Context: an optimization exercise on an open-source flow, tuned for small area. The choices shown serve that exercise and are no tape-out recipe. At most, simulation tests tie the RTL to the original design; equivalence was not proved. The series may have gaps, and a smaller design here may also do less where the tests do not look. No functional check of the RTL was part of runs 2 to 4.

**flow/design.v**
```verilog
module spaceinvaders(
    input            CLOCK_50,
    input            resetn,
    input    [9:0]   SW,
    output   [6:0]   HEX0,
    output   [8:0]   VGA_X,
    output   [8:0]   VGA_Y,
    output   [2:0]   VGA_COLOUR,
    output           VGA_PLOT
    );
    localparam BD = 4'd0,  BU = 4'd1,  EG = 4'd3,
               PI = 4'd4,  PD = 4'd5,  PE = 4'd6,
               EI = 4'd8,  ED = 4'd9,  EE = 4'd10;
    reg [3:0] st;
    reg [4:0] s;
    reg [2:0] k;
    reg [7:0] px;
    reg [8:0] ey;
    reg [4:0] ex;
    reg       dir;
    reg [7:0] bx;
    reg [4:0] byi;
    reg       shooting;
    reg [4:0] hit;
    reg [8:0] fc;
    wire isP = (st[3:2] == 2'b01);
    wire isE = (st[3:2] == 2'b10);
    wire isB = (st == BD);
    wire isU = (st == BU);
    wire ers = st[1];
    wire s31 = (s == 5'd31);
    wire s30 = (s == 5'd30);
    wire ck  = (st == PE) && s30;
    wire sel = shooting || (s == 5'd7);
    reg [7:0] xa;
    reg [7:0] xb;
    reg signed [3:0] dxe;
    reg [1:0] dye;
    always @(*) begin
        case (s)
            5'd1:  begin dxe = 0;  dye = 0; end
            5'd2:  begin dxe = 1;  dye = 0; end
            5'd3:  begin dxe = 2;  dye = 0; end
            5'd4:  begin dxe = -1; dye = 1; end
            5'd5:  begin dxe = 0;  dye = 1; end
            5'd6:  begin dxe = 1;  dye = 1; end
            5'd7:  begin dxe = 2;  dye = 1; end
            5'd8:  begin dxe = 3;  dye = 1; end
            5'd9:  begin dxe = -2; dye = 2; end
            5'd10: begin dxe = -1; dye = 2; end
            5'd11: begin dxe = 0;  dye = 2; end
            5'd12: begin dxe = 1;  dye = 2; end
            5'd13: begin dxe = 2;  dye = 2; end
            5'd14: begin dxe = 3;  dye = 2; end
            5'd15: begin dxe = 4;  dye = 2; end
            5'd16: begin dxe = -1; dye = 3; end
            5'd17: begin dxe = 3;  dye = 3; end
            default: begin dxe = 0; dye = 0; end
        endcase
    end
    reg [7:0] koff;
    always @(*) begin
        case (k)
            3'd0: koff = 8'd0;
            3'd1: koff = 8'd30;
            3'd2: koff = 8'd60;
            3'd3: koff = 8'd90;
            default: koff = 8'd120;
        endcase
    end
    always @(*) begin
        xa = px; xb = 8'd0;
        if (isB) begin
            xb = 8'd1;
        end else if (isP) begin
            if (ck) begin
                xa = bx; xb = {3'b111, ~ex};
            end else if (s31) xb = (k == 3'd1) ? -8'd3 : 8'd3;
            else if (s == 5'd2) xb = -8'd1;
            else if (s == 5'd4) xb = 8'd1;
        end else if (isU) begin
            if (sel) xa = bx; else xb = 8'd2;
        end else begin
            xa = {3'b000, ex};
            if (s31) xb = dir ? -8'd1 : 8'd1;
            else xb = koff + {{4{dxe[3]}}, dxe};
        end
    end
    wire [7:0] X = xa + xb;
    reg [1:0] yb;
    always @(*) begin
        if (isB) yb = 2'd1;
        else if (isE) yb = s31 ? (dir ? 2'd1 : 2'd2) : dye;
        else yb = 2'd2;
    end
    wire [8:0] Y = ey + {7'd0, yb};
    reg plot;
    reg [8:0] oy;
    reg [2:0] oc;
    always @(*) begin
        plot = 1'b0; oy = Y; oc = 3'b000;
        if (isB) begin
            plot = 1'b1; oc = (s == 5'd0) ? 3'b011 : 3'b000;
        end else if (isP) begin
            plot = (s != 5'd0) && (s <= 5'd4);
            oy = {8'b00111011, s >= 5'd2};
            oc = ers ? 3'b000 : 3'b011;
        end else if (isE) begin
            plot = (s != 5'd0) && (s <= 5'd17);
            oc = ers ? 3'b000 : 3'b100;
        end else if (isU) begin
            plot = (s == 5'd2) || (s == 5'd5) || (s == 5'd7);
            oy = sel ? {2'b00, byi, 2'b01} : 9'd119;
            oc = (s == 5'd5 && shooting) ? 3'b111 : 3'b000;
        end
    end
    assign VGA_PLOT = plot;
    assign VGA_X = {1'b0, X};
    assign VGA_Y = oy;
    assign VGA_COLOUR = oc;
    wire [4:0] win;
    assign win[0] = (X >= 8'd253) || (X <= 8'd3);
    assign win[1] = (X >= 8'd27)  && (X <= 8'd33);
    assign win[2] = (X >= 8'd57)  && (X <= 8'd63);
    assign win[3] = (X >= 8'd87)  && (X <= 8'd93);
    assign win[4] = (X >= 8'd117) && (X <= 8'd123);
    wire yok = (Y[8:2] == {2'b00, byi});
    wire [4:0] newhit = win & ~hit & {5{yok}};
    wire fz = (fc == 9'd0);
    wire k4 = (k == 3'd4);
    always @(posedge CLOCK_50) begin
        if (!resetn) begin
            st <= BD; s <= 5'd0; k <= 3'd0;
            px <= 8'd79; ey <= 9'd117; ex <= 5'd10; dir <= 1'b0;
            shooting <= 1'b0; hit <= 5'd0;
        end else begin
            case (st)
                BD: begin
                    if (s == 5'd0) begin px <= X; s <= 5'd1; end
                    else if (s == 5'd1) begin
                        if (X == 8'd240) begin px <= 8'd255; ey <= Y; s <= 5'd2; end
                        else px <= X;
                    end else begin
                        if (X == 8'd160) begin px <= 8'd255; ey <= Y; end
                        else if (X == 8'd1 && Y == 9'd277) begin
                            px <= 8'd80; ey <= 9'd10; st <= PI; s <= 5'd0;
                        end else px <= X;
                    end
                end
                PI: begin
                    if (s == 5'd4) begin st <= EI; s <= 5'd0; k <= 3'd0; end
                    else s <= s + 1'b1;
                end
                PE: begin
                    if (s30) begin
                        if (shooting && (newhit != 5'd0)) begin
                            hit <= hit | newhit;
                            shooting <= 1'b0;
                        end
                        if (&hit) st <= EG; else s <= 5'd31;
                    end else if (s == 5'd0) begin
                        if (fz) s <= 5'd1;
                    end else if (s == 5'd4) begin
                        st <= PD;
                        if (SW[1]) begin s <= 5'd31; k <= 3'd1; end
                        else if (SW[0]) begin s <= 5'd31; k <= 3'd2; end
                        else if (SW[2]) begin s <= 5'd31; k <= 3'd3; end
                        else s <= 5'd0;
                    end else s <= s + 1'b1;
                end
                PD: begin
                    if (s31) begin
                        if (k == 3'd1) begin if (px != 8'd8) px <= X; end
                        else if (k == 3'd2) begin if (px != 8'd152) px <= X; end
                        else if (!shooting) begin bx <= px; byi <= 5'd29; shooting <= 1'b1; end
                        s <= 5'd0;
                    end else if (s == 5'd4) begin st <= BU; s <= 5'd0; end
                    else s <= s + 1'b1;
                end
                BU: begin
                    if (s == 5'd3) begin
                        if (shooting && byi == 5'd2) begin shooting <= 1'b0; s <= 5'd6; end
                        else begin
                            if (shooting) byi <= byi - 1'b1;
                            s <= 5'd4;
                        end
                    end else if (s == 5'd5 || s == 5'd7) begin st <= EE; s <= 5'd0; k <= 3'd0; end
                    else s <= s + 1'b1;
                end
                EI, EE, ED: begin
                    if (s31) begin
                        if (!dir && ex == 5'd30) begin ey <= Y; dir <= 1'b1; end
                        else if (dir && ex == 5'd10) begin ey <= Y; dir <= 1'b0; end
                        else ex <= X[4:0];
                        s <= 5'd0;
                    end else if (s == 5'd0 && st == ED && hit[k]) begin
                        if (k4) begin st <= PE; s <= 5'd30; k <= 3'd0; end
                        else k <= k + 1'b1;
                    end else if (s == 5'd17) begin
                        s <= 5'd0;
                        if (k4) begin
                            k <= 3'd0;
                            if (st == EI) begin st <= PE; s <= 5'd31; end
                            else if (st == EE) begin st <= ED; s <= 5'd31; end
                            else begin st <= PE; s <= 5'd30; end
                        end else k <= k + 1'b1;
                    end else s <= s + 1'b1;
                end
                default: st <= EG;
            endcase
        end
    end
    always @(posedge CLOCK_50) begin
        if (!resetn) fc <= 9'd299;
        else if (SW[9]) fc <= fz ? 9'd299 : fc - 1'b1;
    end
    wire [2:0] score = hit[0] + hit[1] + hit[2] + hit[3] + hit[4];
    reg [6:0] hx;
    always @(*) begin
        case (score)
            3'd0: hx = 7'b1000000;
            3'd1: hx = 7'b1111001;
            3'd2: hx = 7'b0100100;
            3'd3: hx = 7'b0110000;
            3'd4: hx = 7'b0011001;
            3'd5: hx = 7'b0010010;
            3'd6: hx = 7'b0000010;
            default: hx = 7'b1111000;
        endcase
    end
    assign HEX0 = hx;
endmodule
```
**flow/run.sh**
```bash
#!/bin/bash
# synth_recipe.tcl (not shown) runs the flow's synth.tcl, then flattens the netlist and writes it again
# the make line also repeats each setting of config.mk as NAME=value (left out here)
make -C /OpenROAD-flow-scripts/flow DESIGN_CONFIG=/design/flow/config.mk WORK_HOME=/design/flow/orfs CLKGATE_MAP_FILE= SYNTH_SCRIPT=/design/flow/synth_recipe.tcl finish
```
**flow/config.mk**
```make
export PLATFORM = sky130hd
export DESIGN_NAME = spaceinvaders
export DESIGN_NICKNAME = spaceinvaders
export VERILOG_FILES = /design/flow/design.v
export SDC_FILE = /design/flow/constraint.sdc
export NUM_CORES = 4
export LEC_CHECK = 0
export CAP_MARGIN = 20
export CORE_MARGIN = 2
export CORE_UTILIZATION = 40
export SLEW_MARGIN = 20
```
**flow/constraint.sdc**
```tcl
create_clock -name core_clock -period 10.0 [get_ports {CLOCK_50}]
set_input_delay 2.0000 -clock core_clock [delete_from_list [all_inputs] [get_ports {CLOCK_50}]]
set_output_delay 2.0000 -clock core_clock [all_outputs]
set_load 0.01 [all_outputs]
```
Fig. 1: run 1, cell outlines without signal wires
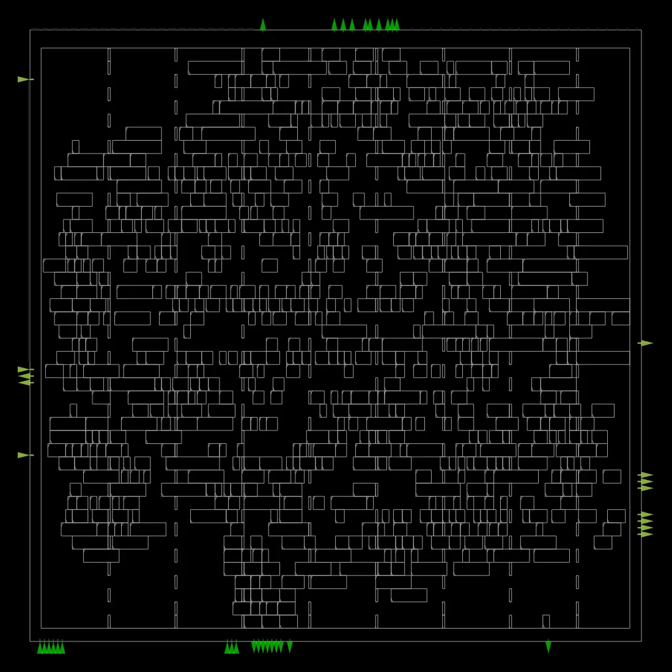
Final Instance Count excl. Fillers: 969
Core ar.: 14500 um^2
FF+latch count: 69
FILL cells: 1484

Fig. 2: run 1, metal layers overlaid
Scale bar: 50 um.
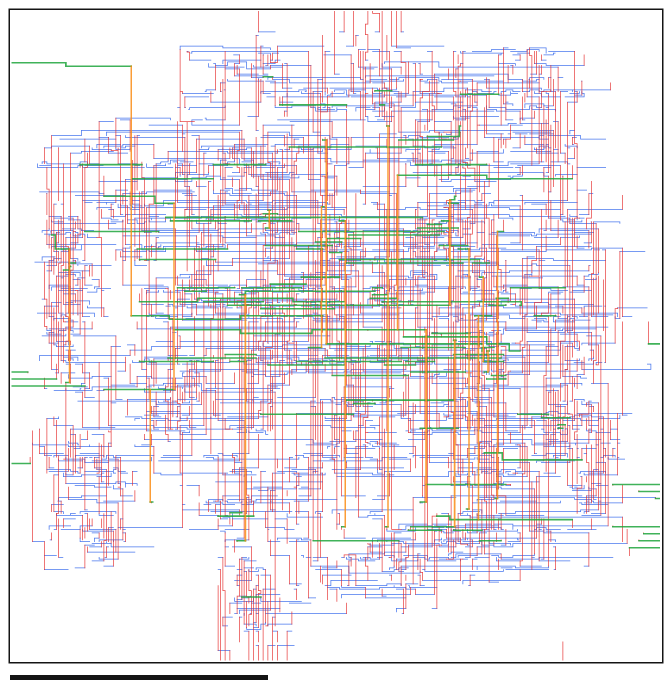
Blue is met1, wire length 8630 um. Green is met3, wire length 1330 um. Orange is met4, wire length 668 um. Red is met2, wire length 8680 um.
vias post-DR: 6073
DRT Wirelength: 19300 um
routed wire length per instance: 19.9 um

==> results.txt, run 1 <==
Result of the run = finished clean
DIE WIDTH = 126 um
First-pass GRT wire length = 30700 um
Worst skew pair latency = 350 ps
Worst hold slack = 456 ps
Worst hold path type = flip-flop to flip-flop
Setup fix buffers added after clock tree synthesis = 0
Max-cap violations = 0
Worst-path maximum fanout = 13
Standard-cell rows = 44
Layout Area Growth over Synthesis = 13.0%
Worst reg2reg path startpoint = st[1]
Total placed cells including tap cells = 953
Final critical path time including I/O delays and setup = 7980 ps
Final period util = 79.8%
Count of final max-slew check failures = 0
CTS H-Tree Depth = 3
Final estimated routing congestion in global placement = 0.965
Finish-stage setup viols = 0
Number of antenna violations at the first check in global routing = 0
CTS root buffer = clkbuf_16
Kind of launch point of the worst setup path = flip-flop
Initial detailed-routing violation count = 679
Synthesized Nets = 824
Tightest slew margin relative to the limit = 32.3%
Required time worst endpoint = 8000 ps
Maximum operating frequency = 125 MHz
Number of global-route vias before repair = 5687
Length of the first detailed-routing pass in iterations = 7
CTS tree = done
Top routing layer used = met4
Final setup slack of the worst path = 2020 ps
Placed Area = 6400 um^2
Syn Std Cell Area = 5970 um^2
CTS clk-pin slew, worst paths = 60 ps
Clock Skews = 7.24 ps
Initial core utilization = 41.1%
Total Die Area = 15900 um^2
Count of flip-flops with a built-in enable after synthesis = 13
Startpoint of the tightest hold check path = px[2]
Count of endpoints failing hold in the final timing report = 0
Gate count of the mapped netlist = 771
Number of vias per cell after detailed routing = 6.27
Fin Setup TNS = 0 ps
Buffer levels on the longest clock path = 2
Mean instance size in the synthesized netlist = 7.74 um^2
Portion of the post-synthesis area used by sequential elements = 25.3%
Async SR Flop Fraction = 0%
Total congestion overflow = 0
Area of the multi-input gates = 4150 um^2
Metal3 WL = 1330 um
Cell with the most instances after synthesis = nand2_1
Slew at the pin closest to its max-slew limit = 1000 ps
Number of clock sinks seen by CTS = 69
Largest cells by area after synthesis = dfxtp_1, ha_1, edfxtp_1, nand2_1, a21oi_1
Worst flop-to-flop path endpoint = dxe[1]
#FFs+latches synth = 69
Vertical extent of the die = 126 um
Area fraction of the dominant cell type after synthesis = 18.8%
Setup repair after global routing missed its margin = no
Antenna violation net count after detailed routing = 0
CTS resizes = 0
Total number of nets in the final design = 833
Detailed-route wire length on metal 1 = 8630 um
Crit path DAT = 5980 ps
Final design instance area without fill = 6740 um^2
# hold bufs at CTS = 0
Overall Global Routing Usage = 24.4%
Most numerous cell types in the synthesized netlist = nand2_1, nor2_1, a21oi_1
Most used flip-flop cell after synthesis = dfxtp_1
Number of library cell types mapped by synthesis = 88
Critical Path End Type = primary output
DRC violations left = 0
Cells on worst reg2reg path = 19
Hold Crit Endpoint = bx[2]
Synthesis Warnings = 1
Met2 routed WL = 8680 um
Post-placement worst setup slack = 2430 ps
Kind of critical path = flip-flop to primary output
Register-to-register setup slack = 2390 ps
Largest area contributor in the synthesized netlist = dfxtp_1
Final HPWL from detailed placement = 14300 um
Inserted Clock Buffers = 9
Antenna diode instance count = 0
Count of cells along the worst hold path = 0
Pin count of the biggest net entering global routing = 27
Ratio of cells with drive above 1 in the final layout = 6.62%
Fig. 3: run 1, sequential cells coloured by netlist name
Scale bar: 50 um. Other sequential cells in the stronger grey, the rest of the logic in the fainter grey.
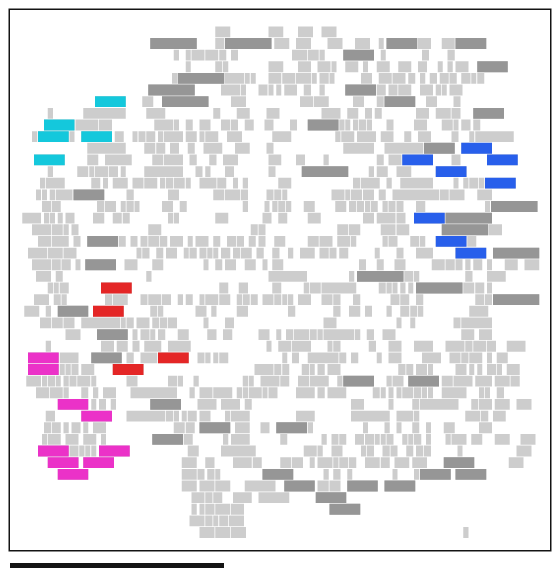
Magenta is fc, flops 9, where bottom left. Cyan is s, flops 5, where top left. Red is st, flops 4, where left middle. Blue is px, flops 8.
final core utilization: 46.4%
register cell area after layout: 1510 um^2

Fig. 4: run 1, I/O nets highlighted
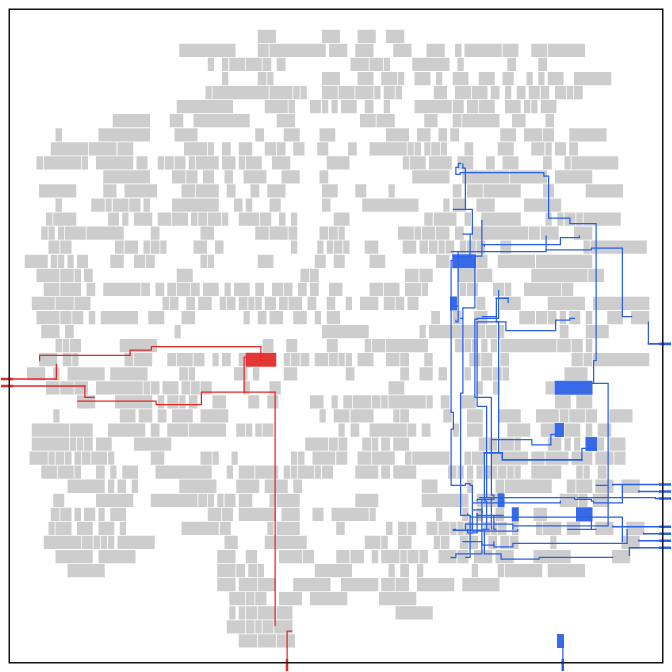
Blue is VGA_X, direction output, edge 8 right, 1 bottom, end cells 9, buffers 8, wire 863 um. Red is VGA_COLOUR, direction output, edge 2 left, 1 bottom, end cells 2, buffers 3, wire 178 um.
number of ports placed on the die boundary: 41
quantity of I/O buffers inserted on ports: 33

[run 1: cells in the final DEF (no fill, tap or decap), drive strengths merged, types with 21 or more instances in the layout]
| master | synthesis | layout |
|---|---|---|
| nand3 | 21 | 21 |
| o21ai | 43 | 43 |
| dfxtp | 56 | 56 |
| a21oi | 60 | 60 |
| nor2 | 79 | 79 |
| nand2 | 82 | 82 |
| ha | 35 | 35 |
| inv | 37 | 38 |
| clkdlybuf4s50 | 0 | 33 |
| nor3 | 27 | 27 |
[run 1: state kept, by name (all words and copies together), names as in the netlist, 4 cells and up]
signal,flops
dxe,4
fc,9
s,5
bx,8
ey,9
hit,5
st,4
byi,5
ex,5
px,8
[run 1: per-layer routing]
metal  GRT usage [%]  vias up
met2            38.0      245
met4            10.1        0
met1            33.0     2919
met5               0        -
met3            5.10       42
li1                -     2867
[run 1: layout make-up]
type                       count  area share [%]
clock buffer                   9            3.34
clock inverter                 7            1.45
inverter                      37            2.06
multi-input combinational    623            61.6
sequential                    69            22.4
tap                          184            3.42
timing repair buffer          40            5.68
[run 1: critical path, cell delays in order, from the launching register on]
cell and delay (ps):
dfxtp_1 410, inv_1 140, ha_1 230, o21ai_0 330, inv_1 210, or3_1 460
ha_1 340, a21oi_1 140, nand2_1 100, a21oi_1 170, xor2_1 160, o21ai_0 110
a21oi_1 190, nor3_1 110, ha_1 460, o21a_1 160, o31a_1 230, nor2_1 60
xnor3_1 810, inv_1 260, clkdlybuf4s50_1 540
[run 1: worst max-delay path by stage]
stage	start	end	slack, ps	cells after the start
after floorplan	k[0]	VGA_X[7]	3970	18
after global placement	k[0]	VGA_X[7]	2580	20
after detailed placement	k[0]	VGA_X[7]	2430	20
after CTS	k[0]	VGA_X[7]	2050	20
after global routing	k[0]	VGA_X[7]	1640	20
final	k[0]	VGA_X[7]	2020	20
[run 1: cells by family (layout without fill, tap and decap cells)]
family	Yosys count	in the layout	share of synthesized area [%]
and+or+nand+nor	300	300	25.5
AOI/OAI and AO/OA	239	239	27.4
buffers and inverters	79	93	5.37
DFF	69	69	25.3
adders and majority gates	41	41	9.35
xor gates and xnor gates	32	32	5.05
muxes	10	10	1.91
other	1	1	0.0628
--- run 2 (changed files replaced; the others as in run 1) ---
==> flow/design.v <==
module spaceinvaders(
    input            CLOCK_50,
    input            resetn,
    input    [9:0]   SW,
    output   [6:0]   HEX0,
    output   [8:0]   VGA_X,
    output   [8:0]   VGA_Y,
    output   [2:0]   VGA_COLOUR,
    output           VGA_PLOT
    );
    localparam BF = 5'd0,  B0 = 5'd1,  BB = 5'd2,  PI = 5'd3,
               EI = 5'd4,  WT = 5'd5,  PE = 5'd6,  ML = 5'd7,
               MR = 5'd8,  FI = 5'd9,  PD = 5'd10, BU = 5'd11,
               EE = 5'd12, ME = 5'd13, ED = 5'd14, CK = 5'd15,
               EG = 5'd16;
    reg [4:0] st;
    reg [4:0] s;
    reg [2:0] k;
    reg [7:0] px;
    reg [8:0] ey;
    reg [4:0] ex;
    reg       dir;
    reg [7:0] bx;
    reg [4:0] byi;
    reg       shooting;
    reg       ended;
    reg [4:0] hit;
    reg [8:0] fc;
    wire [6:0] by = {byi, 2'b01};
    wire fz = (fc == 9'd0);
    wire s17 = (s == 5'd17);
    wire s4 = (s == 5'd4);
    wire k4 = (k == 3'd4);
    wire endgame = &hit;
    reg signed [3:0] dxe;
    reg [1:0] dye;
    always @(*) begin
        case (s)
            5'd1:  begin dxe = 0;  dye = 0; end
            5'd2:  begin dxe = 1;  dye = 0; end
            5'd3:  begin dxe = 2;  dye = 0; end
            5'd4:  begin dxe = -1; dye = 1; end
            5'd5:  begin dxe = 0;  dye = 1; end
            5'd6:  begin dxe = 1;  dye = 1; end
            5'd7:  begin dxe = 2;  dye = 1; end
            5'd8:  begin dxe = 3;  dye = 1; end
            5'd9:  begin dxe = -2; dye = 2; end
            5'd10: begin dxe = -1; dye = 2; end
            5'd11: begin dxe = 0;  dye = 2; end
            5'd12: begin dxe = 1;  dye = 2; end
            5'd13: begin dxe = 2;  dye = 2; end
            5'd14: begin dxe = 3;  dye = 2; end
            5'd15: begin dxe = 4;  dye = 2; end
            5'd16: begin dxe = -1; dye = 3; end
            5'd17: begin dxe = 3;  dye = 3; end
            default: begin dxe = 0; dye = 0; end
        endcase
    end
    reg [7:0] koff;
    always @(*) begin
        case (k)
            3'd0: koff = 8'd0;
            3'd1: koff = 8'd30;
            3'd2: koff = 8'd60;
            3'd3: koff = 8'd90;
            default: koff = 8'd120;
        endcase
    end
    wire [7:0] ex_k = {3'b000, ex} + koff + {{4{dxe[3]}}, dxe};
    wire [8:0] ey_k = ey + {7'd0, dye};
    reg signed [1:0] dxp;
    always @(*) begin
        case (s)
            5'd2: dxp = -1;
            5'd4: dxp = 1;
            default: dxp = 0;
        endcase
    end
    wire [7:0] px_d = px + {{6{dxp[1]}}, dxp};
    wire isP = (st == PI) || (st == PE) || (st == PD);
    wire isE = (st == EI) || (st == EE) || (st == ED);
    wire isB = (st == BF) || (st == B0) || (st == BB);
    wire bsel2 = shooting;
    wire bsel5 = shooting | ended;
    reg plot;
    reg [7:0] ox;
    reg [8:0] oy;
    reg [2:0] oc;
    always @(*) begin
        plot = 1'b0; ox = px; oy = ey; oc = 3'b000;
        if (isB) begin
            plot = 1'b1; ox = px; oy = ey; oc = (st == BF) ? 3'b011 : 3'b000;
        end else if (isP) begin
            plot = (s != 0); ox = px_d; oy = (s >= 5'd2) ? 9'd119 : 9'd118;
            oc = (st == PE) ? 3'b000 : 3'b011;
        end else if (isE) begin
            plot = (s != 0); ox = ex_k; oy = ey_k;
            oc = (st == EE) ? 3'b000 : 3'b100;
        end else if (st == BU) begin
            plot = (s == 5'd2) || (s == 5'd5);
            if ((s == 5'd2) ? bsel2 : bsel5) begin
                ox = bx; oy = {2'b00, by};
            end else begin
                ox = px + 8'd2; oy = 9'd119;
            end
            oc = (s == 5'd5 && shooting) ? 3'b111 : 3'b000;
        end
    end
    assign VGA_PLOT = plot;
    assign VGA_X = {1'b0, ox};
    assign VGA_Y = oy;
    assign VGA_COLOUR = oc;
    wire [8:0] dxb = {1'b0, bx} - {4'b0, ex};
    wire [8:0] dyb = {2'b00, by} - ey;
    wire yok = (dyb <= 9'd3);
    wire signed [9:0] dd = {dxb[8], dxb};
    wire [4:0] inwin;
    assign inwin[0] = (dd >= -2)  && (dd <= 4);
    assign inwin[1] = (dd >= 28)  && (dd <= 34);
    assign inwin[2] = (dd >= 58)  && (dd <= 64);
    assign inwin[3] = (dd >= 88)  && (dd <= 94);
    assign inwin[4] = (dd >= 118) && (dd <= 124);
    wire [4:0] newhit = inwin & ~hit & {5{yok}};
    always @(posedge CLOCK_50) begin
        if (!resetn) begin
            st <= BF; s <= 0; k <= 0;
            px <= 8'd80; ey <= 9'd118; ex <= 5'd10; dir <= 1'b0;
            bx <= 8'd0; byi <= 5'd0; shooting <= 1'b0; ended <= 1'b0;
            hit <= 5'd0;
        end else begin
            case (st)
                BF: begin px <= px + 1'b1; st <= B0; end
                B0: begin
                    if (px == 8'd240) begin px <= 8'd0; ey <= ey + 1'b1; st <= BB; end
                    else px <= px + 1'b1;
                end
                BB: begin
                    if (px == 8'd160) begin px <= 8'd0; ey <= ey + 1'b1; end
                    else if (px == 8'd1 && ey == 9'd277) begin
                        px <= 8'd80; ey <= 9'd10; st <= PI; s <= 0;
                    end else px <= px + 1'b1;
                end
                PI, PD: begin
                    if (s4) begin s <= 0; k <= 0; st <= (st == PI) ? EI : BU; end
                    else s <= s + 1'b1;
                end
                PE: begin
                    if (s == 0) begin if (fz) s <= 1; end
                    else if (s4) begin
                        s <= 0;
                        if (SW[1]) st <= ML;
                        else if (SW[0]) st <= MR;
                        else if (SW[2]) st <= FI;
                        else st <= PD;
                    end else s <= s + 1'b1;
                end
                ML: begin if (px > 8'd9) px <= px - 8'd3; st <= PD; end
                MR: begin if (px < 8'd151) px <= px + 8'd3; st <= PD; end
                FI: begin
                    if (!shooting) begin bx <= px; byi <= 5'd29; shooting <= 1'b1; end
                    st <= PD;
                end
                BU: begin
                    if (s == 5'd3) begin
                        ended <= shooting && (byi == 5'd2);
                        if (shooting) begin
                            if (byi == 5'd2) shooting <= 1'b0;
                            else byi <= byi - 1'b1;
                        end
                    end
                    if (s == 5'd5) begin s <= 0; k <= 0; st <= EE; end
                    else s <= s + 1'b1;
                end
                EI, EE, ED: begin
                    if (s == 0 && st == ED && hit[k]) begin
                        if (k4) st <= CK; else k <= k + 1'b1;
                    end else if (s17) begin
                        s <= 0;
                        if (k4) begin
                            k <= 0;
                            st <= (st == EI) ? WT : (st == EE) ? ME : CK;
                        end else k <= k + 1'b1;
                    end else s <= s + 1'b1;
                end
                WT: begin st <= PE; s <= 0; end
                ME: begin
                    if (!dir && ex == 5'd30) begin ey <= ey + 9'd2; dir <= 1'b1; end
                    else if (dir && ex == 5'd10) begin ey <= ey + 9'd1; dir <= 1'b0; end
                    else if (!dir) ex <= ex + 1'b1;
                    else ex <= ex - 1'b1;
                    st <= ED; s <= 0; k <= 0;
                end
                CK: begin
                    if (shooting && (newhit != 5'd0)) begin
                        hit <= hit | newhit;
                        shooting <= 1'b0;
                    end
                    st <= endgame ? EG : WT;
                end
                default: st <= EG;
            endcase
        end
    end
    always @(posedge CLOCK_50) begin
        if (!resetn) fc <= 9'd299;
        else if (SW[9]) fc <= fz ? 9'd299 : fc - 1'b1;
    end
    wire [2:0] score = hit[0] + hit[1] + hit[2] + hit[3] + hit[4];
    reg [6:0] hx;
    always @(*) begin
        case (score)
            3'd0: hx = 7'b1000000;
            3'd1: hx = 7'b1111001;
            3'd2: hx = 7'b0100100;
            3'd3: hx = 7'b0110000;
            3'd4: hx = 7'b0011001;
            3'd5: hx = 7'b0010010;
            3'd6: hx = 7'b0000010;
            default: hx = 7'b1111000;
        endcase
    end
    assign HEX0 = hx;
endmodule
Fig. 5: run 2, I/O nets highlighted
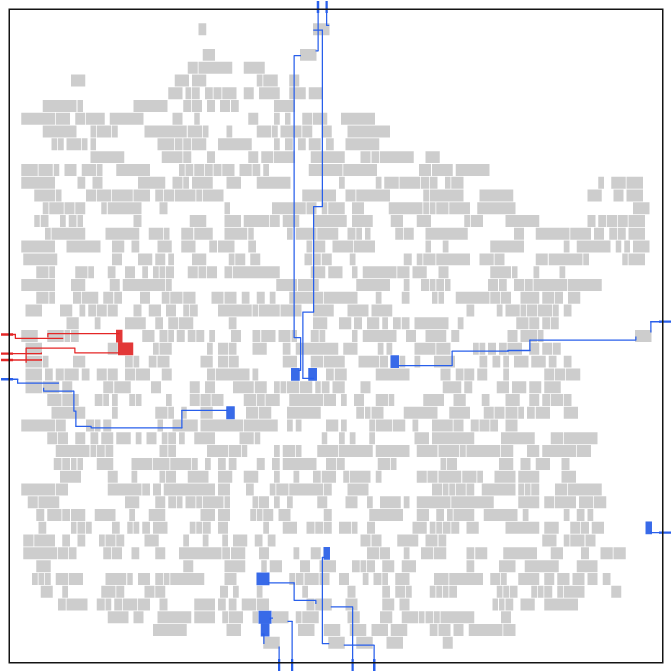
Red is VGA_COLOUR, direction output, edge left, end cells 2, buffers 3, wire 64.1 um. Blue is VGA_X, direction output, edge 4 bottom, 2 top, 2 right, 1 left, end cells 9, buffers 8, wire 366 um.

Fig. 6: run 2, sequential cells coloured by netlist name
Scale bar: 50 um. Other sequential cells in the stronger grey, the rest of the logic in the fainter grey.
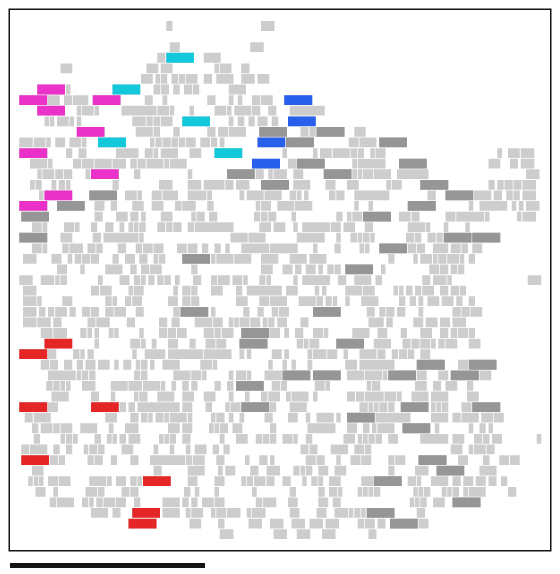
Cyan is s, flops 5. Magenta is fc, flops 9, where top left. Blue is dxe, flops 4, where top middle. Red is px, flops 8, where bottom left.
register cell area after layout: 1420 um^2
final core utilization: 44.5%
fraction of standard cell area that is sequential: 17.8%

Fig. 7: run 2, a small window of the routed layout
Scale bar: 10 um. Region (92, 22) to (117, 47) um. Cells in grey, sequential cells in the stronger grey; small squares are vias.
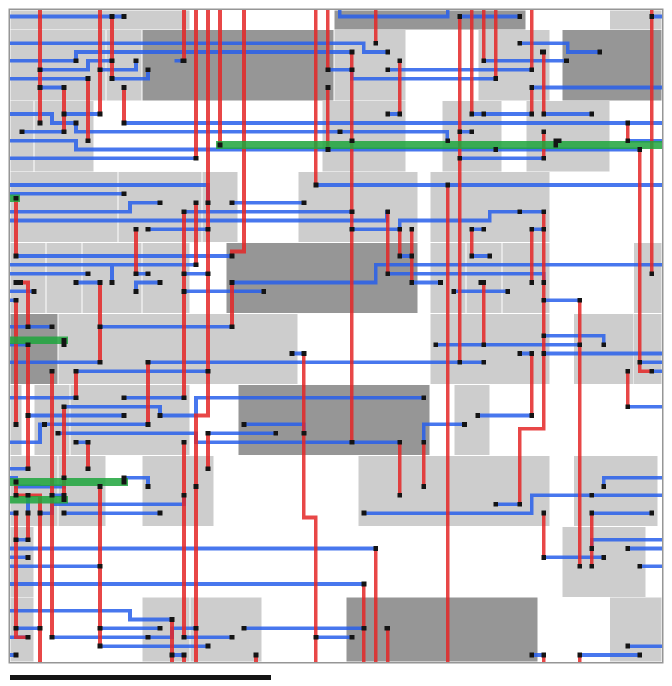
Green is met3. Red is met2. Blue is met1.
42 logic cells have their middle in the window. Netlist names of flops here include ey (3), byi (2). Most frequent: inv_1 (6), ha_1 (5), dfxtp_1 (5). Sequential cells in the window: 5.

==> results.txt, run 2 <==
Area fraction of the dominant cell type after synthesis = 19.6%
Vias post-DR = 6923
Count of flip-flops with a built-in enable after synthesis = 0
Cells on worst reg2reg path = 13
Final estimated routing congestion in global placement = 0.875
Crit path from = k[2]
Final setup slack of the worst path = 3600 ps
Mean instance size in the synthesized netlist = 7.50 um^2
Most common library cell in the layout ignoring fill and taps = nand2_1
Slew at the pin closest to its max-slew limit = 1130 ps
Worst reg2reg path startpoint = st[2]
CTS tree = done
Clock Skews = 7.14 ps
# hold bufs at CTS = 0
Worst hold slack = 480 ps
Fin Setup TNS = 0 ps
Final critical path time including I/O delays and setup = 6400 ps
Setup repair after global routing missed its margin = no
Post-placement worst setup slack = 3980 ps
Total number of nets in the final design = 1051
Number of global-route vias before repair = 6324
Routed wire length per instance = 17.1 um
Crit path DAT = 4400 ps
CTS clk-pin slew, worst paths = 60 ps
Count of endpoints failing hold in the final timing report = 0
Kind of launch point of the worst setup path = flip-flop
Largest area contributor in the synthesized netlist = dfxtp_1
Async SR Flop Fraction = 0%
Pin count of the biggest net entering global routing = 70
Slowest-stage cell, CP = clkdlybuf4s50_1
Standard-cell rows = 49
Quantity of I/O buffers inserted on ports = 33
Number of clock sinks seen by CTS = 71
Worst-path maximum fanout = 9
Result of the run = finished clean
Vertical extent of the die = 139 um
Family with the most delay on the worst path = compound AO/OA/AOI/OAI gates
Cell with the most instances after synthesis = nand2_1
Syn Std Cell Area = 7260 um^2
Worst skew pair latency = 350 ps
Register-to-register setup slack = 5710 ps
Count of cells along the worst hold path = 2
Number of vias per cell after detailed routing = 5.79
Number of antenna violations at the first check in global routing = 0
Worst Path Buf+Inv = 2
CTS resizes = 0
Slowest Stage Delay on Critical Path = 560 ps
#FFs+latches synth = 71
First-pass GRT wire length = 33300 um
Critical Path End Type = primary output
Number of ports placed on the die boundary = 41
Tightest slew margin relative to the limit = 24.8%
Gate count of the mapped netlist = 968
Finish-stage setup viols = 0
Commonest non-fill, non-tap cells in the layout = nand2_1, nor2_1, dfxtp_1, ha_1, o21ai_0
Max-cap violations = 0
Regs by FF count = ey x9, fc x9
Cells traversed along the worst timing path = inv_1, ha_1, a21o_1, or3b_2, fa_1, ha_1, a21o_1, a21oi_1, o21bai_1, a21oi_1, xnor2_1, o211ai_1, o211ai_1, clkdlybuf4s50_1
Core ar. = 17900 um^2
Required time worst endpoint = 8000 ps
DIE WIDTH = 139 um
CP Depth = 14
Initial core utilization = 40.6%
Largest cells by area after synthesis = dfxtp_1, ha_1, nand2_1, o21ai_0, nor2_1
Maximum operating frequency = 156 MHz
Final HPWL from detailed placement = 15500 um
Most numerous cell types in the synthesized netlist = nand2_1, nor2_1, dfxtp_1
Antenna diode instance count = 0
Total Die Area = 19300 um^2
Final period util = 64.0%
Length of the first detailed-routing pass in iterations = 6
Count of final max-slew check failures = 0
Kind of critical path = flip-flop to primary output
Total congestion overflow = 0
Initial detailed-routing violation count = 416
Portion of the post-synthesis area used by sequential elements = 19.6%
Inserted Clock Buffers = 9
Overall Global Routing Usage = 21.2%
Setup fix buffers added after clock tree synthesis = 0
Buffer levels on the longest clock path = 2
Synthesized Nets = 1058
Worst flop-to-flop path endpoint = dxe[1]
DRT Wirelength = 20500 um
Critical path capture point = VGA_X[7]
Number of library cell types mapped by synthesis = 84
Layout Area Growth over Synthesis = 9.66%
Most used flip-flop cell after synthesis = dfxtp_1
Synthesis Warnings = 1
Antenna violation net count after detailed routing = 0
CTS H-Tree Depth = 3
Ratio of cells with drive above 1 in the final layout = 4.66%
DRC violations left = 0
CTS root buffer = clkbuf_16
Worst hold path type = flip-flop to flip-flop
run 2: tightest hold or removal path: cells and delay by family, from the launching register on:
| kind | cells | cell delay, ps |
|---|---|---|
| AND/OR/NAND/NOR | 1 | 60 |
| flip-flops | 1 | 320 |
| AO/OA/AOI/OAI | 1 | 50 |
run 2: how the worst min path moves through the flow:
stage	startpoint	end	slack (ps)
2_1_floorplan	fc[2]	fc[2]	450
3_3_place_gp	fc[2]	fc[2]	470
3_5_place_dp	fc[2]	fc[2]	470
4_1_cts	fc[2]	fc[2]	480
5_1_grt	fc[2]	fc[2]	510
6_report	fc[2]	fc[2]	480
run 2: per-layer routing:
layer | part of all wire (%) | GRT usage [%] | vias to the layer above
met2 | 45 | 33.7 | 157
li1 | - | - | 3475
met5 | 0 | 0 | -
met3 | 3.9 | 2.49 | 32
met4 | 2.4 | 7.28 | 0
met1 | 49 | 30.0 | 3259
run 2: cells by family after synthesis:
group	share of synthesized area (%)
mux	1.14
xor+xnor	5.43
fa+ha+maj	14.8
flops	19.6
buf+inv	6.25
other cells	0.0516
simple gates	27.0
compound gates	25.8
run 2: cell type report:
class	instances	area (um^2)
Clock inverter	3	42.5
Sequential cell	71	1420
Clock buffer	13	250
Multi-Input combinational cell	783	5390
Inverter	59	221
Tap cell	229	287
Fill cell	1854	9940
Timing Repair Buffer	37	355
run 2: through the flow:
| stage | instance area [um^2] | cells |
|---|---|---|
| floorplan | 7260 | 968 |
| finish | 7970 | 1195 |
| global placement | 7670 | 1179 |
| CTS | 7970 | 1195 |
| detailed placement | 7670 | 1179 |
| global route | 7970 | 1195 |
==> run 3: a larger rewrite; changed files in full <==
removed: flow/run.sh
==> flow/design.v <==
module spaceinvaders(
    input            CLOCK_50,
    input            resetn,
    input    [9:0]   SW,
    output   [6:0]   HEX0,
    output   [8:0]   VGA_X,
    output   [8:0]   VGA_Y,
    output   [2:0]   VGA_COLOUR,
    output           VGA_PLOT
    );
    localparam BF = 4'd0,  B0 = 4'd1,  BB = 4'd2,  BU = 4'd3,
               PI = 4'd4,  PD = 4'd5,  PE = 4'd6,  CK = 4'd7,
               EI = 4'd8,  ED = 4'd9,  EE = 4'd10, ME = 4'd11,
               EG = 4'd12;
    reg [3:0] st;
    reg [1:0] dy;      
    reg [2:0] dx;      
    reg [2:0] k;       
    reg [7:0] px;
    reg [8:0] ey;
    reg [4:0] ex;
    reg       dir;
    reg [7:0] bx;
    reg [4:0] byi;
    reg       shooting;
    reg [4:0] hit;
    reg [8:0] fc;
    wire isP = (st == PI) || (st == PD) || (st == PE);
    wire isE = (st == EI) || (st == ED) || (st == EE);
    wire isB = (st == BF) || (st == B0) || (st == BB);
    wire isU = (st == BU);
    wire ld  = (dy == 2'd0) && (dx == 3'd1);
    wire sel = isU && (shooting || (k == 3'd7));
    reg [7:0] xa;
    reg [8:0] ya;
    always @(*) begin
        if (isE || st == ME) xa = {k, ex};
        else if (st == CK || sel) xa = bx;
        else xa = px;
        if (isP || (isU && !sel)) ya = 9'd118;
        else if (sel) ya = {2'b00, byi, 2'b01};
        else ya = ey;
    end
    wire [2:0] kk = isE ? k : ((st == PD && k == 3'd1) ? 3'd1 : 3'd0);
    wire [5:0] toff = {3'b000, dx} - 6'd2 - {2'b00, kk, 1'b0};
    wire [7:0] xb = (st == CK) ? {3'b111, ~ex} : sel ? 8'd0 : {{2{toff[5]}}, toff};
    wire [1:0] yb = sel ? 2'd0 : dy;
    wire [7:0] X = xa + xb;
    wire [8:0] Y = ya + {7'd0, yb};
    reg plot;
    reg [2:0] oc;
    always @(*) begin
        plot = 1'b0; oc = 3'b000;
        if (isB) begin
            plot = 1'b1; oc = (st == BF) ? 3'b011 : 3'b000;
        end else if (isP) begin
            plot = !ld && (dx[2] == 1'b0) && !(dy == 2'd0 && dx == 3'd0) && (k == 3'd0);
            oc = (st == PE) ? 3'b000 : 3'b011;
        end else if (isE) begin
            plot = !ld;
            oc = (st == EE) ? 3'b000 : 3'b100;
        end else if (isU) begin
            plot = (k == 3'd2) || (k == 3'd5) || (k == 3'd7);
            oc = (k == 3'd5 && shooting) ? 3'b111 : 3'b000;
        end
    end
    assign VGA_PLOT = plot;
    assign VGA_X = {1'b0, X};
    assign VGA_Y = Y;
    assign VGA_COLOUR = oc;
    reg [4:0] win;
    always @(*) begin
        case (X)
            8'd253, 8'd254, 8'd255, 8'd0, 8'd1, 8'd2, 8'd3: win = 5'b00001;
            8'd27, 8'd28, 8'd29, 8'd30, 8'd31, 8'd32, 8'd33: win = 5'b00010;
            8'd57, 8'd58, 8'd59, 8'd60, 8'd61, 8'd62, 8'd63: win = 5'b00100;
            8'd87, 8'd88, 8'd89, 8'd90, 8'd91, 8'd92, 8'd93: win = 5'b01000;
            8'd117, 8'd118, 8'd119, 8'd120, 8'd121, 8'd122, 8'd123: win = 5'b10000;
            default: win = 5'b00000;
        endcase
    end
    wire yok = (Y[8:2] == {2'b00, byi});
    wire [4:0] newhit = win & ~hit & {5{yok}};
    wire fz = (fc == 9'd0);
    wire k4 = (k == 3'd4);
    always @(posedge CLOCK_50) begin
        if (!resetn) begin
            st <= BF; dy <= 2'd1; dx <= 3'd3; k <= 3'd0;
            px <= 8'd79; ey <= 9'd117; ex <= 5'd10; dir <= 1'b0;
            shooting <= 1'b0; hit <= 5'd0;
        end else begin
            case (st)
                BF: begin px <= X; st <= B0; end
                B0: begin
                    if (X == 8'd240) begin px <= 8'd255; ey <= Y; st <= BB; end
                    else px <= X;
                end
                BB: begin
                    if (X == 8'd160) begin px <= 8'd255; ey <= Y; end
                    else if (X == 8'd1 && Y == 9'd277) begin
                        px <= 8'd80; ey <= 9'd10; st <= PI; dy <= 2'd0; dx <= 3'd1;
                    end else px <= X;
                end
                PI, PD, PE: begin
                    if (st == PD && k != 3'd0) begin
                        if (k == 3'd1) begin if (px != 8'd8) px <= X; end
                        else if (!shooting) begin bx <= px; byi <= 5'd29; shooting <= 1'b1; end
                        k <= 3'd0; dx <= 3'd1;
                    end else if (st == PD && dx == 3'd5) begin
                        if (px != 8'd152) px <= X;
                        dx <= 3'd1;
                    end else if (ld && st == PE && !fz) begin
                    end else if (dy == 2'd0 && dx == 3'd2) begin
                        dy <= 2'd1; dx <= 3'd1;
                    end else if (dy == 2'd1 && dx == 3'd3) begin
                        dy <= 2'd0; dx <= 3'd1;
                        if (st == PI) begin st <= EI; k <= 3'd0; end
                        else if (st == PD) begin st <= BU; k <= 3'd0; dy <= 2'd1; dx <= 3'd4; end
                        else begin
                            st <= PD;
                            if (SW[1]) k <= 3'd1;
                            else if (SW[0]) dx <= 3'd5;
                            else if (SW[2]) k <= 3'd2;
                        end
                    end else dx <= dx + 1'b1;
                end
                BU: begin
                    if (k == 3'd3) begin
                        if (shooting && byi == 5'd2) begin shooting <= 1'b0; k <= 3'd6; end
                        else begin
                            if (shooting) byi <= byi - 1'b1;
                            k <= 3'd4;
                        end
                    end else if (k == 3'd5 || k == 3'd7) begin
                        st <= EE; k <= 3'd0; dy <= 2'd0; dx <= 3'd1;
                    end else k <= k + 1'b1;
                end
                EI, EE, ED: begin
                    if (ld && st == ED && hit[k]) begin
                        if (k4) begin st <= CK; k <= 3'd0; dy <= 2'd2; end
                        else k <= k + 1'b1;
                    end else if (dy == 2'd3 && dx == 3'd5) begin
                        dy <= 2'd0; dx <= 3'd1;
                        if (k4) begin
                            k <= 3'd0;
                            if (st == EI) begin st <= PE; dx <= 3'd0; end
                            else if (st == EE) begin
                                st <= ME;
                                if (dir) begin dy <= 2'd1; dx <= 3'd1; end
                                else begin dy <= 2'd2; dx <= 3'd3; end
                            end else begin st <= CK; dy <= 2'd2; end
                        end else k <= k + 1'b1;
                    end else if (dy == 2'd3 && dx == 3'd1) begin
                        dx <= 3'd5;
                    end else if (dx == {1'b1, dy}) begin
                        dy <= dy + 1'b1; dx <= {2'b00, ~dy[0]};
                    end else dx <= dx + 1'b1;
                end
                ME: begin
                    if (!dir && ex == 5'd30) begin ey <= Y; dir <= 1'b1; end
                    else if (dir && ex == 5'd10) begin ey <= Y; dir <= 1'b0; end
                    else ex <= X[4:0];
                    st <= ED; dy <= 2'd0; dx <= 3'd1;
                end
                CK: begin
                    if (shooting && (newhit != 5'd0)) begin
                        hit <= hit | newhit;
                        shooting <= 1'b0;
                    end
                    if (&hit) st <= EG; else begin st <= PE; dy <= 2'd0; dx <= 3'd0; end
                end
                default: st <= EG;
            endcase
        end
    end
    always @(posedge CLOCK_50) begin
        if (!resetn) fc <= 9'd299;
        else if (SW[9]) fc <= fz ? 9'd299 : fc - 1'b1;
    end
    wire s1 = hit[0] ^ hit[1] ^ hit[2];
    wire c1 = (hit[0] & hit[1]) | (hit[2] & (hit[0] ^ hit[1]));
    wire p0 = s1 ^ hit[3] ^ hit[4];
    wire c2 = (hit[3] & hit[4]) | (s1 & (hit[3] ^ hit[4]));
    wire p1 = c1 ^ c2;
    wire p2 = c1 & c2;
    wire [6:0] hx;
    assign hx[6] = ~p2 & ~p1;
    assign hx[5] = ~p2 & (p1 | p0);
    assign hx[4] = p2 | p0;
    assign hx[3] = ~p1 & (p0 ^ p2);
    assign hx[2] = p1 & ~p0;
    assign hx[1] = p2 & p0;
    assign hx[0] = ~p1 & (p0 ^ p2);
    assign HEX0 = hx;
endmodule
==> flow/flow/run.sh <==
#!/bin/bash
# Own layout flow: the standard synthesis, then an area-oriented re-mapping
# of the combinational logic (registers kept as synthesized), then the standard flow's
# standard layout steps. Each tool's output goes to a log file in this folder.
set -euo pipefail
R=orfs/results/$FLOW_PLATFORM/spaceinvaders/base
bash standard.sh synth > 1_synth.log 2>&1
cp $R/1_2_yosys.v $R/1_2_yosys_std.v
RS_LIB=$FLOW_HOME/platforms/$FLOW_PLATFORM/lib/sky130_fd_sc_hd__tt_025C_1v80.lib \
RS_IN=$R/1_2_yosys_std.v RS_OUT=$R/1_2_yosys.v RS_ABC=$PWD/flow/area.abc \
  yosys -c flow/resynth.tcl > 2_resynth.log 2>&1
EXTRA=()
if [[ -f flow/extra.args ]]; then mapfile -t EXTRA < flow/extra.args; fi
bash standard.sh "${EXTRA[@]}" finish > 3_layout.log 2>&1
==> flow/flow/area.abc <==
strash
balance -l
resub -K 6 -l
rewrite -l
resub -K 6 -N 2 -l
refactor -l
resub -K 8 -l
balance -l
resub -K 8 -N 2 -l
rewrite -l
resub -K 10 -l
rewrite -z -l
resub -K 10 -N 2 -l
balance -l
resub -K 12 -l
refactor -z -l
resub -K 12 -N 2 -l
rewrite -z -l
balance -l
balance -l
resub -K 6 -l
rewrite -l
resub -K 6 -N 2 -l
refactor -l
resub -K 8 -l
balance -l
resub -K 8 -N 2 -l
rewrite -l
resub -K 10 -l
rewrite -z -l
resub -K 10 -N 2 -l
balance -l
resub -K 12 -l
refactor -z -l
resub -K 12 -N 2 -l
rewrite -z -l
balance -l
dch -f
map -a
mfs2
strash
dch -f
map -a
topo
==> flow/flow/resynth.tcl <==
# Re-map the combinational logic of the standard synthesis netlist for area.
# Registers (and their instance names and cell types) are kept as they are.
yosys -import
set lib $::env(RS_LIB)
set in  $::env(RS_IN)
set out $::env(RS_OUT)
set script $::env(RS_ABC)
read_liberty -ignore_miss_func $lib
read_verilog $in
hierarchy -top spaceinvaders
set seq {}
foreach c [list dfxtp_1 dfxtp_2 dfxtp_4 edfxtp_1 dfrtp_1 dfstp_1 dfbbp_1 dfrbp_1 dfsbp_1 dfxbp_1 edfxbp_1 sdfxtp_1 conb_1 dlxtp_1] {
  lappend seq sky130_fd_sc_hd__$c
}
foreach m $seq { catch { setattr -mod -set keep_hierarchy 1 $m } }
flatten
opt -purge
set du {}
foreach p {*probe* *lpflow* *clkdly* *dlygate* *dlymetal* *clkbuf* *clkinv* *buf_16 *buf_12 *buf_8 *buf_6 *inv_16 *inv_12 *inv_8 *inv_6 *bufinv* *bufbuf* *conb*} { lappend du -dont_use $p }
abc -liberty $lib {*}$du -script $script
opt_clean -purge
hilomap -singleton -hicell sky130_fd_sc_hd__conb_1 HI -locell sky130_fd_sc_hd__conb_1 LO
foreach m $seq { catch { blackbox $m } }
# left out here: clear keep_hierarchy, clean up
stat -liberty $lib
write_verilog -noattr -nohex -nodec $out
==> flow/standard.sh <==
#!/bin/bash
# synth_recipe.tcl (not shown) runs the flow's synth.tcl, then flattens the netlist and writes it again
# the make line also repeats each setting of config.mk as NAME=value (left out here)
make -C /OpenROAD-flow-scripts/flow DESIGN_CONFIG=/design/flow/config.mk WORK_HOME=/design/flow/orfs CLKGATE_MAP_FILE= SYNTH_SCRIPT=/design/flow/synth_recipe.tcl "${@:-finish}"
Fig. 8: run 3, a small window of the routed layout
Scale bar: 10 um. Region (68, 14) to (93, 39) um. Cells in grey, sequential cells in the stronger grey; small squares are vias.
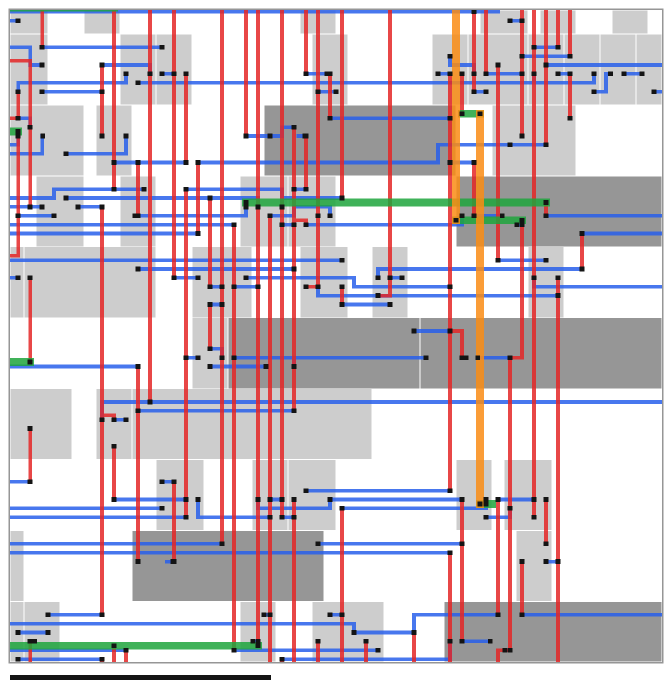
Blue is met1. Orange is met4. Green is met3. Red is met2.
Netlist names of flops here include bx (3), px (3). Sequential cells in the window: 6. 41 logic cells have their middle in the window. Most frequent: nand2_1 (11), inv_1 (5).

Fig. 9: run 3, cell outlines without signal wires
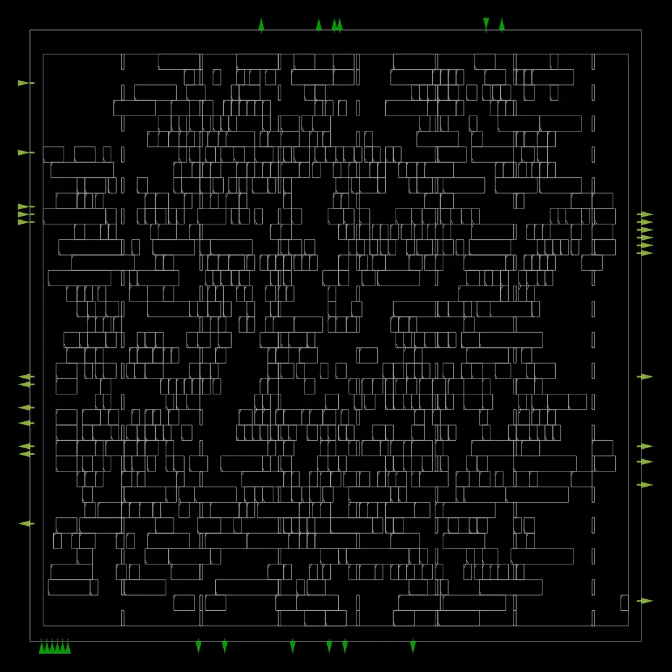
final core utilization: 48.2%
fraction of standard cell area that is sequential: 27.8%

Fig. 10: run 3, I/O nets highlighted
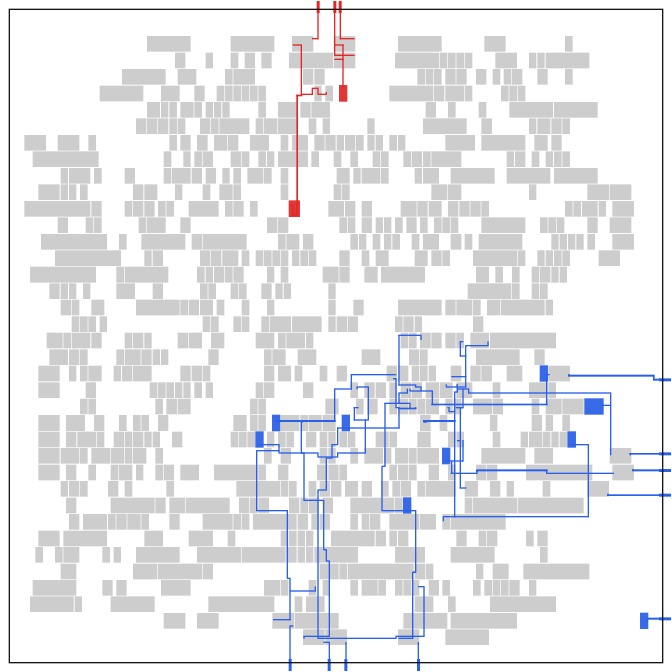
Blue is VGA_X, direction output, edge 5 right, 4 bottom, end cells 9, buffers 8, wire 582 um. Red is VGA_COLOUR, direction output, edge top, end cells 2, buffers 3, wire 71.9 um.

==> results.txt, run 3 <==
# hold bufs at CTS = 0
Worst skew pair latency = 350 ps
Ratio of cells with drive above 1 in the final layout = 5.08%
Result of the run = finished clean
Setup repair after global routing missed its margin = no
Count of cells along the worst hold path = 0
Number of antenna violations at the first check in global routing = 0
Slew at the pin closest to its max-slew limit = 931 ps
Standard-cell rows = 37
CTS clk-pin slew, worst paths = 70 ps
Total Die Area = 11600 um^2
Regs by FF count = ey x9, fc x9
Total congestion overflow = 0
Maximum operating frequency = 120 MHz
Cells on worst reg2reg path = 32
Number of vias per cell after detailed routing = 5.57
Crit path DAT = 6300 ps
DRC violations left = 0
Routed wire length per instance = 15.9 um
Syn Std Cell Area = 4290 um^2
Count of endpoints failing hold in the final timing report = 0
Placed Area = 4810 um^2
Inserted Clock Buffers = 9
Number of clock sinks seen by CTS = 63
First-pass GRT wire length = 22300 um
Register-to-register setup slack = 2740 ps
CTS tree = done
Number of ports placed on the die boundary = 41
Worst hold path type = flip-flop to flip-flop
Worst-path maximum fanout = 15
Final Instance Count excl. Fillers = 865
Synthesized Nets = 691
Startpoint of the tightest hold check path = px[2]
CTS resizes = 0
Count of final max-slew check failures = 0
Final setup slack of the worst path = 1700 ps
Required time worst endpoint = 8000 ps
Final period util = 83.0%
Quantity of I/O buffers inserted on ports = 33
Antenna violation net count after detailed routing = 0
Mean instance size in the synthesized netlist = 6.32 um^2
Final estimated routing congestion in global placement = 0.939
DIE WIDTH = 108 um
Vertical extent of the die = 108 um
Post-placement worst setup slack = 2230 ps
Antenna diode instance count = 0
Initial detailed-routing violation count = 436
Gate count of the mapped netlist = 679
Initial core utilization = 41.4%
Setup fix buffers added after clock tree synthesis = 0
CTS root buffer = clkbuf_8
DRT Wirelength = 13700 um
Kind of critical path = flip-flop to primary output
Hold Crit Endpoint = bx[2]
Core ar. = 10400 um^2
Fin Setup TNS = 0 ps
Clock Skews = 7.98 ps
Total number of nets in the final design = 736
Critical Path End Type = primary output
Total placed cells including tap cells = 849
Buffer levels on the longest clock path = 2
Worst flop-to-flop path endpoint = ey[2]
Max-cap violations = 0
Final HPWL from detailed placement = 10600 um
Pin count of the biggest net entering global routing = 26
Overall Global Routing Usage = 24.7%
Commonest non-fill, non-tap cells in the layout = nor2_1, inv_1, nand2_1, a21oi_1, dfxtp_1
Kind of launch point of the worst setup path = flip-flop
Layout Area Growth over Synthesis = 16.4%
Most common library cell in the layout ignoring fill and taps = nor2_1
Number of global-route vias before repair = 4484
Final critical path time including I/O delays and setup = 8300 ps
CTS H-Tree Depth = 3
Worst reg2reg path startpoint = st[1]
Vias post-DR = 4816
Final design instance area without fill = 5000 um^2
Finish-stage setup viols = 0
Synthesis Warnings = 1
Length of the first detailed-routing pass in iterations = 8
Tightest slew margin relative to the limit = 37.6%
[run 3: stage by stage]
| step | hold WS [ps] |
|---|---|
| after floorplan | 408 |
| after global placement | 410 |
| after detailed placement | 415 |
| after CTS | 433 |
| after global routing | 454 |
| final | 434 |
[run 3: how the worst max path moves through the flow]
stage	cells past startpoint	to	from	slack, ps
after global placement	25	VGA_X[7]	st[0]	2310
after floorplan	24	VGA_X[7]	st[1]	4140
final	25	VGA_X[7]	st[1]	1700
after global routing	25	VGA_X[7]	st[1]	1170
after CTS	25	VGA_X[7]	st[1]	1800
after detailed placement	25	VGA_X[7]	st[1]	2230
[run 3: layer usage]
| metal | share of wire [%] | GRT usage [%] |
|---|---|---|
| met5 | 0 | 0 |
| met4 | 2.6 | 9.16 |
| met3 | 6.9 | 4.12 |
| met2 | 45 | 39.6 |
| met1 | 46 | 33.3 |
[run 3: final cells by class]
type	instances	area (um^2)
clock buffers	11	163
repair buffers	34	338
clock inverters	5	28.8
flip-flops and latches	63	1390
multi-input cells	498	2460
fillers	1084	5370
well taps	136	170
inverters	118	443
[run 3: worst max-delay path, stage by stage (launching register included)]
cell and delay (ps):
dfxtp_1 500, inv_1 190, nor2_1 160, inv_1 70, nor2_1 520, inv_1 260, a21oi_1 430, nor2_1 270
inv_1 480, nand2_1 110, o211ai_1 140, o21ai_0 190, xnor2_1 240, nor2_1 150, nor2_1 80, or2_2 290
nand2_1 80, nand2_1 90, nand4_1 110, nand2_1 90, nor2_1 180, nor2_1 100, a22o_2 220, xnor2_1 310
inv_1 170, clkdlybuf4s50_1 520
==> run 4, diff against run 3 <==
==> flow/flow/extra.args (new file) <==
CTS_ARGS=-sink_clustering_enable -repair_clock_nets -dont_use_dummy_load -buf_list sky130_fd_sc_hd__clkbuf_4 -root_buf sky130_fd_sc_hd__clkbuf_4 -sink_clustering_size 16
BUFFER_PORTS_ARGS=-buffer_cell sky130_fd_sc_hd__buf_1
Fig. 11: run 4, I/O nets highlighted
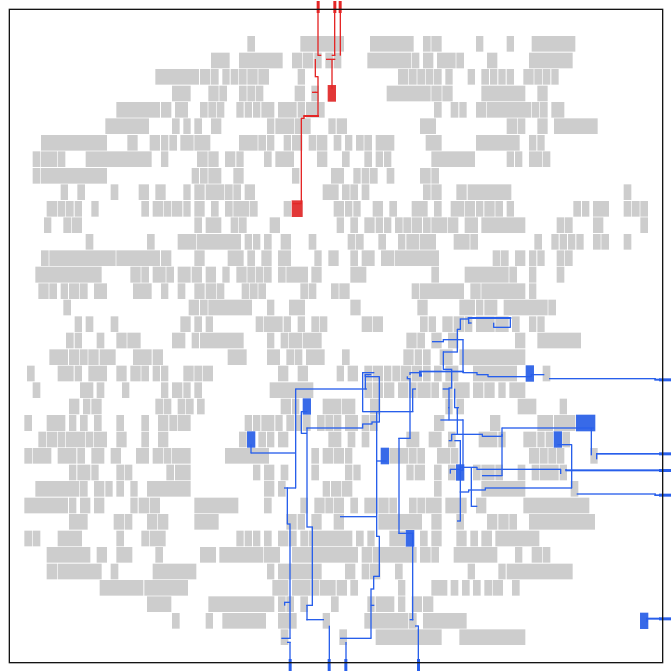
Blue is VGA_X, direction output, edge 5 right, 4 bottom, end cells 9, buffers 8, wire 537 um. Red is VGA_COLOUR, direction output, edge top, end cells 2, buffers 3, wire 58.0 um.

Fig. 12: run 4, a small window of the routed layout
Scale bar: 10 um. Region (68, 14) to (93, 39) um. Cells in grey, sequential cells in the stronger grey; small squares are vias.
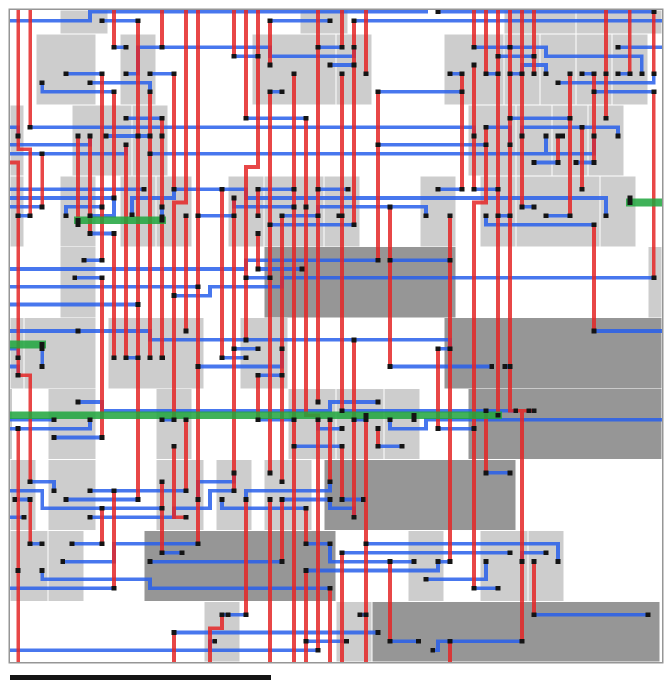
Blue is met1. Green is met3. Red is met2.
52 logic cells have their middle in the window. Most frequent: nand2_1 (12), inv_1 (8), nor2_1 (7). Sequential cells in the window: 6. Netlist names of flops here include bx (3), px (3).

Fig. 13: run 4, cell outlines without signal wires
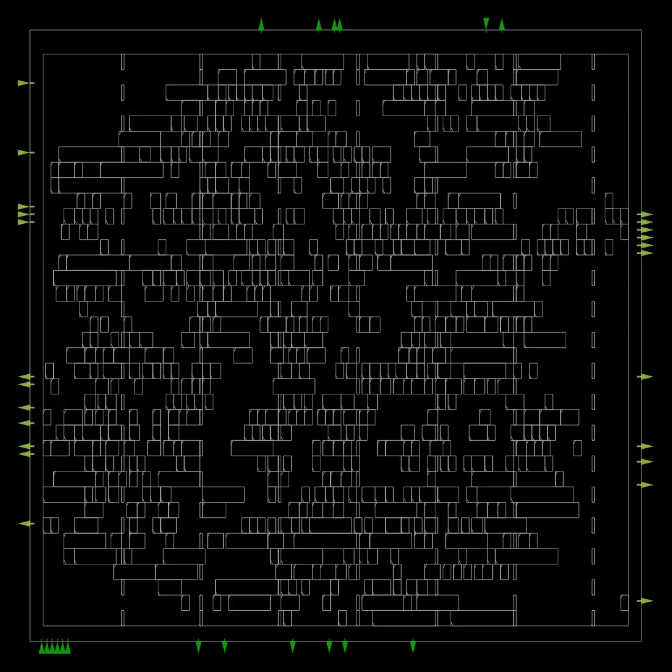
well tap count: 136
Final Instance Count excl. Fillers: 859
FF+latch count: 63

==> results.txt, run 4 <==
Total number of nets in the final design = 737
First-pass GRT wire length = 22200 um
Number of ports placed on the die boundary = 41
Worst skew pair latency = 440 ps
Final setup slack of the worst path = 1980 ps
Maximum operating frequency = 125 MHz
Vias post-DR = 4839
Gate count of the mapped netlist = 679
Finish-stage setup viols = 0
Commonest non-fill, non-tap cells in the layout = nor2_1, inv_1, nand2_1, a21oi_1, dfxtp_1
Setup fix buffers added after clock tree synthesis = 0
Pin count of the biggest net entering global routing = 26
CTS resizes = 0
Kind of launch point of the worst setup path = flip-flop
Result of the run = finished clean
Final period util = 80.2%
Clock Skews = 17.6 ps
Detailed-route wire length on metal 1 = 6330 um
Kind of critical path = flip-flop to primary output
Cells on worst reg2reg path = 32
Slew at the pin closest to its max-slew limit = 904 ps
Top routing layer used = met4
Crit path DAT = 6020 ps
Final critical path time including I/O delays and setup = 8020 ps
Overall Global Routing Usage = 24.6%
Mean instance size in the synthesized netlist = 6.32 um^2
CTS tree = done
Length of the first detailed-routing pass in iterations = 6
Worst-path maximum fanout = 15
Quantity of I/O buffers inserted on ports = 33
Met2 routed WL = 6280 um
Max-cap violations = 0
Metal3 WL = 856 um
Count of final max-slew check failures = 0
Vertical extent of the die = 108 um
Fin Setup TNS = 0 ps
CTS clk-pin slew, worst paths = 110 ps
Number of vias per cell after detailed routing = 5.63
Critical Path End Type = primary output
Number of global-route vias before repair = 4503
Antenna violation net count after detailed routing = 0
Worst hold path type = flip-flop to flip-flop
# hold bufs at CTS = 0
Setup repair after global routing missed its margin = no
Tightest slew margin relative to the limit = 39.4%
Post-placement worst setup slack = 2630 ps
Synthesis Warnings = 1
Worst hold slack = 441 ps
Final HPWL from detailed placement = 10600 um
Buffer levels on the longest clock path = 2
Total placed cells including tap cells = 850
Placed Area = 4610 um^2
Routed wire length per instance = 16.1 um
Count of cells along the worst hold path = 0
Standard-cell rows = 37
Antenna diode instance count = 0
DIE WIDTH = 108 um
CTS H-Tree Depth = 3
Ratio of cells with drive above 1 in the final layout = 4.29%
Regs by FF count = ey x9, fc x9
Count of endpoints failing hold in the final timing report = 0
Most common library cell in the layout ignoring fill and taps = nor2_1
DRT Wirelength = 13900 um
Number of clock sinks seen by CTS = 63
## run 4: cell count changes in the layout (fill, tap and decap cells not counted)
| cell | change |
|---|---|
| clkbuf_8 | -10 |
| clkbuf_16 | -1 |
| clkinv_2 | -3 |
| clkbuf_4 | +9 |
| clkinvlp_4 | -1 |
| buf_4 | +1 |
| inv_4 | -1 |
| buf_1 | +33 |
| clkdlybuf4s50_1 | -33 |
## run 4: critical path, cell delays in order (launching register included)
cell	delay, ps
dfxtp_1	510
inv_1	190
nor2_1	160
inv_1	70
nor2_1	510
inv_1	260
a21oi_1	500
nor2_1	290
inv_1	490
nand2_1	110
o211ai_1	120
o21ai_0	180
xnor2_1	230
nor2_1	150
nor2_1	60
or2_2	280
nand2_1	80
nand2_1	90
nand4_1	100
nand2_1	90
nor2_1	160
nor2_1	90
a22o_2	220
xnor2_1	310
inv_1	160
buf_1	170
## run 4: final cells by class
type                       count  area, um^2
tap                          136         170
clock buffer                   9        67.6
fill                        1111        5700
timing repair buffer          35         139
inverter                     118         443
multi-input combinational    498        2460
sequential                    63        1390
## run 4: layer usage
metal	up-vias	track usage (%)
met4	0	9.71
met1	2225	32.3
li1	2372	-
met2	205	39.9
met5	-	0
met3	37	4.60
## run 4: worst paths after layout
kind | startpoint | end | slack [ps]
hold reg to reg | px[2] | bx[2] | 440
hold / removal | px[2] | bx[2] | 440
setup reg to reg | st[1] | ey[2] | 2620
setup / recovery | st[1] | VGA_X[7] | 1980
==> run 5, diff against run 4 <==
--- a/flow/design.v
+++ b/flow/design.v
@@ -81,7 +81,7 @@
     end
     wire yok = (Y[8:2] == {2'b00, byi});
     wire [4:0] newhit = win & ~hit & {5{yok}};
-    wire fz = (fc == 9'd0);
+    wire fz = ~fc[8] & ~fc[7] & fc[6] & fc[2] & ~fc[1] & ~fc[0];
     wire k4 = (k == 3'd4);
     always @(posedge CLOCK_50) begin
         if (!resetn) begin
@@ -92,12 +92,12 @@
             case (st)
                 BF: begin px <= X; st <= B0; end
                 B0: begin
-                    if (X == 8'd240) begin px <= 8'd255; ey <= Y; st <= BB; end
+                    if (X[7] & X[6] & X[5] & X[4]) begin px <= 8'd255; ey <= Y; st <= BB; end
                     else px <= X;
                 end
                 BB: begin
-                    if (X == 8'd160) begin px <= 8'd255; ey <= Y; end
-                    else if (X == 8'd1 && Y == 9'd277) begin
+                    if (X[7] & X[5]) begin px <= 8'd255; ey <= Y; end
+                    else if (X[0] & Y[8] & Y[4] & Y[2] & Y[0]) begin
                         px <= 8'd80; ey <= 9'd10; st <= PI; dy <= 2'd0; dx <= 3'd1;
                     end else px <= X;
                 end
@@ -174,8 +174,8 @@
         end
     end
     always @(posedge CLOCK_50) begin
-        if (!resetn) fc <= 9'd299;
-        else if (SW[9]) fc <= fz ? 9'd299 : fc - 1'b1;
+        if (!resetn) fc <= 9'd1;
+        else if (SW[9]) fc <= fz ? 9'd1 : {fc[7:0], fc[8] ^ fc[4]};
     end
     wire s1 = hit[0] ^ hit[1] ^ hit[2];
     wire c1 = (hit[0] & hit[1]) | (hit[2] & (hit[0] ^ hit[1]));
==> flow/flow/run.sh (replaced) <==
#!/bin/bash
# Own layout flow:
#  1. the standard synthesis (standard.sh synth), unchanged;
#  2. the combinational logic between the registers is re-mapped for area by
#     ABC with a few scripts (flow/*.abc); the smallest netlist is kept. The
#     registers keep their instances, names and cell types;
#  3. the standard layout (standard.sh finish) with one-size port buffers
#     and a clock tree of clkbuf_4 without dummy loads.
# Each tool writes its full output to a log file in this folder.
set -euo pipefail
R=orfs/results/$FLOW_PLATFORM/spaceinvaders/base
LIB=$FLOW_HOME/platforms/$FLOW_PLATFORM/lib/sky130_fd_sc_hd__tt_025C_1v80.lib
bash standard.sh synth > 1_synth.log 2>&1
cp $R/1_2_yosys.v $R/1_2_yosys_std.v
best=""; bestA=""
for s in flow/*.abc; do
  n=$(basename $s .abc)
  RS_LIB=$LIB RS_IN=$R/1_2_yosys_std.v RS_OUT=$R/rs_$n.v RS_ABC=$PWD/$s \
    yosys -c flow/resynth.tcl > 2_resynth_$n.log 2>&1 &
done
wait
for s in flow/*.abc; do
  n=$(basename $s .abc)
  a=$(grep "Chip area" 2_resynth_$n.log | tail -1 | awk '{print $NF}')
  echo "$n $a" >> 2_resynth_areas.log
  if [[ -n "$a" ]] && { [[ -z "$bestA" ]] || awk "BEGIN{exit !($a < $bestA)}"; }; then best=$n; bestA=$a; fi
done
echo "best $best $bestA" >> 2_resynth_areas.log
cp $R/rs_$best.v $R/1_2_yosys.v
bash standard.sh \
  "CTS_ARGS=-sink_clustering_enable -repair_clock_nets -dont_use_dummy_load -buf_list sky130_fd_sc_hd__clkbuf_4 -root_buf sky130_fd_sc_hd__clkbuf_4" \
  "BUFFER_PORTS_ARGS=-buffer_cell sky130_fd_sc_hd__buf_1" \
  finish > 3_layout.log 2>&1
==> flow/flow/c3.abc (new file) <==
strash
balance -l
resub -K 6 -l
rewrite -l
resub -K 6 -N 2 -l
refactor -l
resub -K 8 -l
balance -l
resub -K 8 -N 2 -l
rewrite -l
resub -K 10 -l
rewrite -z -l
resub -K 10 -N 2 -l
balance -l
resub -K 12 -l
refactor -z -l
resub -K 12 -N 2 -l
rewrite -z -l
balance -l
balance -l
resub -K 6 -l
rewrite -l
resub -K 6 -N 2 -l
refactor -l
resub -K 8 -l
balance -l
resub -K 8 -N 2 -l
rewrite -l
resub -K 10 -l
rewrite -z -l
resub -K 10 -N 2 -l
balance -l
resub -K 12 -l
refactor -z -l
resub -K 12 -N 2 -l
rewrite -z -l
balance -l
&get -n
&st
&dch -f
&nf -p -a -F 8 -A 4 -R 1000
&put
mfs2
strash
&get -n
&st
&dch -f
&nf -p -a -R 1000
&put
topo
==> flow/flow/d1.abc (new file) <==
strash
balance -l
resub -K 6 -l
rewrite -l
resub -K 6 -N 2 -l
refactor -l
resub -K 8 -l
balance -l
resub -K 8 -N 2 -l
rewrite -l
resub -K 10 -l
rewrite -z -l
resub -K 10 -N 2 -l
balance -l
resub -K 12 -l
refactor -z -l
resub -K 12 -N 2 -l
rewrite -z -l
balance -l
balance -l
resub -K 6 -l
rewrite -l
resub -K 6 -N 2 -l
refactor -l
resub -K 8 -l
balance -l
resub -K 8 -N 2 -l
rewrite -l
resub -K 10 -l
rewrite -z -l
resub -K 10 -N 2 -l
balance -l
resub -K 12 -l
refactor -z -l
resub -K 12 -N 2 -l
rewrite -z -l
balance -l
&get -n
&st
&dch -f
&nf -p -a -F 8 -A 4 -C 32 -R 1000
&put
mfs2
strash
&get -n
&st
&dch -f
&nf -p -a -F 8 -A 4 -C 32 -R 1000
&put
mfs2
strash
&get -n
&st
&dch -f
&nf -p -a -F 8 -A 4 -C 32 -R 1000
&put
topo
==> flow/flow/d2.abc (new file) <==
strash
balance -l
resub -K 6 -l
rewrite -l
resub -K 6 -N 2 -l
refactor -l
resub -K 8 -l
balance -l
resub -K 8 -N 2 -l
rewrite -l
resub -K 10 -l
rewrite -z -l
resub -K 10 -N 2 -l
balance -l
resub -K 12 -l
refactor -z -l
resub -K 12 -N 2 -l
rewrite -z -l
balance -l
balance -l
resub -K 6 -l
rewrite -l
resub -K 6 -N 2 -l
refactor -l
resub -K 8 -l
balance -l
resub -K 8 -N 2 -l
rewrite -l
resub -K 10 -l
rewrite -z -l
resub -K 10 -N 2 -l
balance -l
resub -K 12 -l
refactor -z -l
resub -K 12 -N 2 -l
rewrite -z -l
balance -l
&get -n
&st
&synch2
&nf -p -a -F 8 -A 4 -C 32 -R 1000
&put
mfs2
strash
&get -n
&st
&dch -f
&nf -p -a -F 8 -A 4 -C 32 -R 1000
&put
topo
==> flow/flow/d6.abc (new file) <==
strash
balance -l
resub -K 6 -l
rewrite -l
resub -K 6 -N 2 -l
refactor -l
resub -K 8 -l
balance -l
resub -K 8 -N 2 -l
rewrite -l
resub -K 10 -l
rewrite -z -l
resub -K 10 -N 2 -l
balance -l
resub -K 12 -l
refactor -z -l
resub -K 12 -N 2 -l
rewrite -z -l
balance -l
balance -l
resub -K 6 -l
rewrite -l
resub -K 6 -N 2 -l
refactor -l
resub -K 8 -l
balance -l
resub -K 8 -N 2 -l
rewrite -l
resub -K 10 -l
rewrite -z -l
resub -K 10 -N 2 -l
balance -l
resub -K 12 -l
refactor -z -l
resub -K 12 -N 2 -l
rewrite -z -l
balance -l
&get -n
&st
&dch -f
&nf -p -a -F 8 -A 4 -C 32 -R 1000
&put
mfs2
strash
&get -n
&st
&dch -f
&nf -p -a -F 8 -A 4 -C 32 -R 1000
&put
mfs2
strash
&get -n
&st
&dch -f
&nf -p -a -F 8 -A 4 -C 32 -R 1000
&put
mfs2
strash
&get -n
&st
&dch -f
&nf -p -a -F 8 -A 4 -C 32 -R 1000
&put
mfs2
strash
&get -n
&st
&dch -f
&nf -p -a -F 8 -A 4 -C 32 -R 1000
&put
topo
--- a/flow/flow/resynth.tcl
+++ b/flow/flow/resynth.tcl
@@ -1,5 +1,6 @@
 # Re-map the combinational logic of the standard synthesis netlist for area.
-# Registers (and their instance names and cell types) are kept as they are.
+# The registers keep their instances, names and cell types; only the logic
+# between them is re-mapped by ABC with the script named in RS_ABC.
 yosys -import
 set lib $::env(RS_LIB)
 set in  $::env(RS_IN)
@@ -14,13 +15,15 @@
 }
 foreach m $seq { catch { setattr -mod -set keep_hierarchy 1 $m } }
 flatten
+foreach m $seq { catch { blackbox $m } }
 opt -purge
 set du {}
 foreach p {*probe* *lpflow* *clkdly* *dlygate* *dlymetal* *clkbuf* *clkinv* *buf_16 *buf_12 *buf_8 *buf_6 *inv_16 *inv_12 *inv_8 *inv_6 *bufinv* *bufbuf* *conb*} { lappend du -dont_use $p }
 abc -liberty $lib {*}$du -script $script
 opt_clean -purge
 hilomap -singleton -hicell sky130_fd_sc_hd__conb_1 HI -locell sky130_fd_sc_hd__conb_1 LO
-foreach m $seq { catch { blackbox $m } }
+yosys rename -enumerate -pattern tie_% t:sky130_fd_sc_hd__conb_1
+yosys rename -hide w:*.*
 # left out here: clear keep_hierarchy, clean up
 stat -liberty $lib
 write_verilog -noattr -nohex -nodec $out
removed: flow/flow/area.abc
removed: flow/flow/extra.args
Fig. 14: run 5, I/O nets highlighted
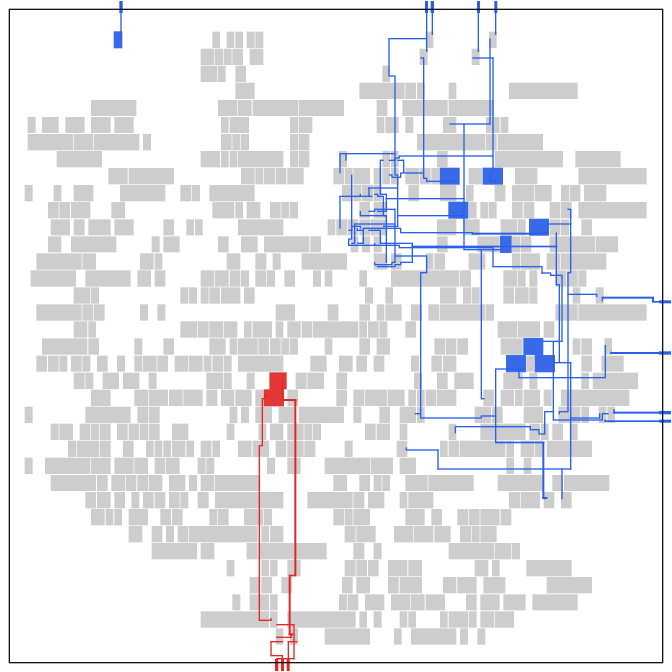
Red is VGA_COLOUR, direction output, edge bottom, end cells 2, buffers 3, wire 108 um. Blue is VGA_X, direction output, edge 5 top, 4 right, end cells 9, buffers 8, wire 763 um.

Fig. 15: run 5, sequential cells coloured by netlist name
Scale bar: 20 um. Other sequential cells in the stronger grey, the rest of the logic in the fainter grey.
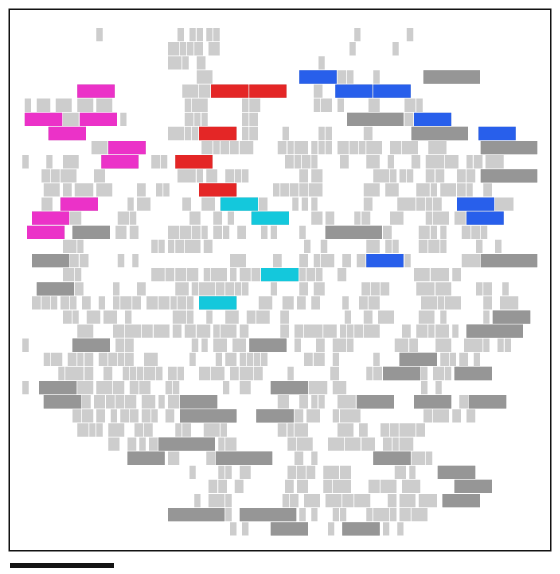
Magenta is fc, flops 9, where top left. Blue is px, flops 8, where top right. Red is hit, flops 5, where top middle. Cyan is st, flops 4, where middle.
register cell area after layout: 1390 um^2
final core utilization: 45.3%
fraction of standard cell area that is sequential: 31.6%

Fig. 16: run 5, metal layers overlaid
Scale bar: 20 um.
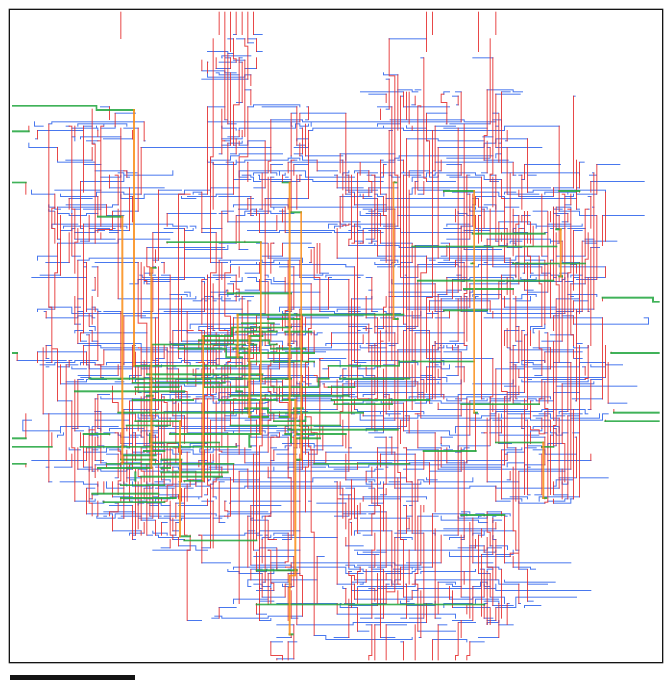
Green is met3, wire length 955 um. Red is met2, wire length 5640 um. Blue is met1, wire length 5670 um. Orange is met4, wire length 393 um.
Overall Global Routing Usage: 23.4%
vias post-DR: 4333

==> results.txt, run 5 <==
Final setup slack of the worst path = 2280 ps
Core ar. = 9730 um^2
Setup fix buffers added after clock tree synthesis = 0
Kind of critical path = flip-flop to primary output
Ratio of cells with drive above 1 in the final layout = 2.57%
Inserted Clock Buffers = 9
Startpoint of the tightest hold check path = ey[1]
Kind of launch point of the worst setup path = flip-flop
Tightest slew margin relative to the limit = 29.0%
Register-to-register setup slack = 3120 ps
Mean instance size in the synthesized netlist = 7.48 um^2
Commonest non-fill, non-tap cells in the layout = nor2_1, nand2_1, o21ai_0, a21oi_1, dfxtp_1
Critical Path End Type = primary output
Antenna violation net count after detailed routing = 0
Required time worst endpoint = 8000 ps
FILL cells = 1003
Synthesis Warnings = 1
DRC violations left = 0
Final period util = 77.2%
Number of ports placed on the die boundary = 41
Worst skew pair latency = 410 ps
Vertical extent of the die = 104 um
Regs by FF count = ey x9, fc x9
Finish-stage setup viols = 0
Worst flop-to-flop path endpoint = ey[0]
Initial detailed-routing violation count = 430
Number of antenna violations at the first check in global routing = 0
Slew at the pin closest to its max-slew limit = 1050 ps
Worst hold path type = flip-flop to flip-flop
Count of endpoints failing hold in the final timing report = 0
Worst reg2reg path startpoint = st[1]
First-pass GRT wire length = 20400 um
Clock Skews = 24.7 ps
DIE WIDTH = 104 um
Final HPWL from detailed placement = 9020 um
Final estimated routing congestion in global placement = 0.923
Total placed cells including tap cells = 706
Standard-cell rows = 36
Most common library cell in the layout ignoring fill and taps = nor2_1
Quantity of I/O buffers inserted on ports = 33
Number of clock sinks seen by CTS = 63
Result of the run = finished clean
Post-placement worst setup slack = 2440 ps
Count of final max-slew check failures = 0
Total number of nets in the final design = 597
Buffer levels on the longest clock path = 2
Initial core utilization = 41.1%
Final Instance Count excl. Fillers = 716
Number of vias per cell after detailed routing = 6.05
Worst-path maximum fanout = 21
Crit path DAT = 5720 ps
# hold bufs at CTS = 0
Maximum operating frequency = 130 MHz
Hold Crit Endpoint = ey[1]
CTS clk-pin slew, worst paths = 90 ps
Antenna diode instance count = 0
Routed wire length per instance = 17.7 um
CTS tree = done
Synthesized Nets = 547
Placed Area = 4330 um^2
CTS root buffer = clkbuf_4
Max-cap violations = 0
Count of cells along the worst hold path = 2
Number of global-route vias before repair = 4054
Fin Setup TNS = 0 ps
Final design instance area without fill = 4400 um^2
Setup repair after global routing missed its margin = no
DRT Wirelength = 12700 um
Gate count of the mapped netlist = 535
CTS H-Tree Depth = 3
Final critical path time including I/O delays and setup = 7720 ps
-- run 5: how the worst max path moves through the flow --
stage	end	slack, ps	depth (start not counted)
floorplan	VGA_X[7]	3390	15
global placement	VGA_X[7]	2540	16
detailed placement	VGA_X[7]	2440	16
CTS	VGA_X[7]	1970	16
global route	VGA_X[7]	1730	16
finish	VGA_X[7]	2280	16
-- run 5: layout make-up --
class	count	area (um^2)	area share (%)
multi-input combinational	455	2550	57.9
sequential	63	1390	31.6
timing repair buffer	39	166	3.78
tap	133	166	3.78
clock buffer	9	67.6	1.53
inverter	17	63.8	1.45
-- run 5: critical path: stages, from the launching register on --
cell and delay, ps:
dfxtp_1 790, nand2_1 190, nor3_1 540, o21ai_0 300, nand2_1 560, mux2i_1 250, a21oi_1 120, xnor2_1 410
a32o_1 280, maj3_1 180, or2_0 160, o21ai_0 170, a21oi_1 340, nor3b_1 310, mux2i_1 150, xnor2_1 370
buf_1 200
-- run 5: routing by layer --
metal,global-route usage (%),routed length [um],up-vias
met2,36.0,5640,193
met4,10.8,392,0
met3,4.07,955,33
met5,0,0,-
li1,-,-,2069
met1,31.8,5670,2038
-- run 5: per-stage QoR --
stage / util, % / hold WS (ps)
floorplan: - / 429
global placement: 44.5 / 442
detailed placement: 44.5 / 452
CTS: 45.2 / 471
global route: 45.3 / 495
finish: 45.3 / 466
==> run 6, diff against run 5 <==
==> flow/design.v (replaced) <==
module spaceinvaders(
    input            CLOCK_50,
    input            resetn,
    input    [9:0]   SW,
    output   [6:0]   HEX0,
    output   [8:0]   VGA_X,
    output   [8:0]   VGA_Y,
    output   [2:0]   VGA_COLOUR,
    output           VGA_PLOT
    );
    localparam ME = 5'd0,  BF = 5'd1,  B0 = 5'd2,  BB = 5'd3,
               PI = 5'd4,  PD = 5'd5,  PE = 5'd6,  BU = 5'd7,
               CK = 5'd13, EG = 5'd14;
    localparam [1:0] GI = 2'd1, GD = 2'd2, GE = 2'd3;
    reg [4:0] cs;
    reg [1:0] dy;      
    reg [2:0] dx;      
    reg [7:0] px;      
    reg [8:0] ey;      
    reg [4:0] ex;      
    reg       dir;
    reg [7:0] bx;      
    reg [4:0] byi;     
    reg [4:0] hit;
    reg [8:0] fc;
    wire [1:0] grp = cs[4:3];
    wire [2:0] k = cs[2:0];
    wire isE = (grp != 2'd0) && !(k[2] && (k[1] || k[0]));
    wire isP = (cs == PI) || (cs == PD) || (cs == PE);
    wire isB = (cs == BF) || (cs == B0) || (cs == BB);
    wire isU = (cs == BU);
    wire shooting = (byi != 5'd0);
    wire ld  = (dy == 2'd0) && (dx == 3'd1);
    wire sel = isU && (shooting || (dx == 3'd7));
    wire mvl = (cs == PD) && (dy == 2'd3) && (dx == 3'd1);
    reg [7:0] xa;
    reg [8:0] ya;
    always @(*) begin
        if (isE || cs == ME) xa = {k, ex};
        else if (cs == CK || sel) xa = bx;
        else xa = px;
        if (isP || (isU && !sel)) ya = 9'd118;
        else if (sel) ya = {2'b00, byi, 2'b01};
        else ya = ey;
    end
    wire [2:0] kk = isE ? k : 3'd0;
    wire [5:0] toff = {3'b000, dx} - 6'd2 - {2'b00, kk, 1'b0};
    wire [7:0] xb = (cs == CK) ? {3'b111, ~ex} : mvl ? 8'd253 : isU ? {6'd0, ~sel, 1'b0} : {{2{toff[5]}}, toff};
    wire [1:0] yb = isU ? {1'b0, ~sel} : dy;
    wire [7:0] X = xa + xb;
    wire [8:0] Y = ya + {7'd0, yb};
    reg plot;
    reg [2:0] oc;
    always @(*) begin
        plot = 1'b0; oc = 3'b000;
        if (isB) begin
            plot = 1'b1; oc = (cs == BF) ? 3'b011 : 3'b000;
        end else if (isP) begin
            plot = (dy == 2'd0 && dx == 3'd2) || (dy == 2'd1 && dx != 3'd0 && !dx[2]);
            oc = (cs == PE) ? 3'b000 : 3'b011;
        end else if (isE) begin
            plot = !ld;
            oc = (grp == GE) ? 3'b000 : 3'b100;
        end else if (isU) begin
            plot = (dx == 3'd2) || (dx == 3'd5) || (dx == 3'd7);
            oc = (dx == 3'd5 && shooting) ? 3'b111 : 3'b000;
        end
    end
    assign VGA_PLOT = plot;
    assign VGA_X = {1'b0, X};
    assign VGA_Y = Y;
    assign VGA_COLOUR = oc;
    reg [4:0] win;
    always @(*) begin
        case (X)
            8'd253, 8'd254, 8'd255, 8'd0, 8'd1, 8'd2, 8'd3: win = 5'b00001;
            8'd27, 8'd28, 8'd29, 8'd30, 8'd31, 8'd32, 8'd33: win = 5'b00010;
            8'd57, 8'd58, 8'd59, 8'd60, 8'd61, 8'd62, 8'd63: win = 5'b00100;
            8'd87, 8'd88, 8'd89, 8'd90, 8'd91, 8'd92, 8'd93: win = 5'b01000;
            8'd117, 8'd118, 8'd119, 8'd120, 8'd121, 8'd122, 8'd123: win = 5'b10000;
            default: win = 5'b00000;
        endcase
    end
    wire yok = (Y[8:2] == {2'b00, byi});
    wire [4:0] newhit = win & ~hit & {5{yok}};
    wire fz = ~fc[8] & ~fc[7] & fc[6] & fc[2] & ~fc[1] & ~fc[0];
    wire k4 = k[2];
    always @(posedge CLOCK_50) begin
        if (!resetn) begin
            cs <= BF; dy <= 2'd1; dx <= 3'd3;
            px <= 8'd79; ey <= 9'd117; ex <= 5'd10; dir <= 1'b0;
            byi <= 5'd0; hit <= 5'd0;
        end else if (isE) begin
            if (ld && grp == GD && hit[k]) begin
                if (k4) begin cs <= CK; dy <= 2'd2; end
                else cs <= cs + 1'b1;
            end else if (dy == 2'd3 && dx == 3'd5) begin
                dy <= 2'd0; dx <= 3'd1;
                if (k4) begin
                    if (grp == GI) begin cs <= PE; dx <= 3'd0; end
                    else if (grp == GE) begin
                        cs <= ME;
                        if (dir) begin dy <= 2'd1; dx <= 3'd1; end
                        else begin dy <= 2'd2; dx <= 3'd3; end
                    end else begin cs <= CK; dy <= 2'd2; end
                end else cs <= cs + 1'b1;
            end else if (dy == 2'd3 && dx == 3'd1) begin
                dx <= 3'd5;
            end else if (dx == {1'b1, dy}) begin
                dy <= dy + 1'b1; dx <= {2'b00, ~dy[0]};
            end else dx <= dx + 1'b1;
        end else begin
            case (cs)
                BF: begin px <= X; cs <= B0; end
                B0: begin
                    if (X[7] & X[6] & X[5] & X[4]) begin px <= 8'd255; ey <= Y; cs <= BB; end
                    else px <= X;
                end
                BB: begin
                    if (X[7] & X[5]) begin px <= 8'd255; ey <= Y; end
                    else if (X[0] & Y[8] & Y[4] & Y[2] & Y[0]) begin
                        px <= 8'd80; ey <= 9'd10; cs <= PI; dy <= 2'd0; dx <= 3'd1;
                    end else px <= X;
                end
                PI, PD, PE: begin
                    if (dy == 2'd3) begin
                        if (dx == 3'd1) begin if (px != 8'd8) px <= X; end
                        else if (dx == 3'd5) begin if (px != 8'd152) px <= X; end
                        else if (!shooting) begin bx <= px; byi <= 5'd29; end
                        dy <= 2'd0; dx <= 3'd1;
                    end else if (ld && cs == PE && !fz) begin
                    end else if (dy == 2'd0 && dx == 3'd2) begin
                        dy <= 2'd1; dx <= 3'd1;
                    end else if (dy == 2'd1 && dx == 3'd3) begin
                        if (cs == PI) begin cs <= {GI, 3'd0}; dy <= 2'd0; dx <= 3'd1; end
                        else if (cs == PD) begin cs <= BU; dx <= 3'd0; end
                        else begin
                            cs <= PD;
                            if (SW[1]) begin dy <= 2'd3; dx <= 3'd1; end
                            else if (SW[0]) begin dy <= 2'd3; dx <= 3'd5; end
                            else if (SW[2]) begin dy <= 2'd3; dx <= 3'd2; end
                            else begin dy <= 2'd0; dx <= 3'd1; end
                        end
                    end else dx <= dx + 1'b1;
                end
                BU: begin
                    if (dx == 3'd3) begin
                        if (byi == 5'd2) dx <= 3'd6;
                        else begin
                            if (shooting) byi <= byi - 1'b1;
                            dx <= 3'd4;
                        end
                    end else if (dx == 3'd5 || dx == 3'd7) begin
                        if (dx[1]) byi <= 5'd0;
                        cs <= {GE, 3'd0}; dy <= 2'd0; dx <= 3'd1;
                    end else dx <= dx + 1'b1;
                end
                ME: begin
                    if (!dir && ex == 5'd30) begin ey <= Y; dir <= 1'b1; end
                    else if (dir && ex == 5'd10) begin ey <= Y; dir <= 1'b0; end
                    else ex <= X[4:0];
                    cs <= {GD, 3'd0}; dy <= 2'd0; dx <= 3'd1;
                end
                CK: begin
                    if (shooting && yok) hit <= hit | win;
                    if (shooting && (newhit != 5'd0)) byi <= 5'd0;
                    if (&hit) cs <= EG; else begin cs <= PE; dy <= 2'd0; dx <= 3'd0; end
                end
                default: cs <= EG;
            endcase
        end
    end
    always @(posedge CLOCK_50) begin
        if (!resetn) fc <= 9'd1;
        else if (SW[9]) fc <= fz ? 9'd1 : {fc[7:0], fc[8] ^ fc[4]};
    end
    wire s1 = hit[0] ^ hit[1] ^ hit[2];
    wire c1 = (hit[0] & hit[1]) | (hit[2] & (hit[0] ^ hit[1]));
    wire p0 = s1 ^ hit[3] ^ hit[4];
    wire c2 = (hit[3] & hit[4]) | (s1 & (hit[3] ^ hit[4]));
    wire p1 = c1 ^ c2;
    wire p2 = c1 & c2;
    assign HEX0[6] = ~p2 & ~p1;
    assign HEX0[5] = ~p2 & (p1 | p0);
    assign HEX0[4] = p2 | p0;
    assign HEX0[3] = ~p1 & (p0 ^ p2);
    assign HEX0[2] = p1 & ~p0;
    assign HEX0[1] = p2 & p0;
    assign HEX0[0] = ~p1 & (p0 ^ p2);
endmodule
--- a/flow/flow/run.sh
+++ b/flow/flow/run.sh
@@ -30,4 +30,5 @@
 bash standard.sh \
   "CTS_ARGS=-sink_clustering_enable -repair_clock_nets -dont_use_dummy_load -buf_list sky130_fd_sc_hd__clkbuf_4 -root_buf sky130_fd_sc_hd__clkbuf_4" \
   "BUFFER_PORTS_ARGS=-buffer_cell sky130_fd_sc_hd__buf_1" \
+  GPL_TIMING_DRIVEN=0 \
   finish > 3_layout.log 2>&1
Fig. 17: run 6, a small window of the routed layout
Scale bar: 10 um. Region (64, 13) to (89, 38) um. Cells in grey, sequential cells in the stronger grey; small squares are vias.
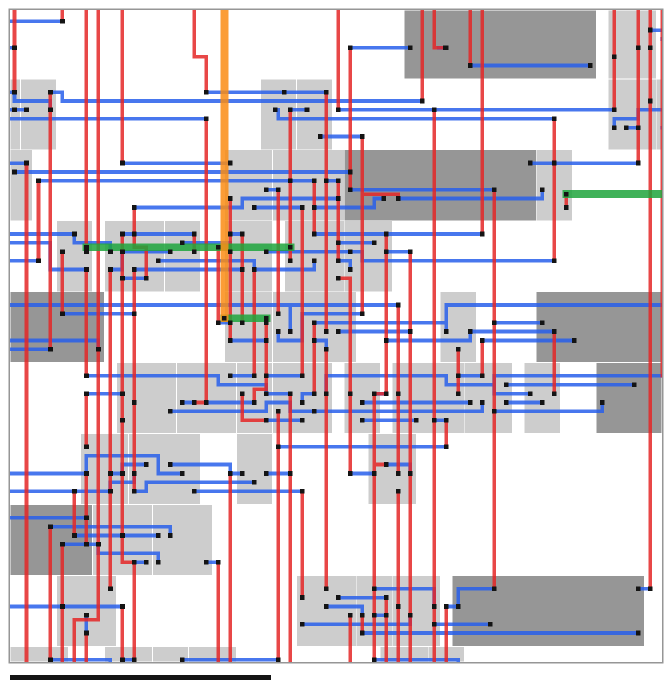
Green is met3. Orange is met4. Blue is met1. Red is met2.
Netlist names of flops here include hit (3), cs (1). 39 logic cells have their middle in the window. Sequential cells in the window: 4. Most frequent: nand2_1 (8), dfxtp_1 (4).

Fig. 18: run 6, sequential cells coloured by netlist name
Scale bar: 20 um. Other sequential cells in the stronger grey, the rest of the logic in the fainter grey.
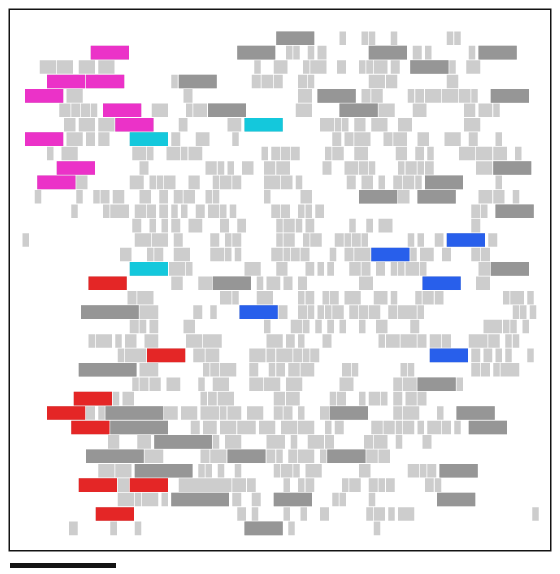
Blue is cs, flops 5, where right middle. Magenta is fc, flops 9, where top left. Cyan is dx, flops 3. Red is px, flops 8, where bottom left.
register cell area after layout: 1280 um^2
final core utilization: 45.5%
fraction of standard cell area that is sequential: 30.3%

Fig. 19: run 6, metal layers overlaid
Scale bar: 20 um.
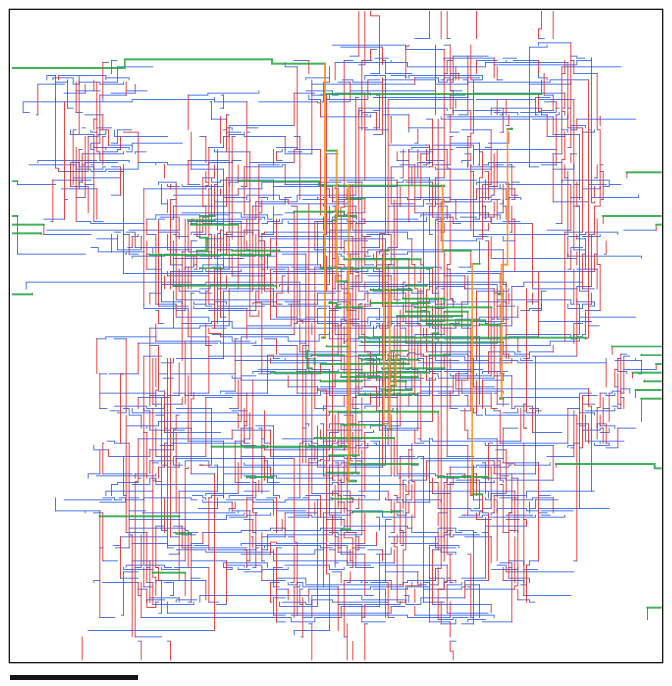
Orange is met4, wire length 253 um. Green is met3, wire length 688 um. Red is met2, wire length 5340 um. Blue is met1, wire length 5750 um.
Overall Global Routing Usage: 23.7%
routed wire length per instance: 17.6 um
vias post-DR: 4141
DRT Wirelength: 12000 um

==> results.txt, run 6 <==
Synthesis Warnings = 1
Post-placement worst setup slack = 2360 ps
Vertical extent of the die = 102 um
Final critical path time including I/O delays and setup = 8210 ps
Total placed cells including tap cells = 676
Crit path DAT = 6210 ps
Initial core utilization = 41.3%
CTS clk-pin slew, worst paths = 110 ps
CTS H-Tree Depth = 3
Final HPWL from detailed placement = 8940 um
Number of clock sinks seen by CTS = 60
Finish-stage setup viols = 0
Length of the first detailed-routing pass in iterations = 7
Standard-cell rows = 35
Kind of launch point of the worst setup path = flip-flop
DRC violations left = 0
Clock Skews = 28.9 ps
Count of endpoints failing hold in the final timing report = 0
CTS tree = done
Count of final max-slew check failures = 0
Final period util = 82.1%
Final estimated routing congestion in global placement = 0.976
Maximum operating frequency = 122 MHz
Worst-path maximum fanout = 14
Initial detailed-routing violation count = 349
Setup repair after global routing missed its margin = no
Setup fix buffers added after clock tree synthesis = 0
First-pass GRT wire length = 19200 um
# hold bufs at CTS = 0
Total congestion overflow = 0
Inserted Clock Buffers = 9
Quantity of I/O buffers inserted on ports = 33
Max-cap violations = 0
Total Die Area = 10400 um^2
Final Instance Count excl. Fillers = 685
Synthesized Nets = 524
Antenna violation net count after detailed routing = 0
Antenna diode instance count = 0
Layout Area Growth over Synthesis = 10.3%
Final setup slack of the worst path = 1790 ps
Worst hold path type = flip-flop to flip-flop
Mean instance size in the synthesized netlist = 7.49 um^2
Slew at the pin closest to its max-slew limit = 1020 ps
Regs by FF count = ey x9, fc x9
Total number of nets in the final design = 570
Number of ports placed on the die boundary = 41
Number of vias per cell after detailed routing = 6.05
CTS root buffer = clkbuf_4
Buffer levels on the longest clock path = 2
Worst hold slack = 455 ps
Tightest slew margin relative to the limit = 31.7%
DIE WIDTH = 102 um
Gate count of the mapped netlist = 512
Critical Path End Type = primary output
Required time worst endpoint = 8000 ps
CTS resizes = 0
Kind of critical path = flip-flop to primary output
Ratio of cells with drive above 1 in the final layout = 2.34%
Number of global-route vias before repair = 3636
Commonest non-fill, non-tap cells in the layout = nand2_1, nor2_1, dfxtp_1, o21ai_0, a21oi_1
Fin Setup TNS = 0 ps
Syn Std Cell Area = 3830 um^2
Number of antenna violations at the first check in global routing = 0
Pin count of the biggest net entering global routing = 28
Register-to-register setup slack = 2240 ps
Worst skew pair latency = 420 ps
Result of the run = finished clean
Most common library cell in the layout ignoring fill and taps = nand2_1
Core ar. = 9280 um^2
## run 6: changes by cell type in the layout (fill, tap and decap cells not counted), moves of 5 or more
| cell | before | now |
|---|---|---|
| a21oi_1 | 56 | 38 |
| nand2_1 | 64 | 74 |
| a22oi_1 | 4 | 11 |
| xor2_1 | 13 | 7 |
| o21ai_0 | 56 | 41 |
| edfxtp_1 | 13 | 8 |
| o211ai_1 | 2 | 11 |
| nor2_1 | 77 | 52 |
| mux2i_1 | 10 | 5 |
| a221o_1 | 5 | 0 |
| nor2b_1 | 6 | 12 |
| nand3_1 | 20 | 29 |
## run 6: through the flow
step           util (%)  instance area, um^2
6_report           45.5                 4230
2_1_floorplan         -                 3830
3_5_place_dp       44.8                 4160
5_1_grt            45.5                 4230
3_3_place_gp       44.4                 4120
4_1_cts            45.5                 4230
## run 6: layout make-up
cell class / count / area (um^2)
Tap cell: 129 / 161
Inverter: 20 / 75.1
Multi-Input combinational cell: 432 / 2480
Clock buffer: 9 / 67.6
Timing Repair Buffer: 35 / 160
Fill cell: 983 / 5060
Sequential cell: 60 / 1280
## run 6: critical path: stages, from the launching register on
cell	delay, ps
dfxtp_1	650
nand2_1	410
nor2_1	640
o21ai_0	530
nand2_1	530
nor2_1	180
nand2_1	120
nand2_1	60
and2_0	220
nor2_1	100
o21ai_0	130
maj3_1	430
maj3_1	380
inv_1	90
maj3_1	190
nor3b_1	250
mux2i_1	120
xor2_1	470
inv_1	140
buf_1	160
## run 6: routing by layer
metal  share of wire [%]  track usage [%]  routed length [um]  vias to the layer above
met5                   0                0                   0                        -
met4                 2.1             6.67                 252                        0
met3                 5.7             5.06                 688                       22
met2                  44             36.2                5340                      161
met1                  48             33.9                5750                     1950
li1                    -                -                   -                     2008
## run 6: worst paths after layout
path,startpoint,to,cells after the start
setup / recovery,cs[2],VGA_X[7],19
hold / removal,ey[3],ey[3],2
setup reg to reg,cs[2],ey[0],25
hold reg to reg,ey[3],ey[3],2
==> run 7, diff against run 6 <==
--- a/flow/flow/run.sh
+++ b/flow/flow/run.sh
@@ -30,5 +30,5 @@
 bash standard.sh \
   "CTS_ARGS=-sink_clustering_enable -repair_clock_nets -dont_use_dummy_load -buf_list sky130_fd_sc_hd__clkbuf_4 -root_buf sky130_fd_sc_hd__clkbuf_4" \
   "BUFFER_PORTS_ARGS=-buffer_cell sky130_fd_sc_hd__buf_1" \
-  GPL_TIMING_DRIVEN=0 \
+  CORE_UTILIZATION=70 \
   finish > 3_layout.log 2>&1
Fig. 20: run 7, a small window of the routed layout
Scale bar: 10 um. Region (46, 7) to (71, 32) um. Cells in grey, sequential cells in the stronger grey; small squares are vias.
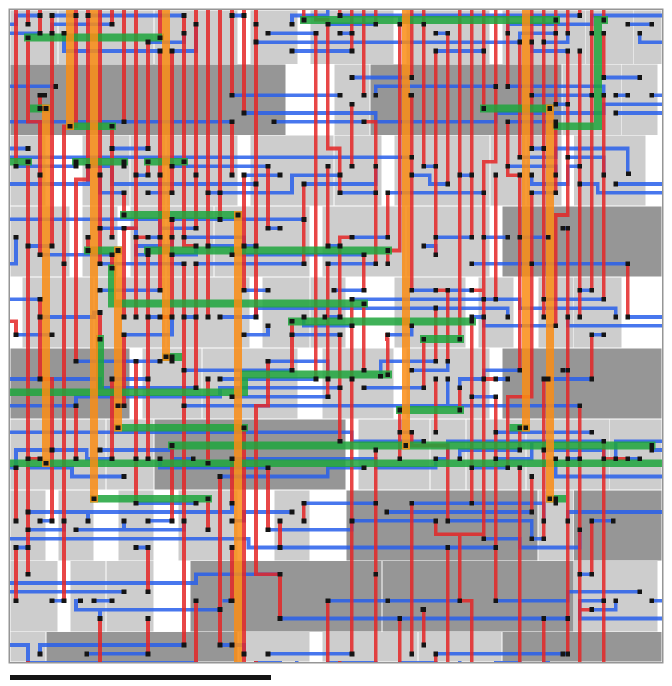
Orange is met4. Green is met3. Blue is met1. Red is met2.
Netlist names of flops here include px (5), bx (3). 66 logic cells have their middle in the window. Sequential cells in the window: 8. Most frequent: nor2_1 (8), nand2_1 (8).

Fig. 21: run 7, I/O nets highlighted
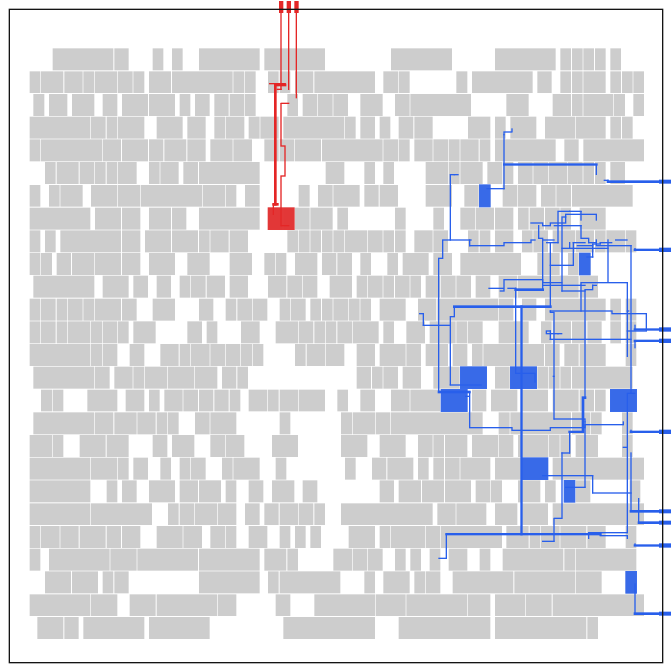
Blue is VGA_X, direction output, edge right, end cells 9, buffers 8, wire 506 um. Red is VGA_COLOUR, direction output, edge top, end cells 2, buffers 3, wire 65.4 um.

Fig. 22: run 7, metal layers overlaid
Scale bar: 20 um.
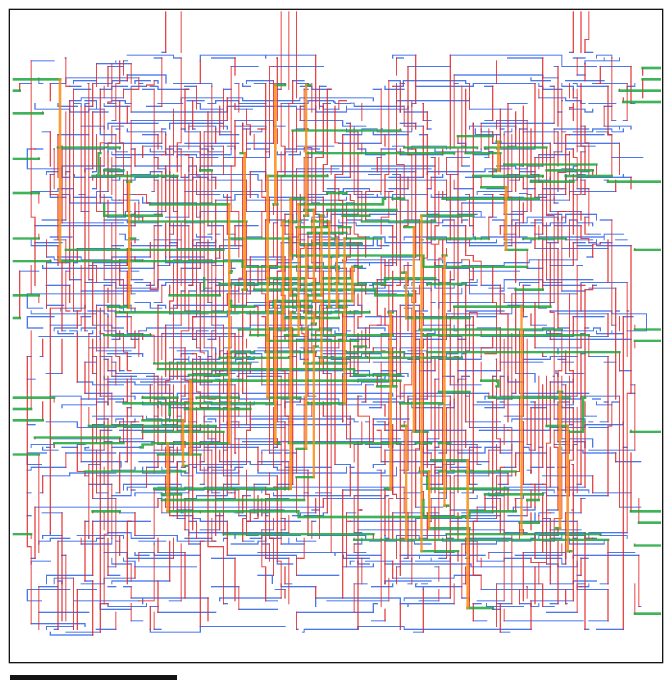
Blue is met1, wire length 4420 um. Green is met3, wire length 1180 um. Orange is met4, wire length 580 um. Red is met2, wire length 5020 um.
DRT Wirelength: 11200 um
routed wire length per instance: 17.9 um
Overall Global Routing Usage: 37.6%
vias post-DR: 4303

==> results.txt, run 7 <==
Synthesized Nets = 524
Length of the first detailed-routing pass in iterations = 9
Initial core utilization = 73.6%
First-pass GRT wire length = 18200 um
Core ar. = 5200 um^2
Layout Area Growth over Synthesis = 7.87%
Hold Crit Endpoint = bx[6]
DRC violations left = 0
Total number of nets in the final design = 571
Max-cap violations = 0
Total Die Area = 6080 um^2
Slew at the pin closest to its max-slew limit = 904 ps
Maximum operating frequency = 121 MHz
Post-placement worst setup slack = 2520 ps
Standard-cell rows = 26
Crit path DAT = 6250 ps
Gate count of the mapped netlist = 512
Final setup slack of the worst path = 1750 ps
CTS H-Tree Depth = 3
Initial detailed-routing violation count = 627
Count of cells along the worst hold path = 0
Register-to-register setup slack = 2390 ps
Total congestion overflow = 0
Cells on worst reg2reg path = 24
Worst hold path type = flip-flop to flip-flop
Number of ports placed on the die boundary = 41
Most common library cell in the layout ignoring fill and taps = nand2_1
Count of endpoints failing hold in the final timing report = 0
CTS clk-pin slew, worst paths = 100 ps
Setup repair after global routing missed its margin = no
Syn Std Cell Area = 3830 um^2
Antenna violation net count after detailed routing = 0
Worst skew pair latency = 420 ps
Setup fix buffers added after clock tree synthesis = 0
Number of vias per cell after detailed routing = 6.86
Finish-stage setup viols = 0
Antenna diode instance count = 0
Buffer levels on the longest clock path = 2
Inserted Clock Buffers = 9
Critical Path End Type = primary output
Clock Skews = 29.6 ps
Vertical extent of the die = 78.0 um
Mean instance size in the synthesized netlist = 7.49 um^2
Result of the run = finished clean
DIE WIDTH = 78.0 um
Fin Setup TNS = 0 ps
Commonest non-fill, non-tap cells in the layout = nand2_1, nor2_1, dfxtp_1, o21ai_0, a21oi_1
Count of final max-slew check failures = 0
Pin count of the biggest net entering global routing = 46
Ratio of cells with drive above 1 in the final layout = 2.15%
Regs by FF count = ey x9, fc x9
Kind of critical path = flip-flop to primary output
Number of global-route vias before repair = 3856
Final critical path time including I/O delays and setup = 8250 ps
Number of antenna violations at the first check in global routing = 0
Final period util = 82.5%
# hold bufs at CTS = 0
Tightest slew margin relative to the limit = 39.1%
Number of clock sinks seen by CTS = 60
Required time worst endpoint = 8000 ps
Worst flop-to-flop path endpoint = ey[2]
CTS root buffer = clkbuf_4
Final estimated routing congestion in global placement = 1.04
Quantity of I/O buffers inserted on ports = 33
CTS resizes = 0
Synthesis Warnings = 1
Startpoint of the tightest hold check path = px[6]
Final HPWL from detailed placement = 8100 um
CTS tree = done
## run 7: final cells by class
class | instances | area (um^2) | share of cell area, %
repair buffers | 36 | 146 | 3.54
well taps | 70 | 87.6 | 2.12
flip-flops and latches | 60 | 1280 | 31.0
clock buffers | 9 | 67.6 | 1.63
multi-input cells | 432 | 2480 | 59.9
inverters | 20 | 75.1 | 1.82
## run 7: layer usage
metal / routed length (um) / share of wire (%) / vias to the layer above / global-route usage, %
met3: 1180 / 11 / 80 / 9.30
met5: 0 / 0 / - / 0
met1: 4420 / 39 / 1932 / 47.3
met2: 5020 / 45 / 291 / 59.9
met4: 579 / 5.2 / 0 / 19.1
li1: - / - / 2000 / -
## run 7: stage by stage
step           hold WS (ps)  cells  util, %  area [um^2]
3_3_place_gp            436    618     78.1         4070
6_report                472    627     79.4         4130
5_1_grt                 496    627     79.4         4130
4_1_cts                 469    627     79.4         4130
3_5_place_dp            468    618     78.1         4070
2_1_floorplan           423    512        -         3830
## run 7: how the worst max path moves through the flow
stage	start	to	slack (ps)	cells after the start
final	byi[0]	VGA_X[7]	1750	19
after global routing	cs[2]	VGA_X[7]	1370	19
after CTS	byi[0]	VGA_X[7]	2000	19
after detailed placement	byi[1]	VGA_X[7]	2520	19
after global placement	cs[2]	VGA_X[7]	2690	19
after floorplan	byi[1]	VGA_X[7]	3640	18
## run 7: critical path, stage by stage, from the launching register on
cell      delay, ps
dfxtp_1         430
or4_1           560
nand2b_1        240
o21ai_0         740
nand2_1         520
nor2_1          430
nand2_1          90
nand2_1          90
and2_0          240
nor2_1           60
o21ai_0         340
maj3_1          290
maj3_1          210
inv_1            70
maj3_1          390
nor3b_1         180
mux2i_1         190
xor2_1          450
inv_1           140
buf_1           160
==> run 8, diff against run 7 <==
--- a/flow/flow/run.sh
+++ b/flow/flow/run.sh
@@ -30,5 +30,4 @@
 bash standard.sh \
   "CTS_ARGS=-sink_clustering_enable -repair_clock_nets -dont_use_dummy_load -buf_list sky130_fd_sc_hd__clkbuf_4 -root_buf sky130_fd_sc_hd__clkbuf_4" \
   "BUFFER_PORTS_ARGS=-buffer_cell sky130_fd_sc_hd__buf_1" \
-  CORE_UTILIZATION=70 \
   finish > 3_layout.log 2>&1
Fig. 23: run 8, a small window of the routed layout
Scale bar: 10 um. Region (64, 13) to (89, 38) um. Cells in grey, sequential cells in the stronger grey; small squares are vias.
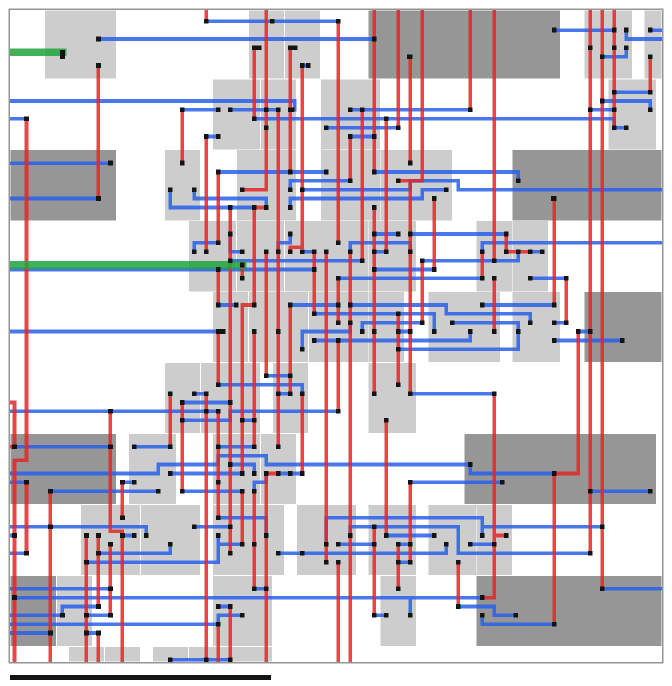
Green is met3. Red is met2. Blue is met1.
Netlist names of flops here include hit (4), ex (2). 47 logic cells have their middle in the window. Sequential cells in the window: 6. Most frequent: nand2_1 (10), dfxtp_1 (6).

Fig. 24: run 8, sequential cells coloured by netlist name
Scale bar: 20 um. Other sequential cells in the stronger grey, the rest of the logic in the fainter grey.
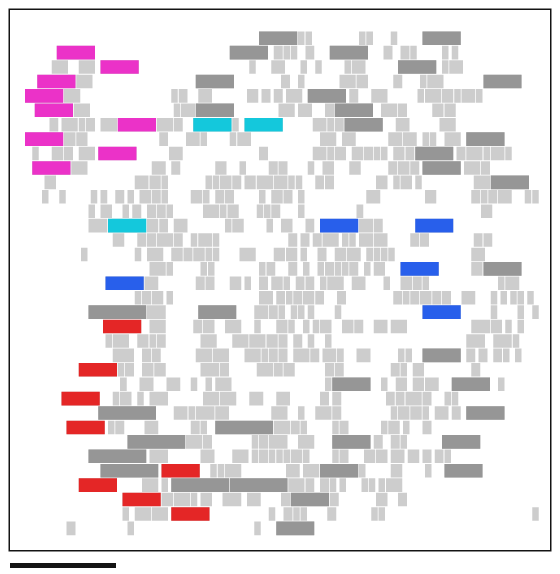
Cyan is dx, flops 3. Magenta is fc, flops 9, where top left. Blue is cs, flops 5. Red is px, flops 8, where bottom left.
final core utilization: 45.4%

Fig. 25: run 8, cell outlines without signal wires
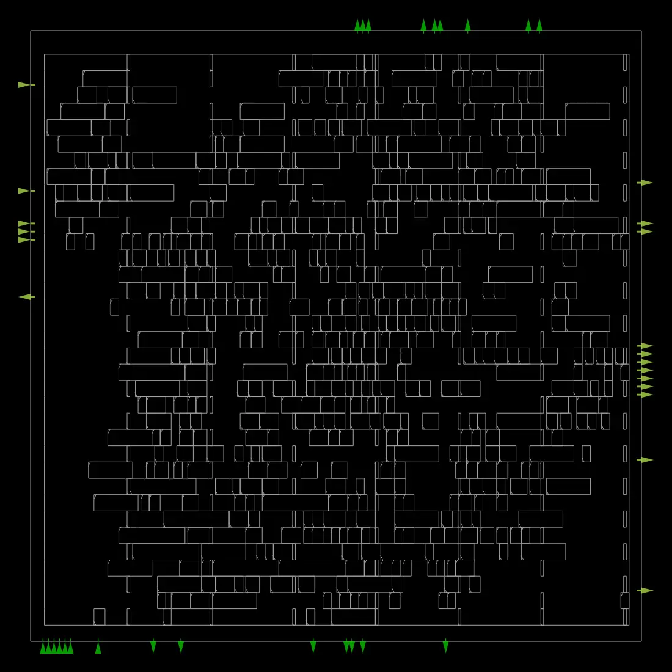
fraction of standard cell area that is sequential: 30.4%
FILL cells: 967

==> results.txt, run 8 <==
Result of the run = finished clean
Pin count of the biggest net entering global routing = 46
Number of clock sinks seen by CTS = 60
CTS tree = done
Finish-stage setup viols = 0
First-pass GRT wire length = 19200 um
Register-to-register setup slack = 2280 ps
Final setup slack of the worst path = 1800 ps
Number of ports placed on the die boundary = 41
Worst-path maximum fanout = 14
Placed Area = 4150 um^2
Antenna violation net count after detailed routing = 0
Buffer levels on the longest clock path = 2
Quantity of I/O buffers inserted on ports = 33
Vias post-DR = 4141
Most Frequent Cell on Critical Path = nand2_1
Mean instance size in the synthesized netlist = 7.49 um^2
Most common library cell in the layout ignoring fill and taps = nand2_1
Maximum operating frequency = 122 MHz
Antenna diode instance count = 0
CTS H-Tree Depth = 3
CTS resizes = 0
Total placed cells including tap cells = 678
Slowest-stage cell, CP = dfxtp_1
CTS root buffer = clkbuf_4
Commonest non-fill, non-tap cells in the layout = nand2_1, nor2_1, dfxtp_1, o21ai_0, a21oi_1
Core ar. = 9280 um^2
Post-placement worst setup slack = 2340 ps
Final design instance area without fill = 4220 um^2
Number of global-route vias before repair = 3673
Final HPWL from detailed placement = 8660 um
Total congestion overflow = 0
Setup repair after global routing missed its margin = no
Final critical path time including I/O delays and setup = 8200 ps
DIE WIDTH = 102 um
Overall Global Routing Usage = 24.0%
DRC violations left = 0
Standard-cell rows = 35
Number of antenna violations at the first check in global routing = 0
Slowest Stage Delay on Critical Path = 650 ps
Kind of critical path = flip-flop to primary output
DRT Wirelength = 12000 um
Length of the first detailed-routing pass in iterations = 5
Setup fix buffers added after clock tree synthesis = 0
Initial core utilization = 41.3%
Critical Path End Type = primary output
Tightest slew margin relative to the limit = 39.2%
Clock Skews = 43.5 ps
Final period util = 82.0%
Worst hold slack = 461 ps
Slew at the pin closest to its max-slew limit = 912 ps
Synthesized Nets = 524
CTS clk-pin slew, worst paths = 110 ps
Count of final max-slew check failures = 0
Count of endpoints failing hold in the final timing report = 0
Synthesis Warnings = 1
Crit path DAT = 6200 ps
Gate count of the mapped netlist = 512
Worst skew pair latency = 420 ps
Regs by FF count = ey x9, fc x9
Syn Std Cell Area = 3830 um^2
Final estimated routing congestion in global placement = 1.04
Number of vias per cell after detailed routing = 6.03
Cells traversed along the worst timing path = nand2_1, nor2_1, o21ai_0, nand2_1, nor2_1, nand2_1, nand2_1, and2_0, nor2_1, o21ai_0, maj3_1, maj3_1, inv_1, maj3_1, nor3b_1, mux2i_1, xor2_1, inv_1, buf_1
Inserted Clock Buffers = 9
Total number of nets in the final design = 572
Ratio of cells with drive above 1 in the final layout = 2.51%
Max-cap violations = 0
Final Instance Count excl. Fillers = 687
Required time worst endpoint = 8000 ps
Total Die Area = 10400 um^2
# hold bufs at CTS = 0
Layout Area Growth over Synthesis = 10.0%
Worst Path Buf+Inv = 3
Vertical extent of the die = 102 um
Family with the most delay on the worst path = simple AND/OR/NAND/NOR gates
Fin Setup TNS = 0 ps
Initial detailed-routing violation count = 457
Kind of launch point of the worst setup path = flip-flop
Routed wire length per instance = 17.4 um
Worst hold path type = flip-flop to flip-flop
==> run 8: cell count changes in the layout (fill, tap and decap cells not counted), sizes merged <==
| cell | before | now |
|---|---|---|
| clkbuf | 9 | 10 |
==> run 8: path summary, 6_finish.rpt <==
path	endpoint	cells after the start	startpoint
hold / removal	ey[3]	2	ey[3]
setup reg to reg	ey[0]	24	byi[2]
setup / recovery	VGA_X[7]	19	cs[2]
hold reg to reg	ey[3]	2	ey[3]
==> run 8: worst reg2reg max path, stage by stage (launching register included) <==
cell      delay (ps)
dfxtp_1          400
or4_1            590
nand2b_1         260
o21ai_0          720
nand2_1          520
nor2_1           430
nand2_1          110
nand2_1           80
and2_0           230
nor2_1            60
o21ai_0          280
maj3_1           300
maj3_1           240
inv_1             70
maj3_1           380
xnor2_1          670
and2_0           250
nand2_1           90
nor2_1           230
nor2_1           110
a21oi_1          200
nor2b_1          670
a21oi_1          380
a22oi_1          240
nand2_1           70
==> run 8: cell type report <==
type,instances,area [um^2]
inverter,20,75.1
fill,967,5070
clock buffer,9,67.6
timing repair buffer,37,155
sequential,60,1280
multi-input combinational,432,2480
tap,129,161
==> run 8: per-layer routing <==
metal,share of wire (%),global-route usage (%)
met3,8.5,5.20
met5,0,0
met4,2.5,8.41
met1,46,34.3
met2,44,35.7

==> screenshots <==
Sequential cells coloured by netlist name.
Scale bar: 20 um. Other sequential cells in the stronger grey, the rest of the logic in the fainter grey.
Plate I
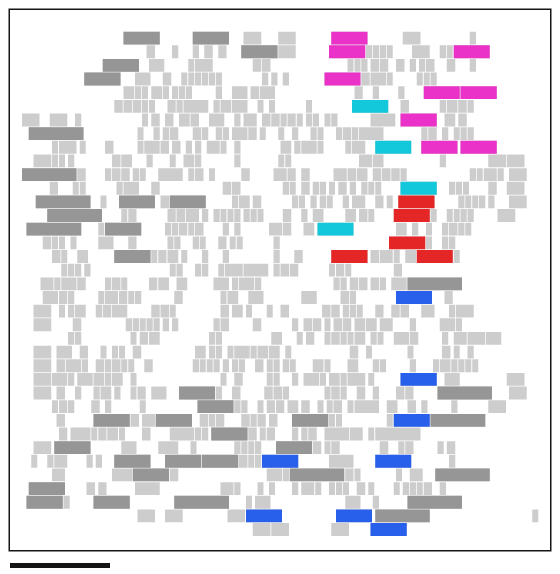
Plate II
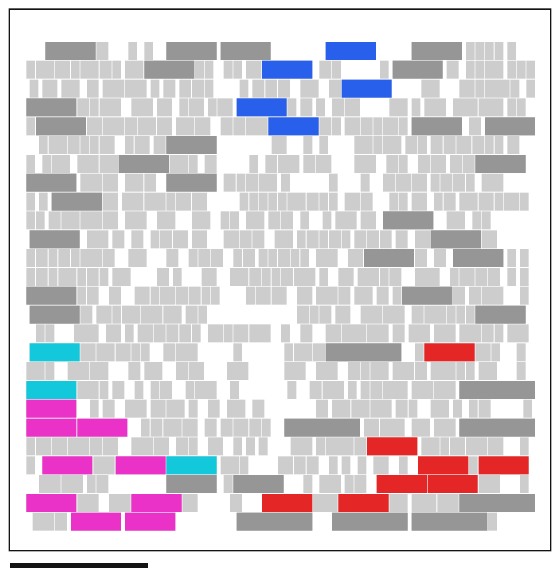
Plate III
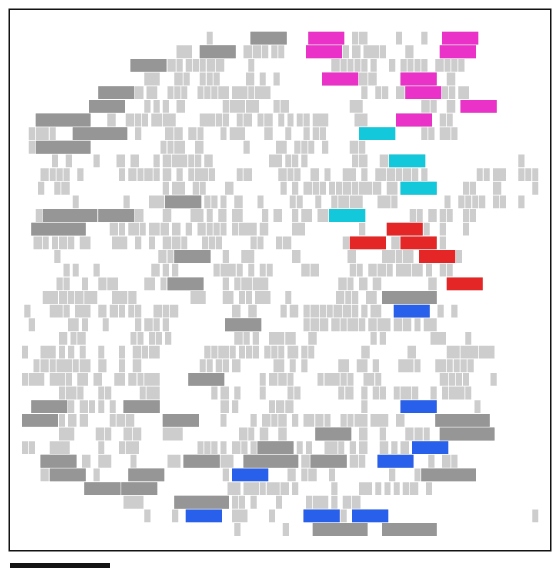
The one with the fewest cells is Plate II.
The one with the smallest die is Plate II.
| from | picture |
|---|---|
| run 7 | Plate II |
| run 3 | Plate I |
| run 4 | Plate III |

Key to Plate III:
Blue is px, flops 8. Red is hit, flops 5, where right middle. Cyan is st, flops 4. Magenta is fc, flops 9, where top right.
Another 37 sequential cells are not coloured.


==> layout pictures side by side <==
Metal layers overlaid.
image #1
Scale bar: 20 um.
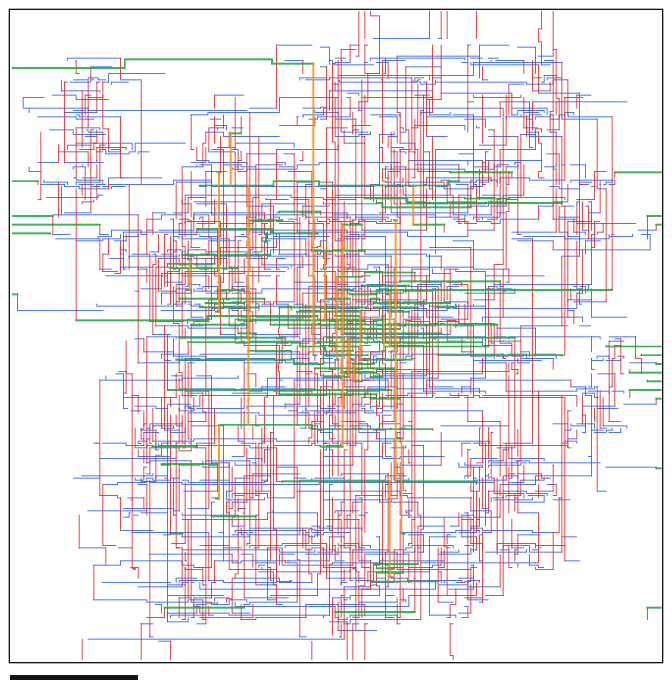
image #2
Scale bar: 20 um.
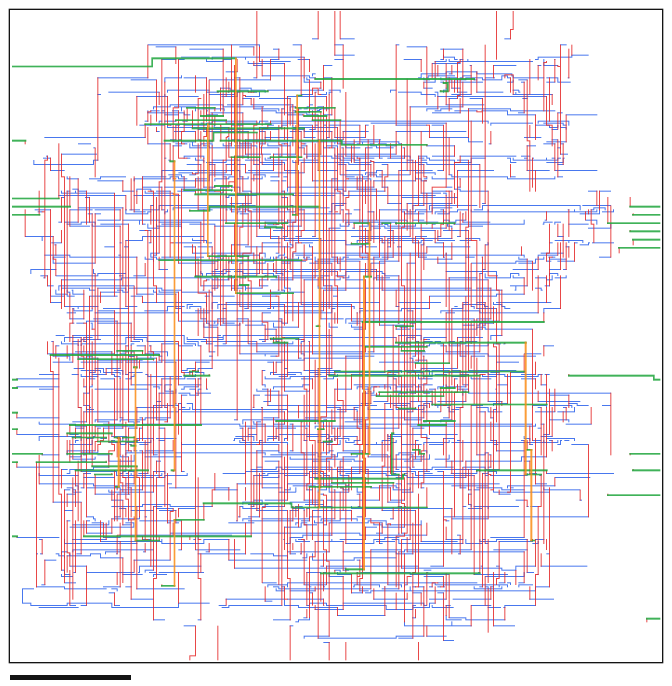
image #3
Scale bar: 50 um.
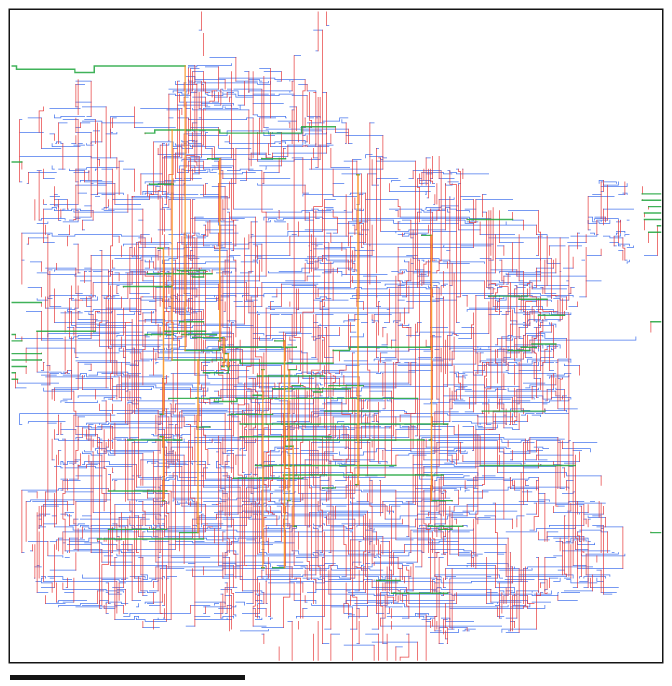
- run 3 = image #2
- run 8 = image #1
- run 2 = image #3

afterwards: timing with drivers on the ports:
Ports are ideal in the flow. The routed layouts listed here were re-timed in OpenROAD.
Step 1: set_driving_cell puts a clkbuf_16 on CLOCK_50 and a buf_2 on each other input, an assumption about the parent block.
Step 2 adds t to the input delays and takes it off the output delays; t is the mean of the earliest and latest rising clock arrival at the registers after step 1. Input paths then give back, and output paths get back, about the clock's delay inside the block.
Slacks: no drivers / after step 1 / after step 2; pairs: no drivers / after step 1.
| run | shift t [ns] | setup slack, ns | worst setup path after step 2 | latest minus earliest clock arrival (ns) |
|---|---|---|---|---|
| run 1 | 0.389 | 2.018 / 1.976 / 2.364 | register to output | 0.009 / 0.009 |
| run 2 | 0.393 | 3.596 / 3.551 / 3.944 | register to output | 0.007 / 0.007 |
| run 3 | 0.385 | 1.700 / 1.666 / 2.051 | register to output | 0.009 / 0.008 |
| run 4 | 0.458 | 1.976 / 1.944 / 2.402 | register to output | 0.018 / 0.018 |
| run 5 | 0.430 | 2.281 / 2.249 / 2.680 | register to output | 0.025 / 0.025 |
| run 6 | 0.432 | 1.790 / 1.760 / 2.192 | register to output | 0.029 / 0.029 |
| run 7 | 0.435 | 1.746 / 1.717 / 2.153 | register to output | 0.030 / 0.029 |
| run 8 | 0.431 | 1.801 / 1.770 / 2.201 | register to output | 0.044 / 0.044 |
After both steps every run listed still meets setup and hold.
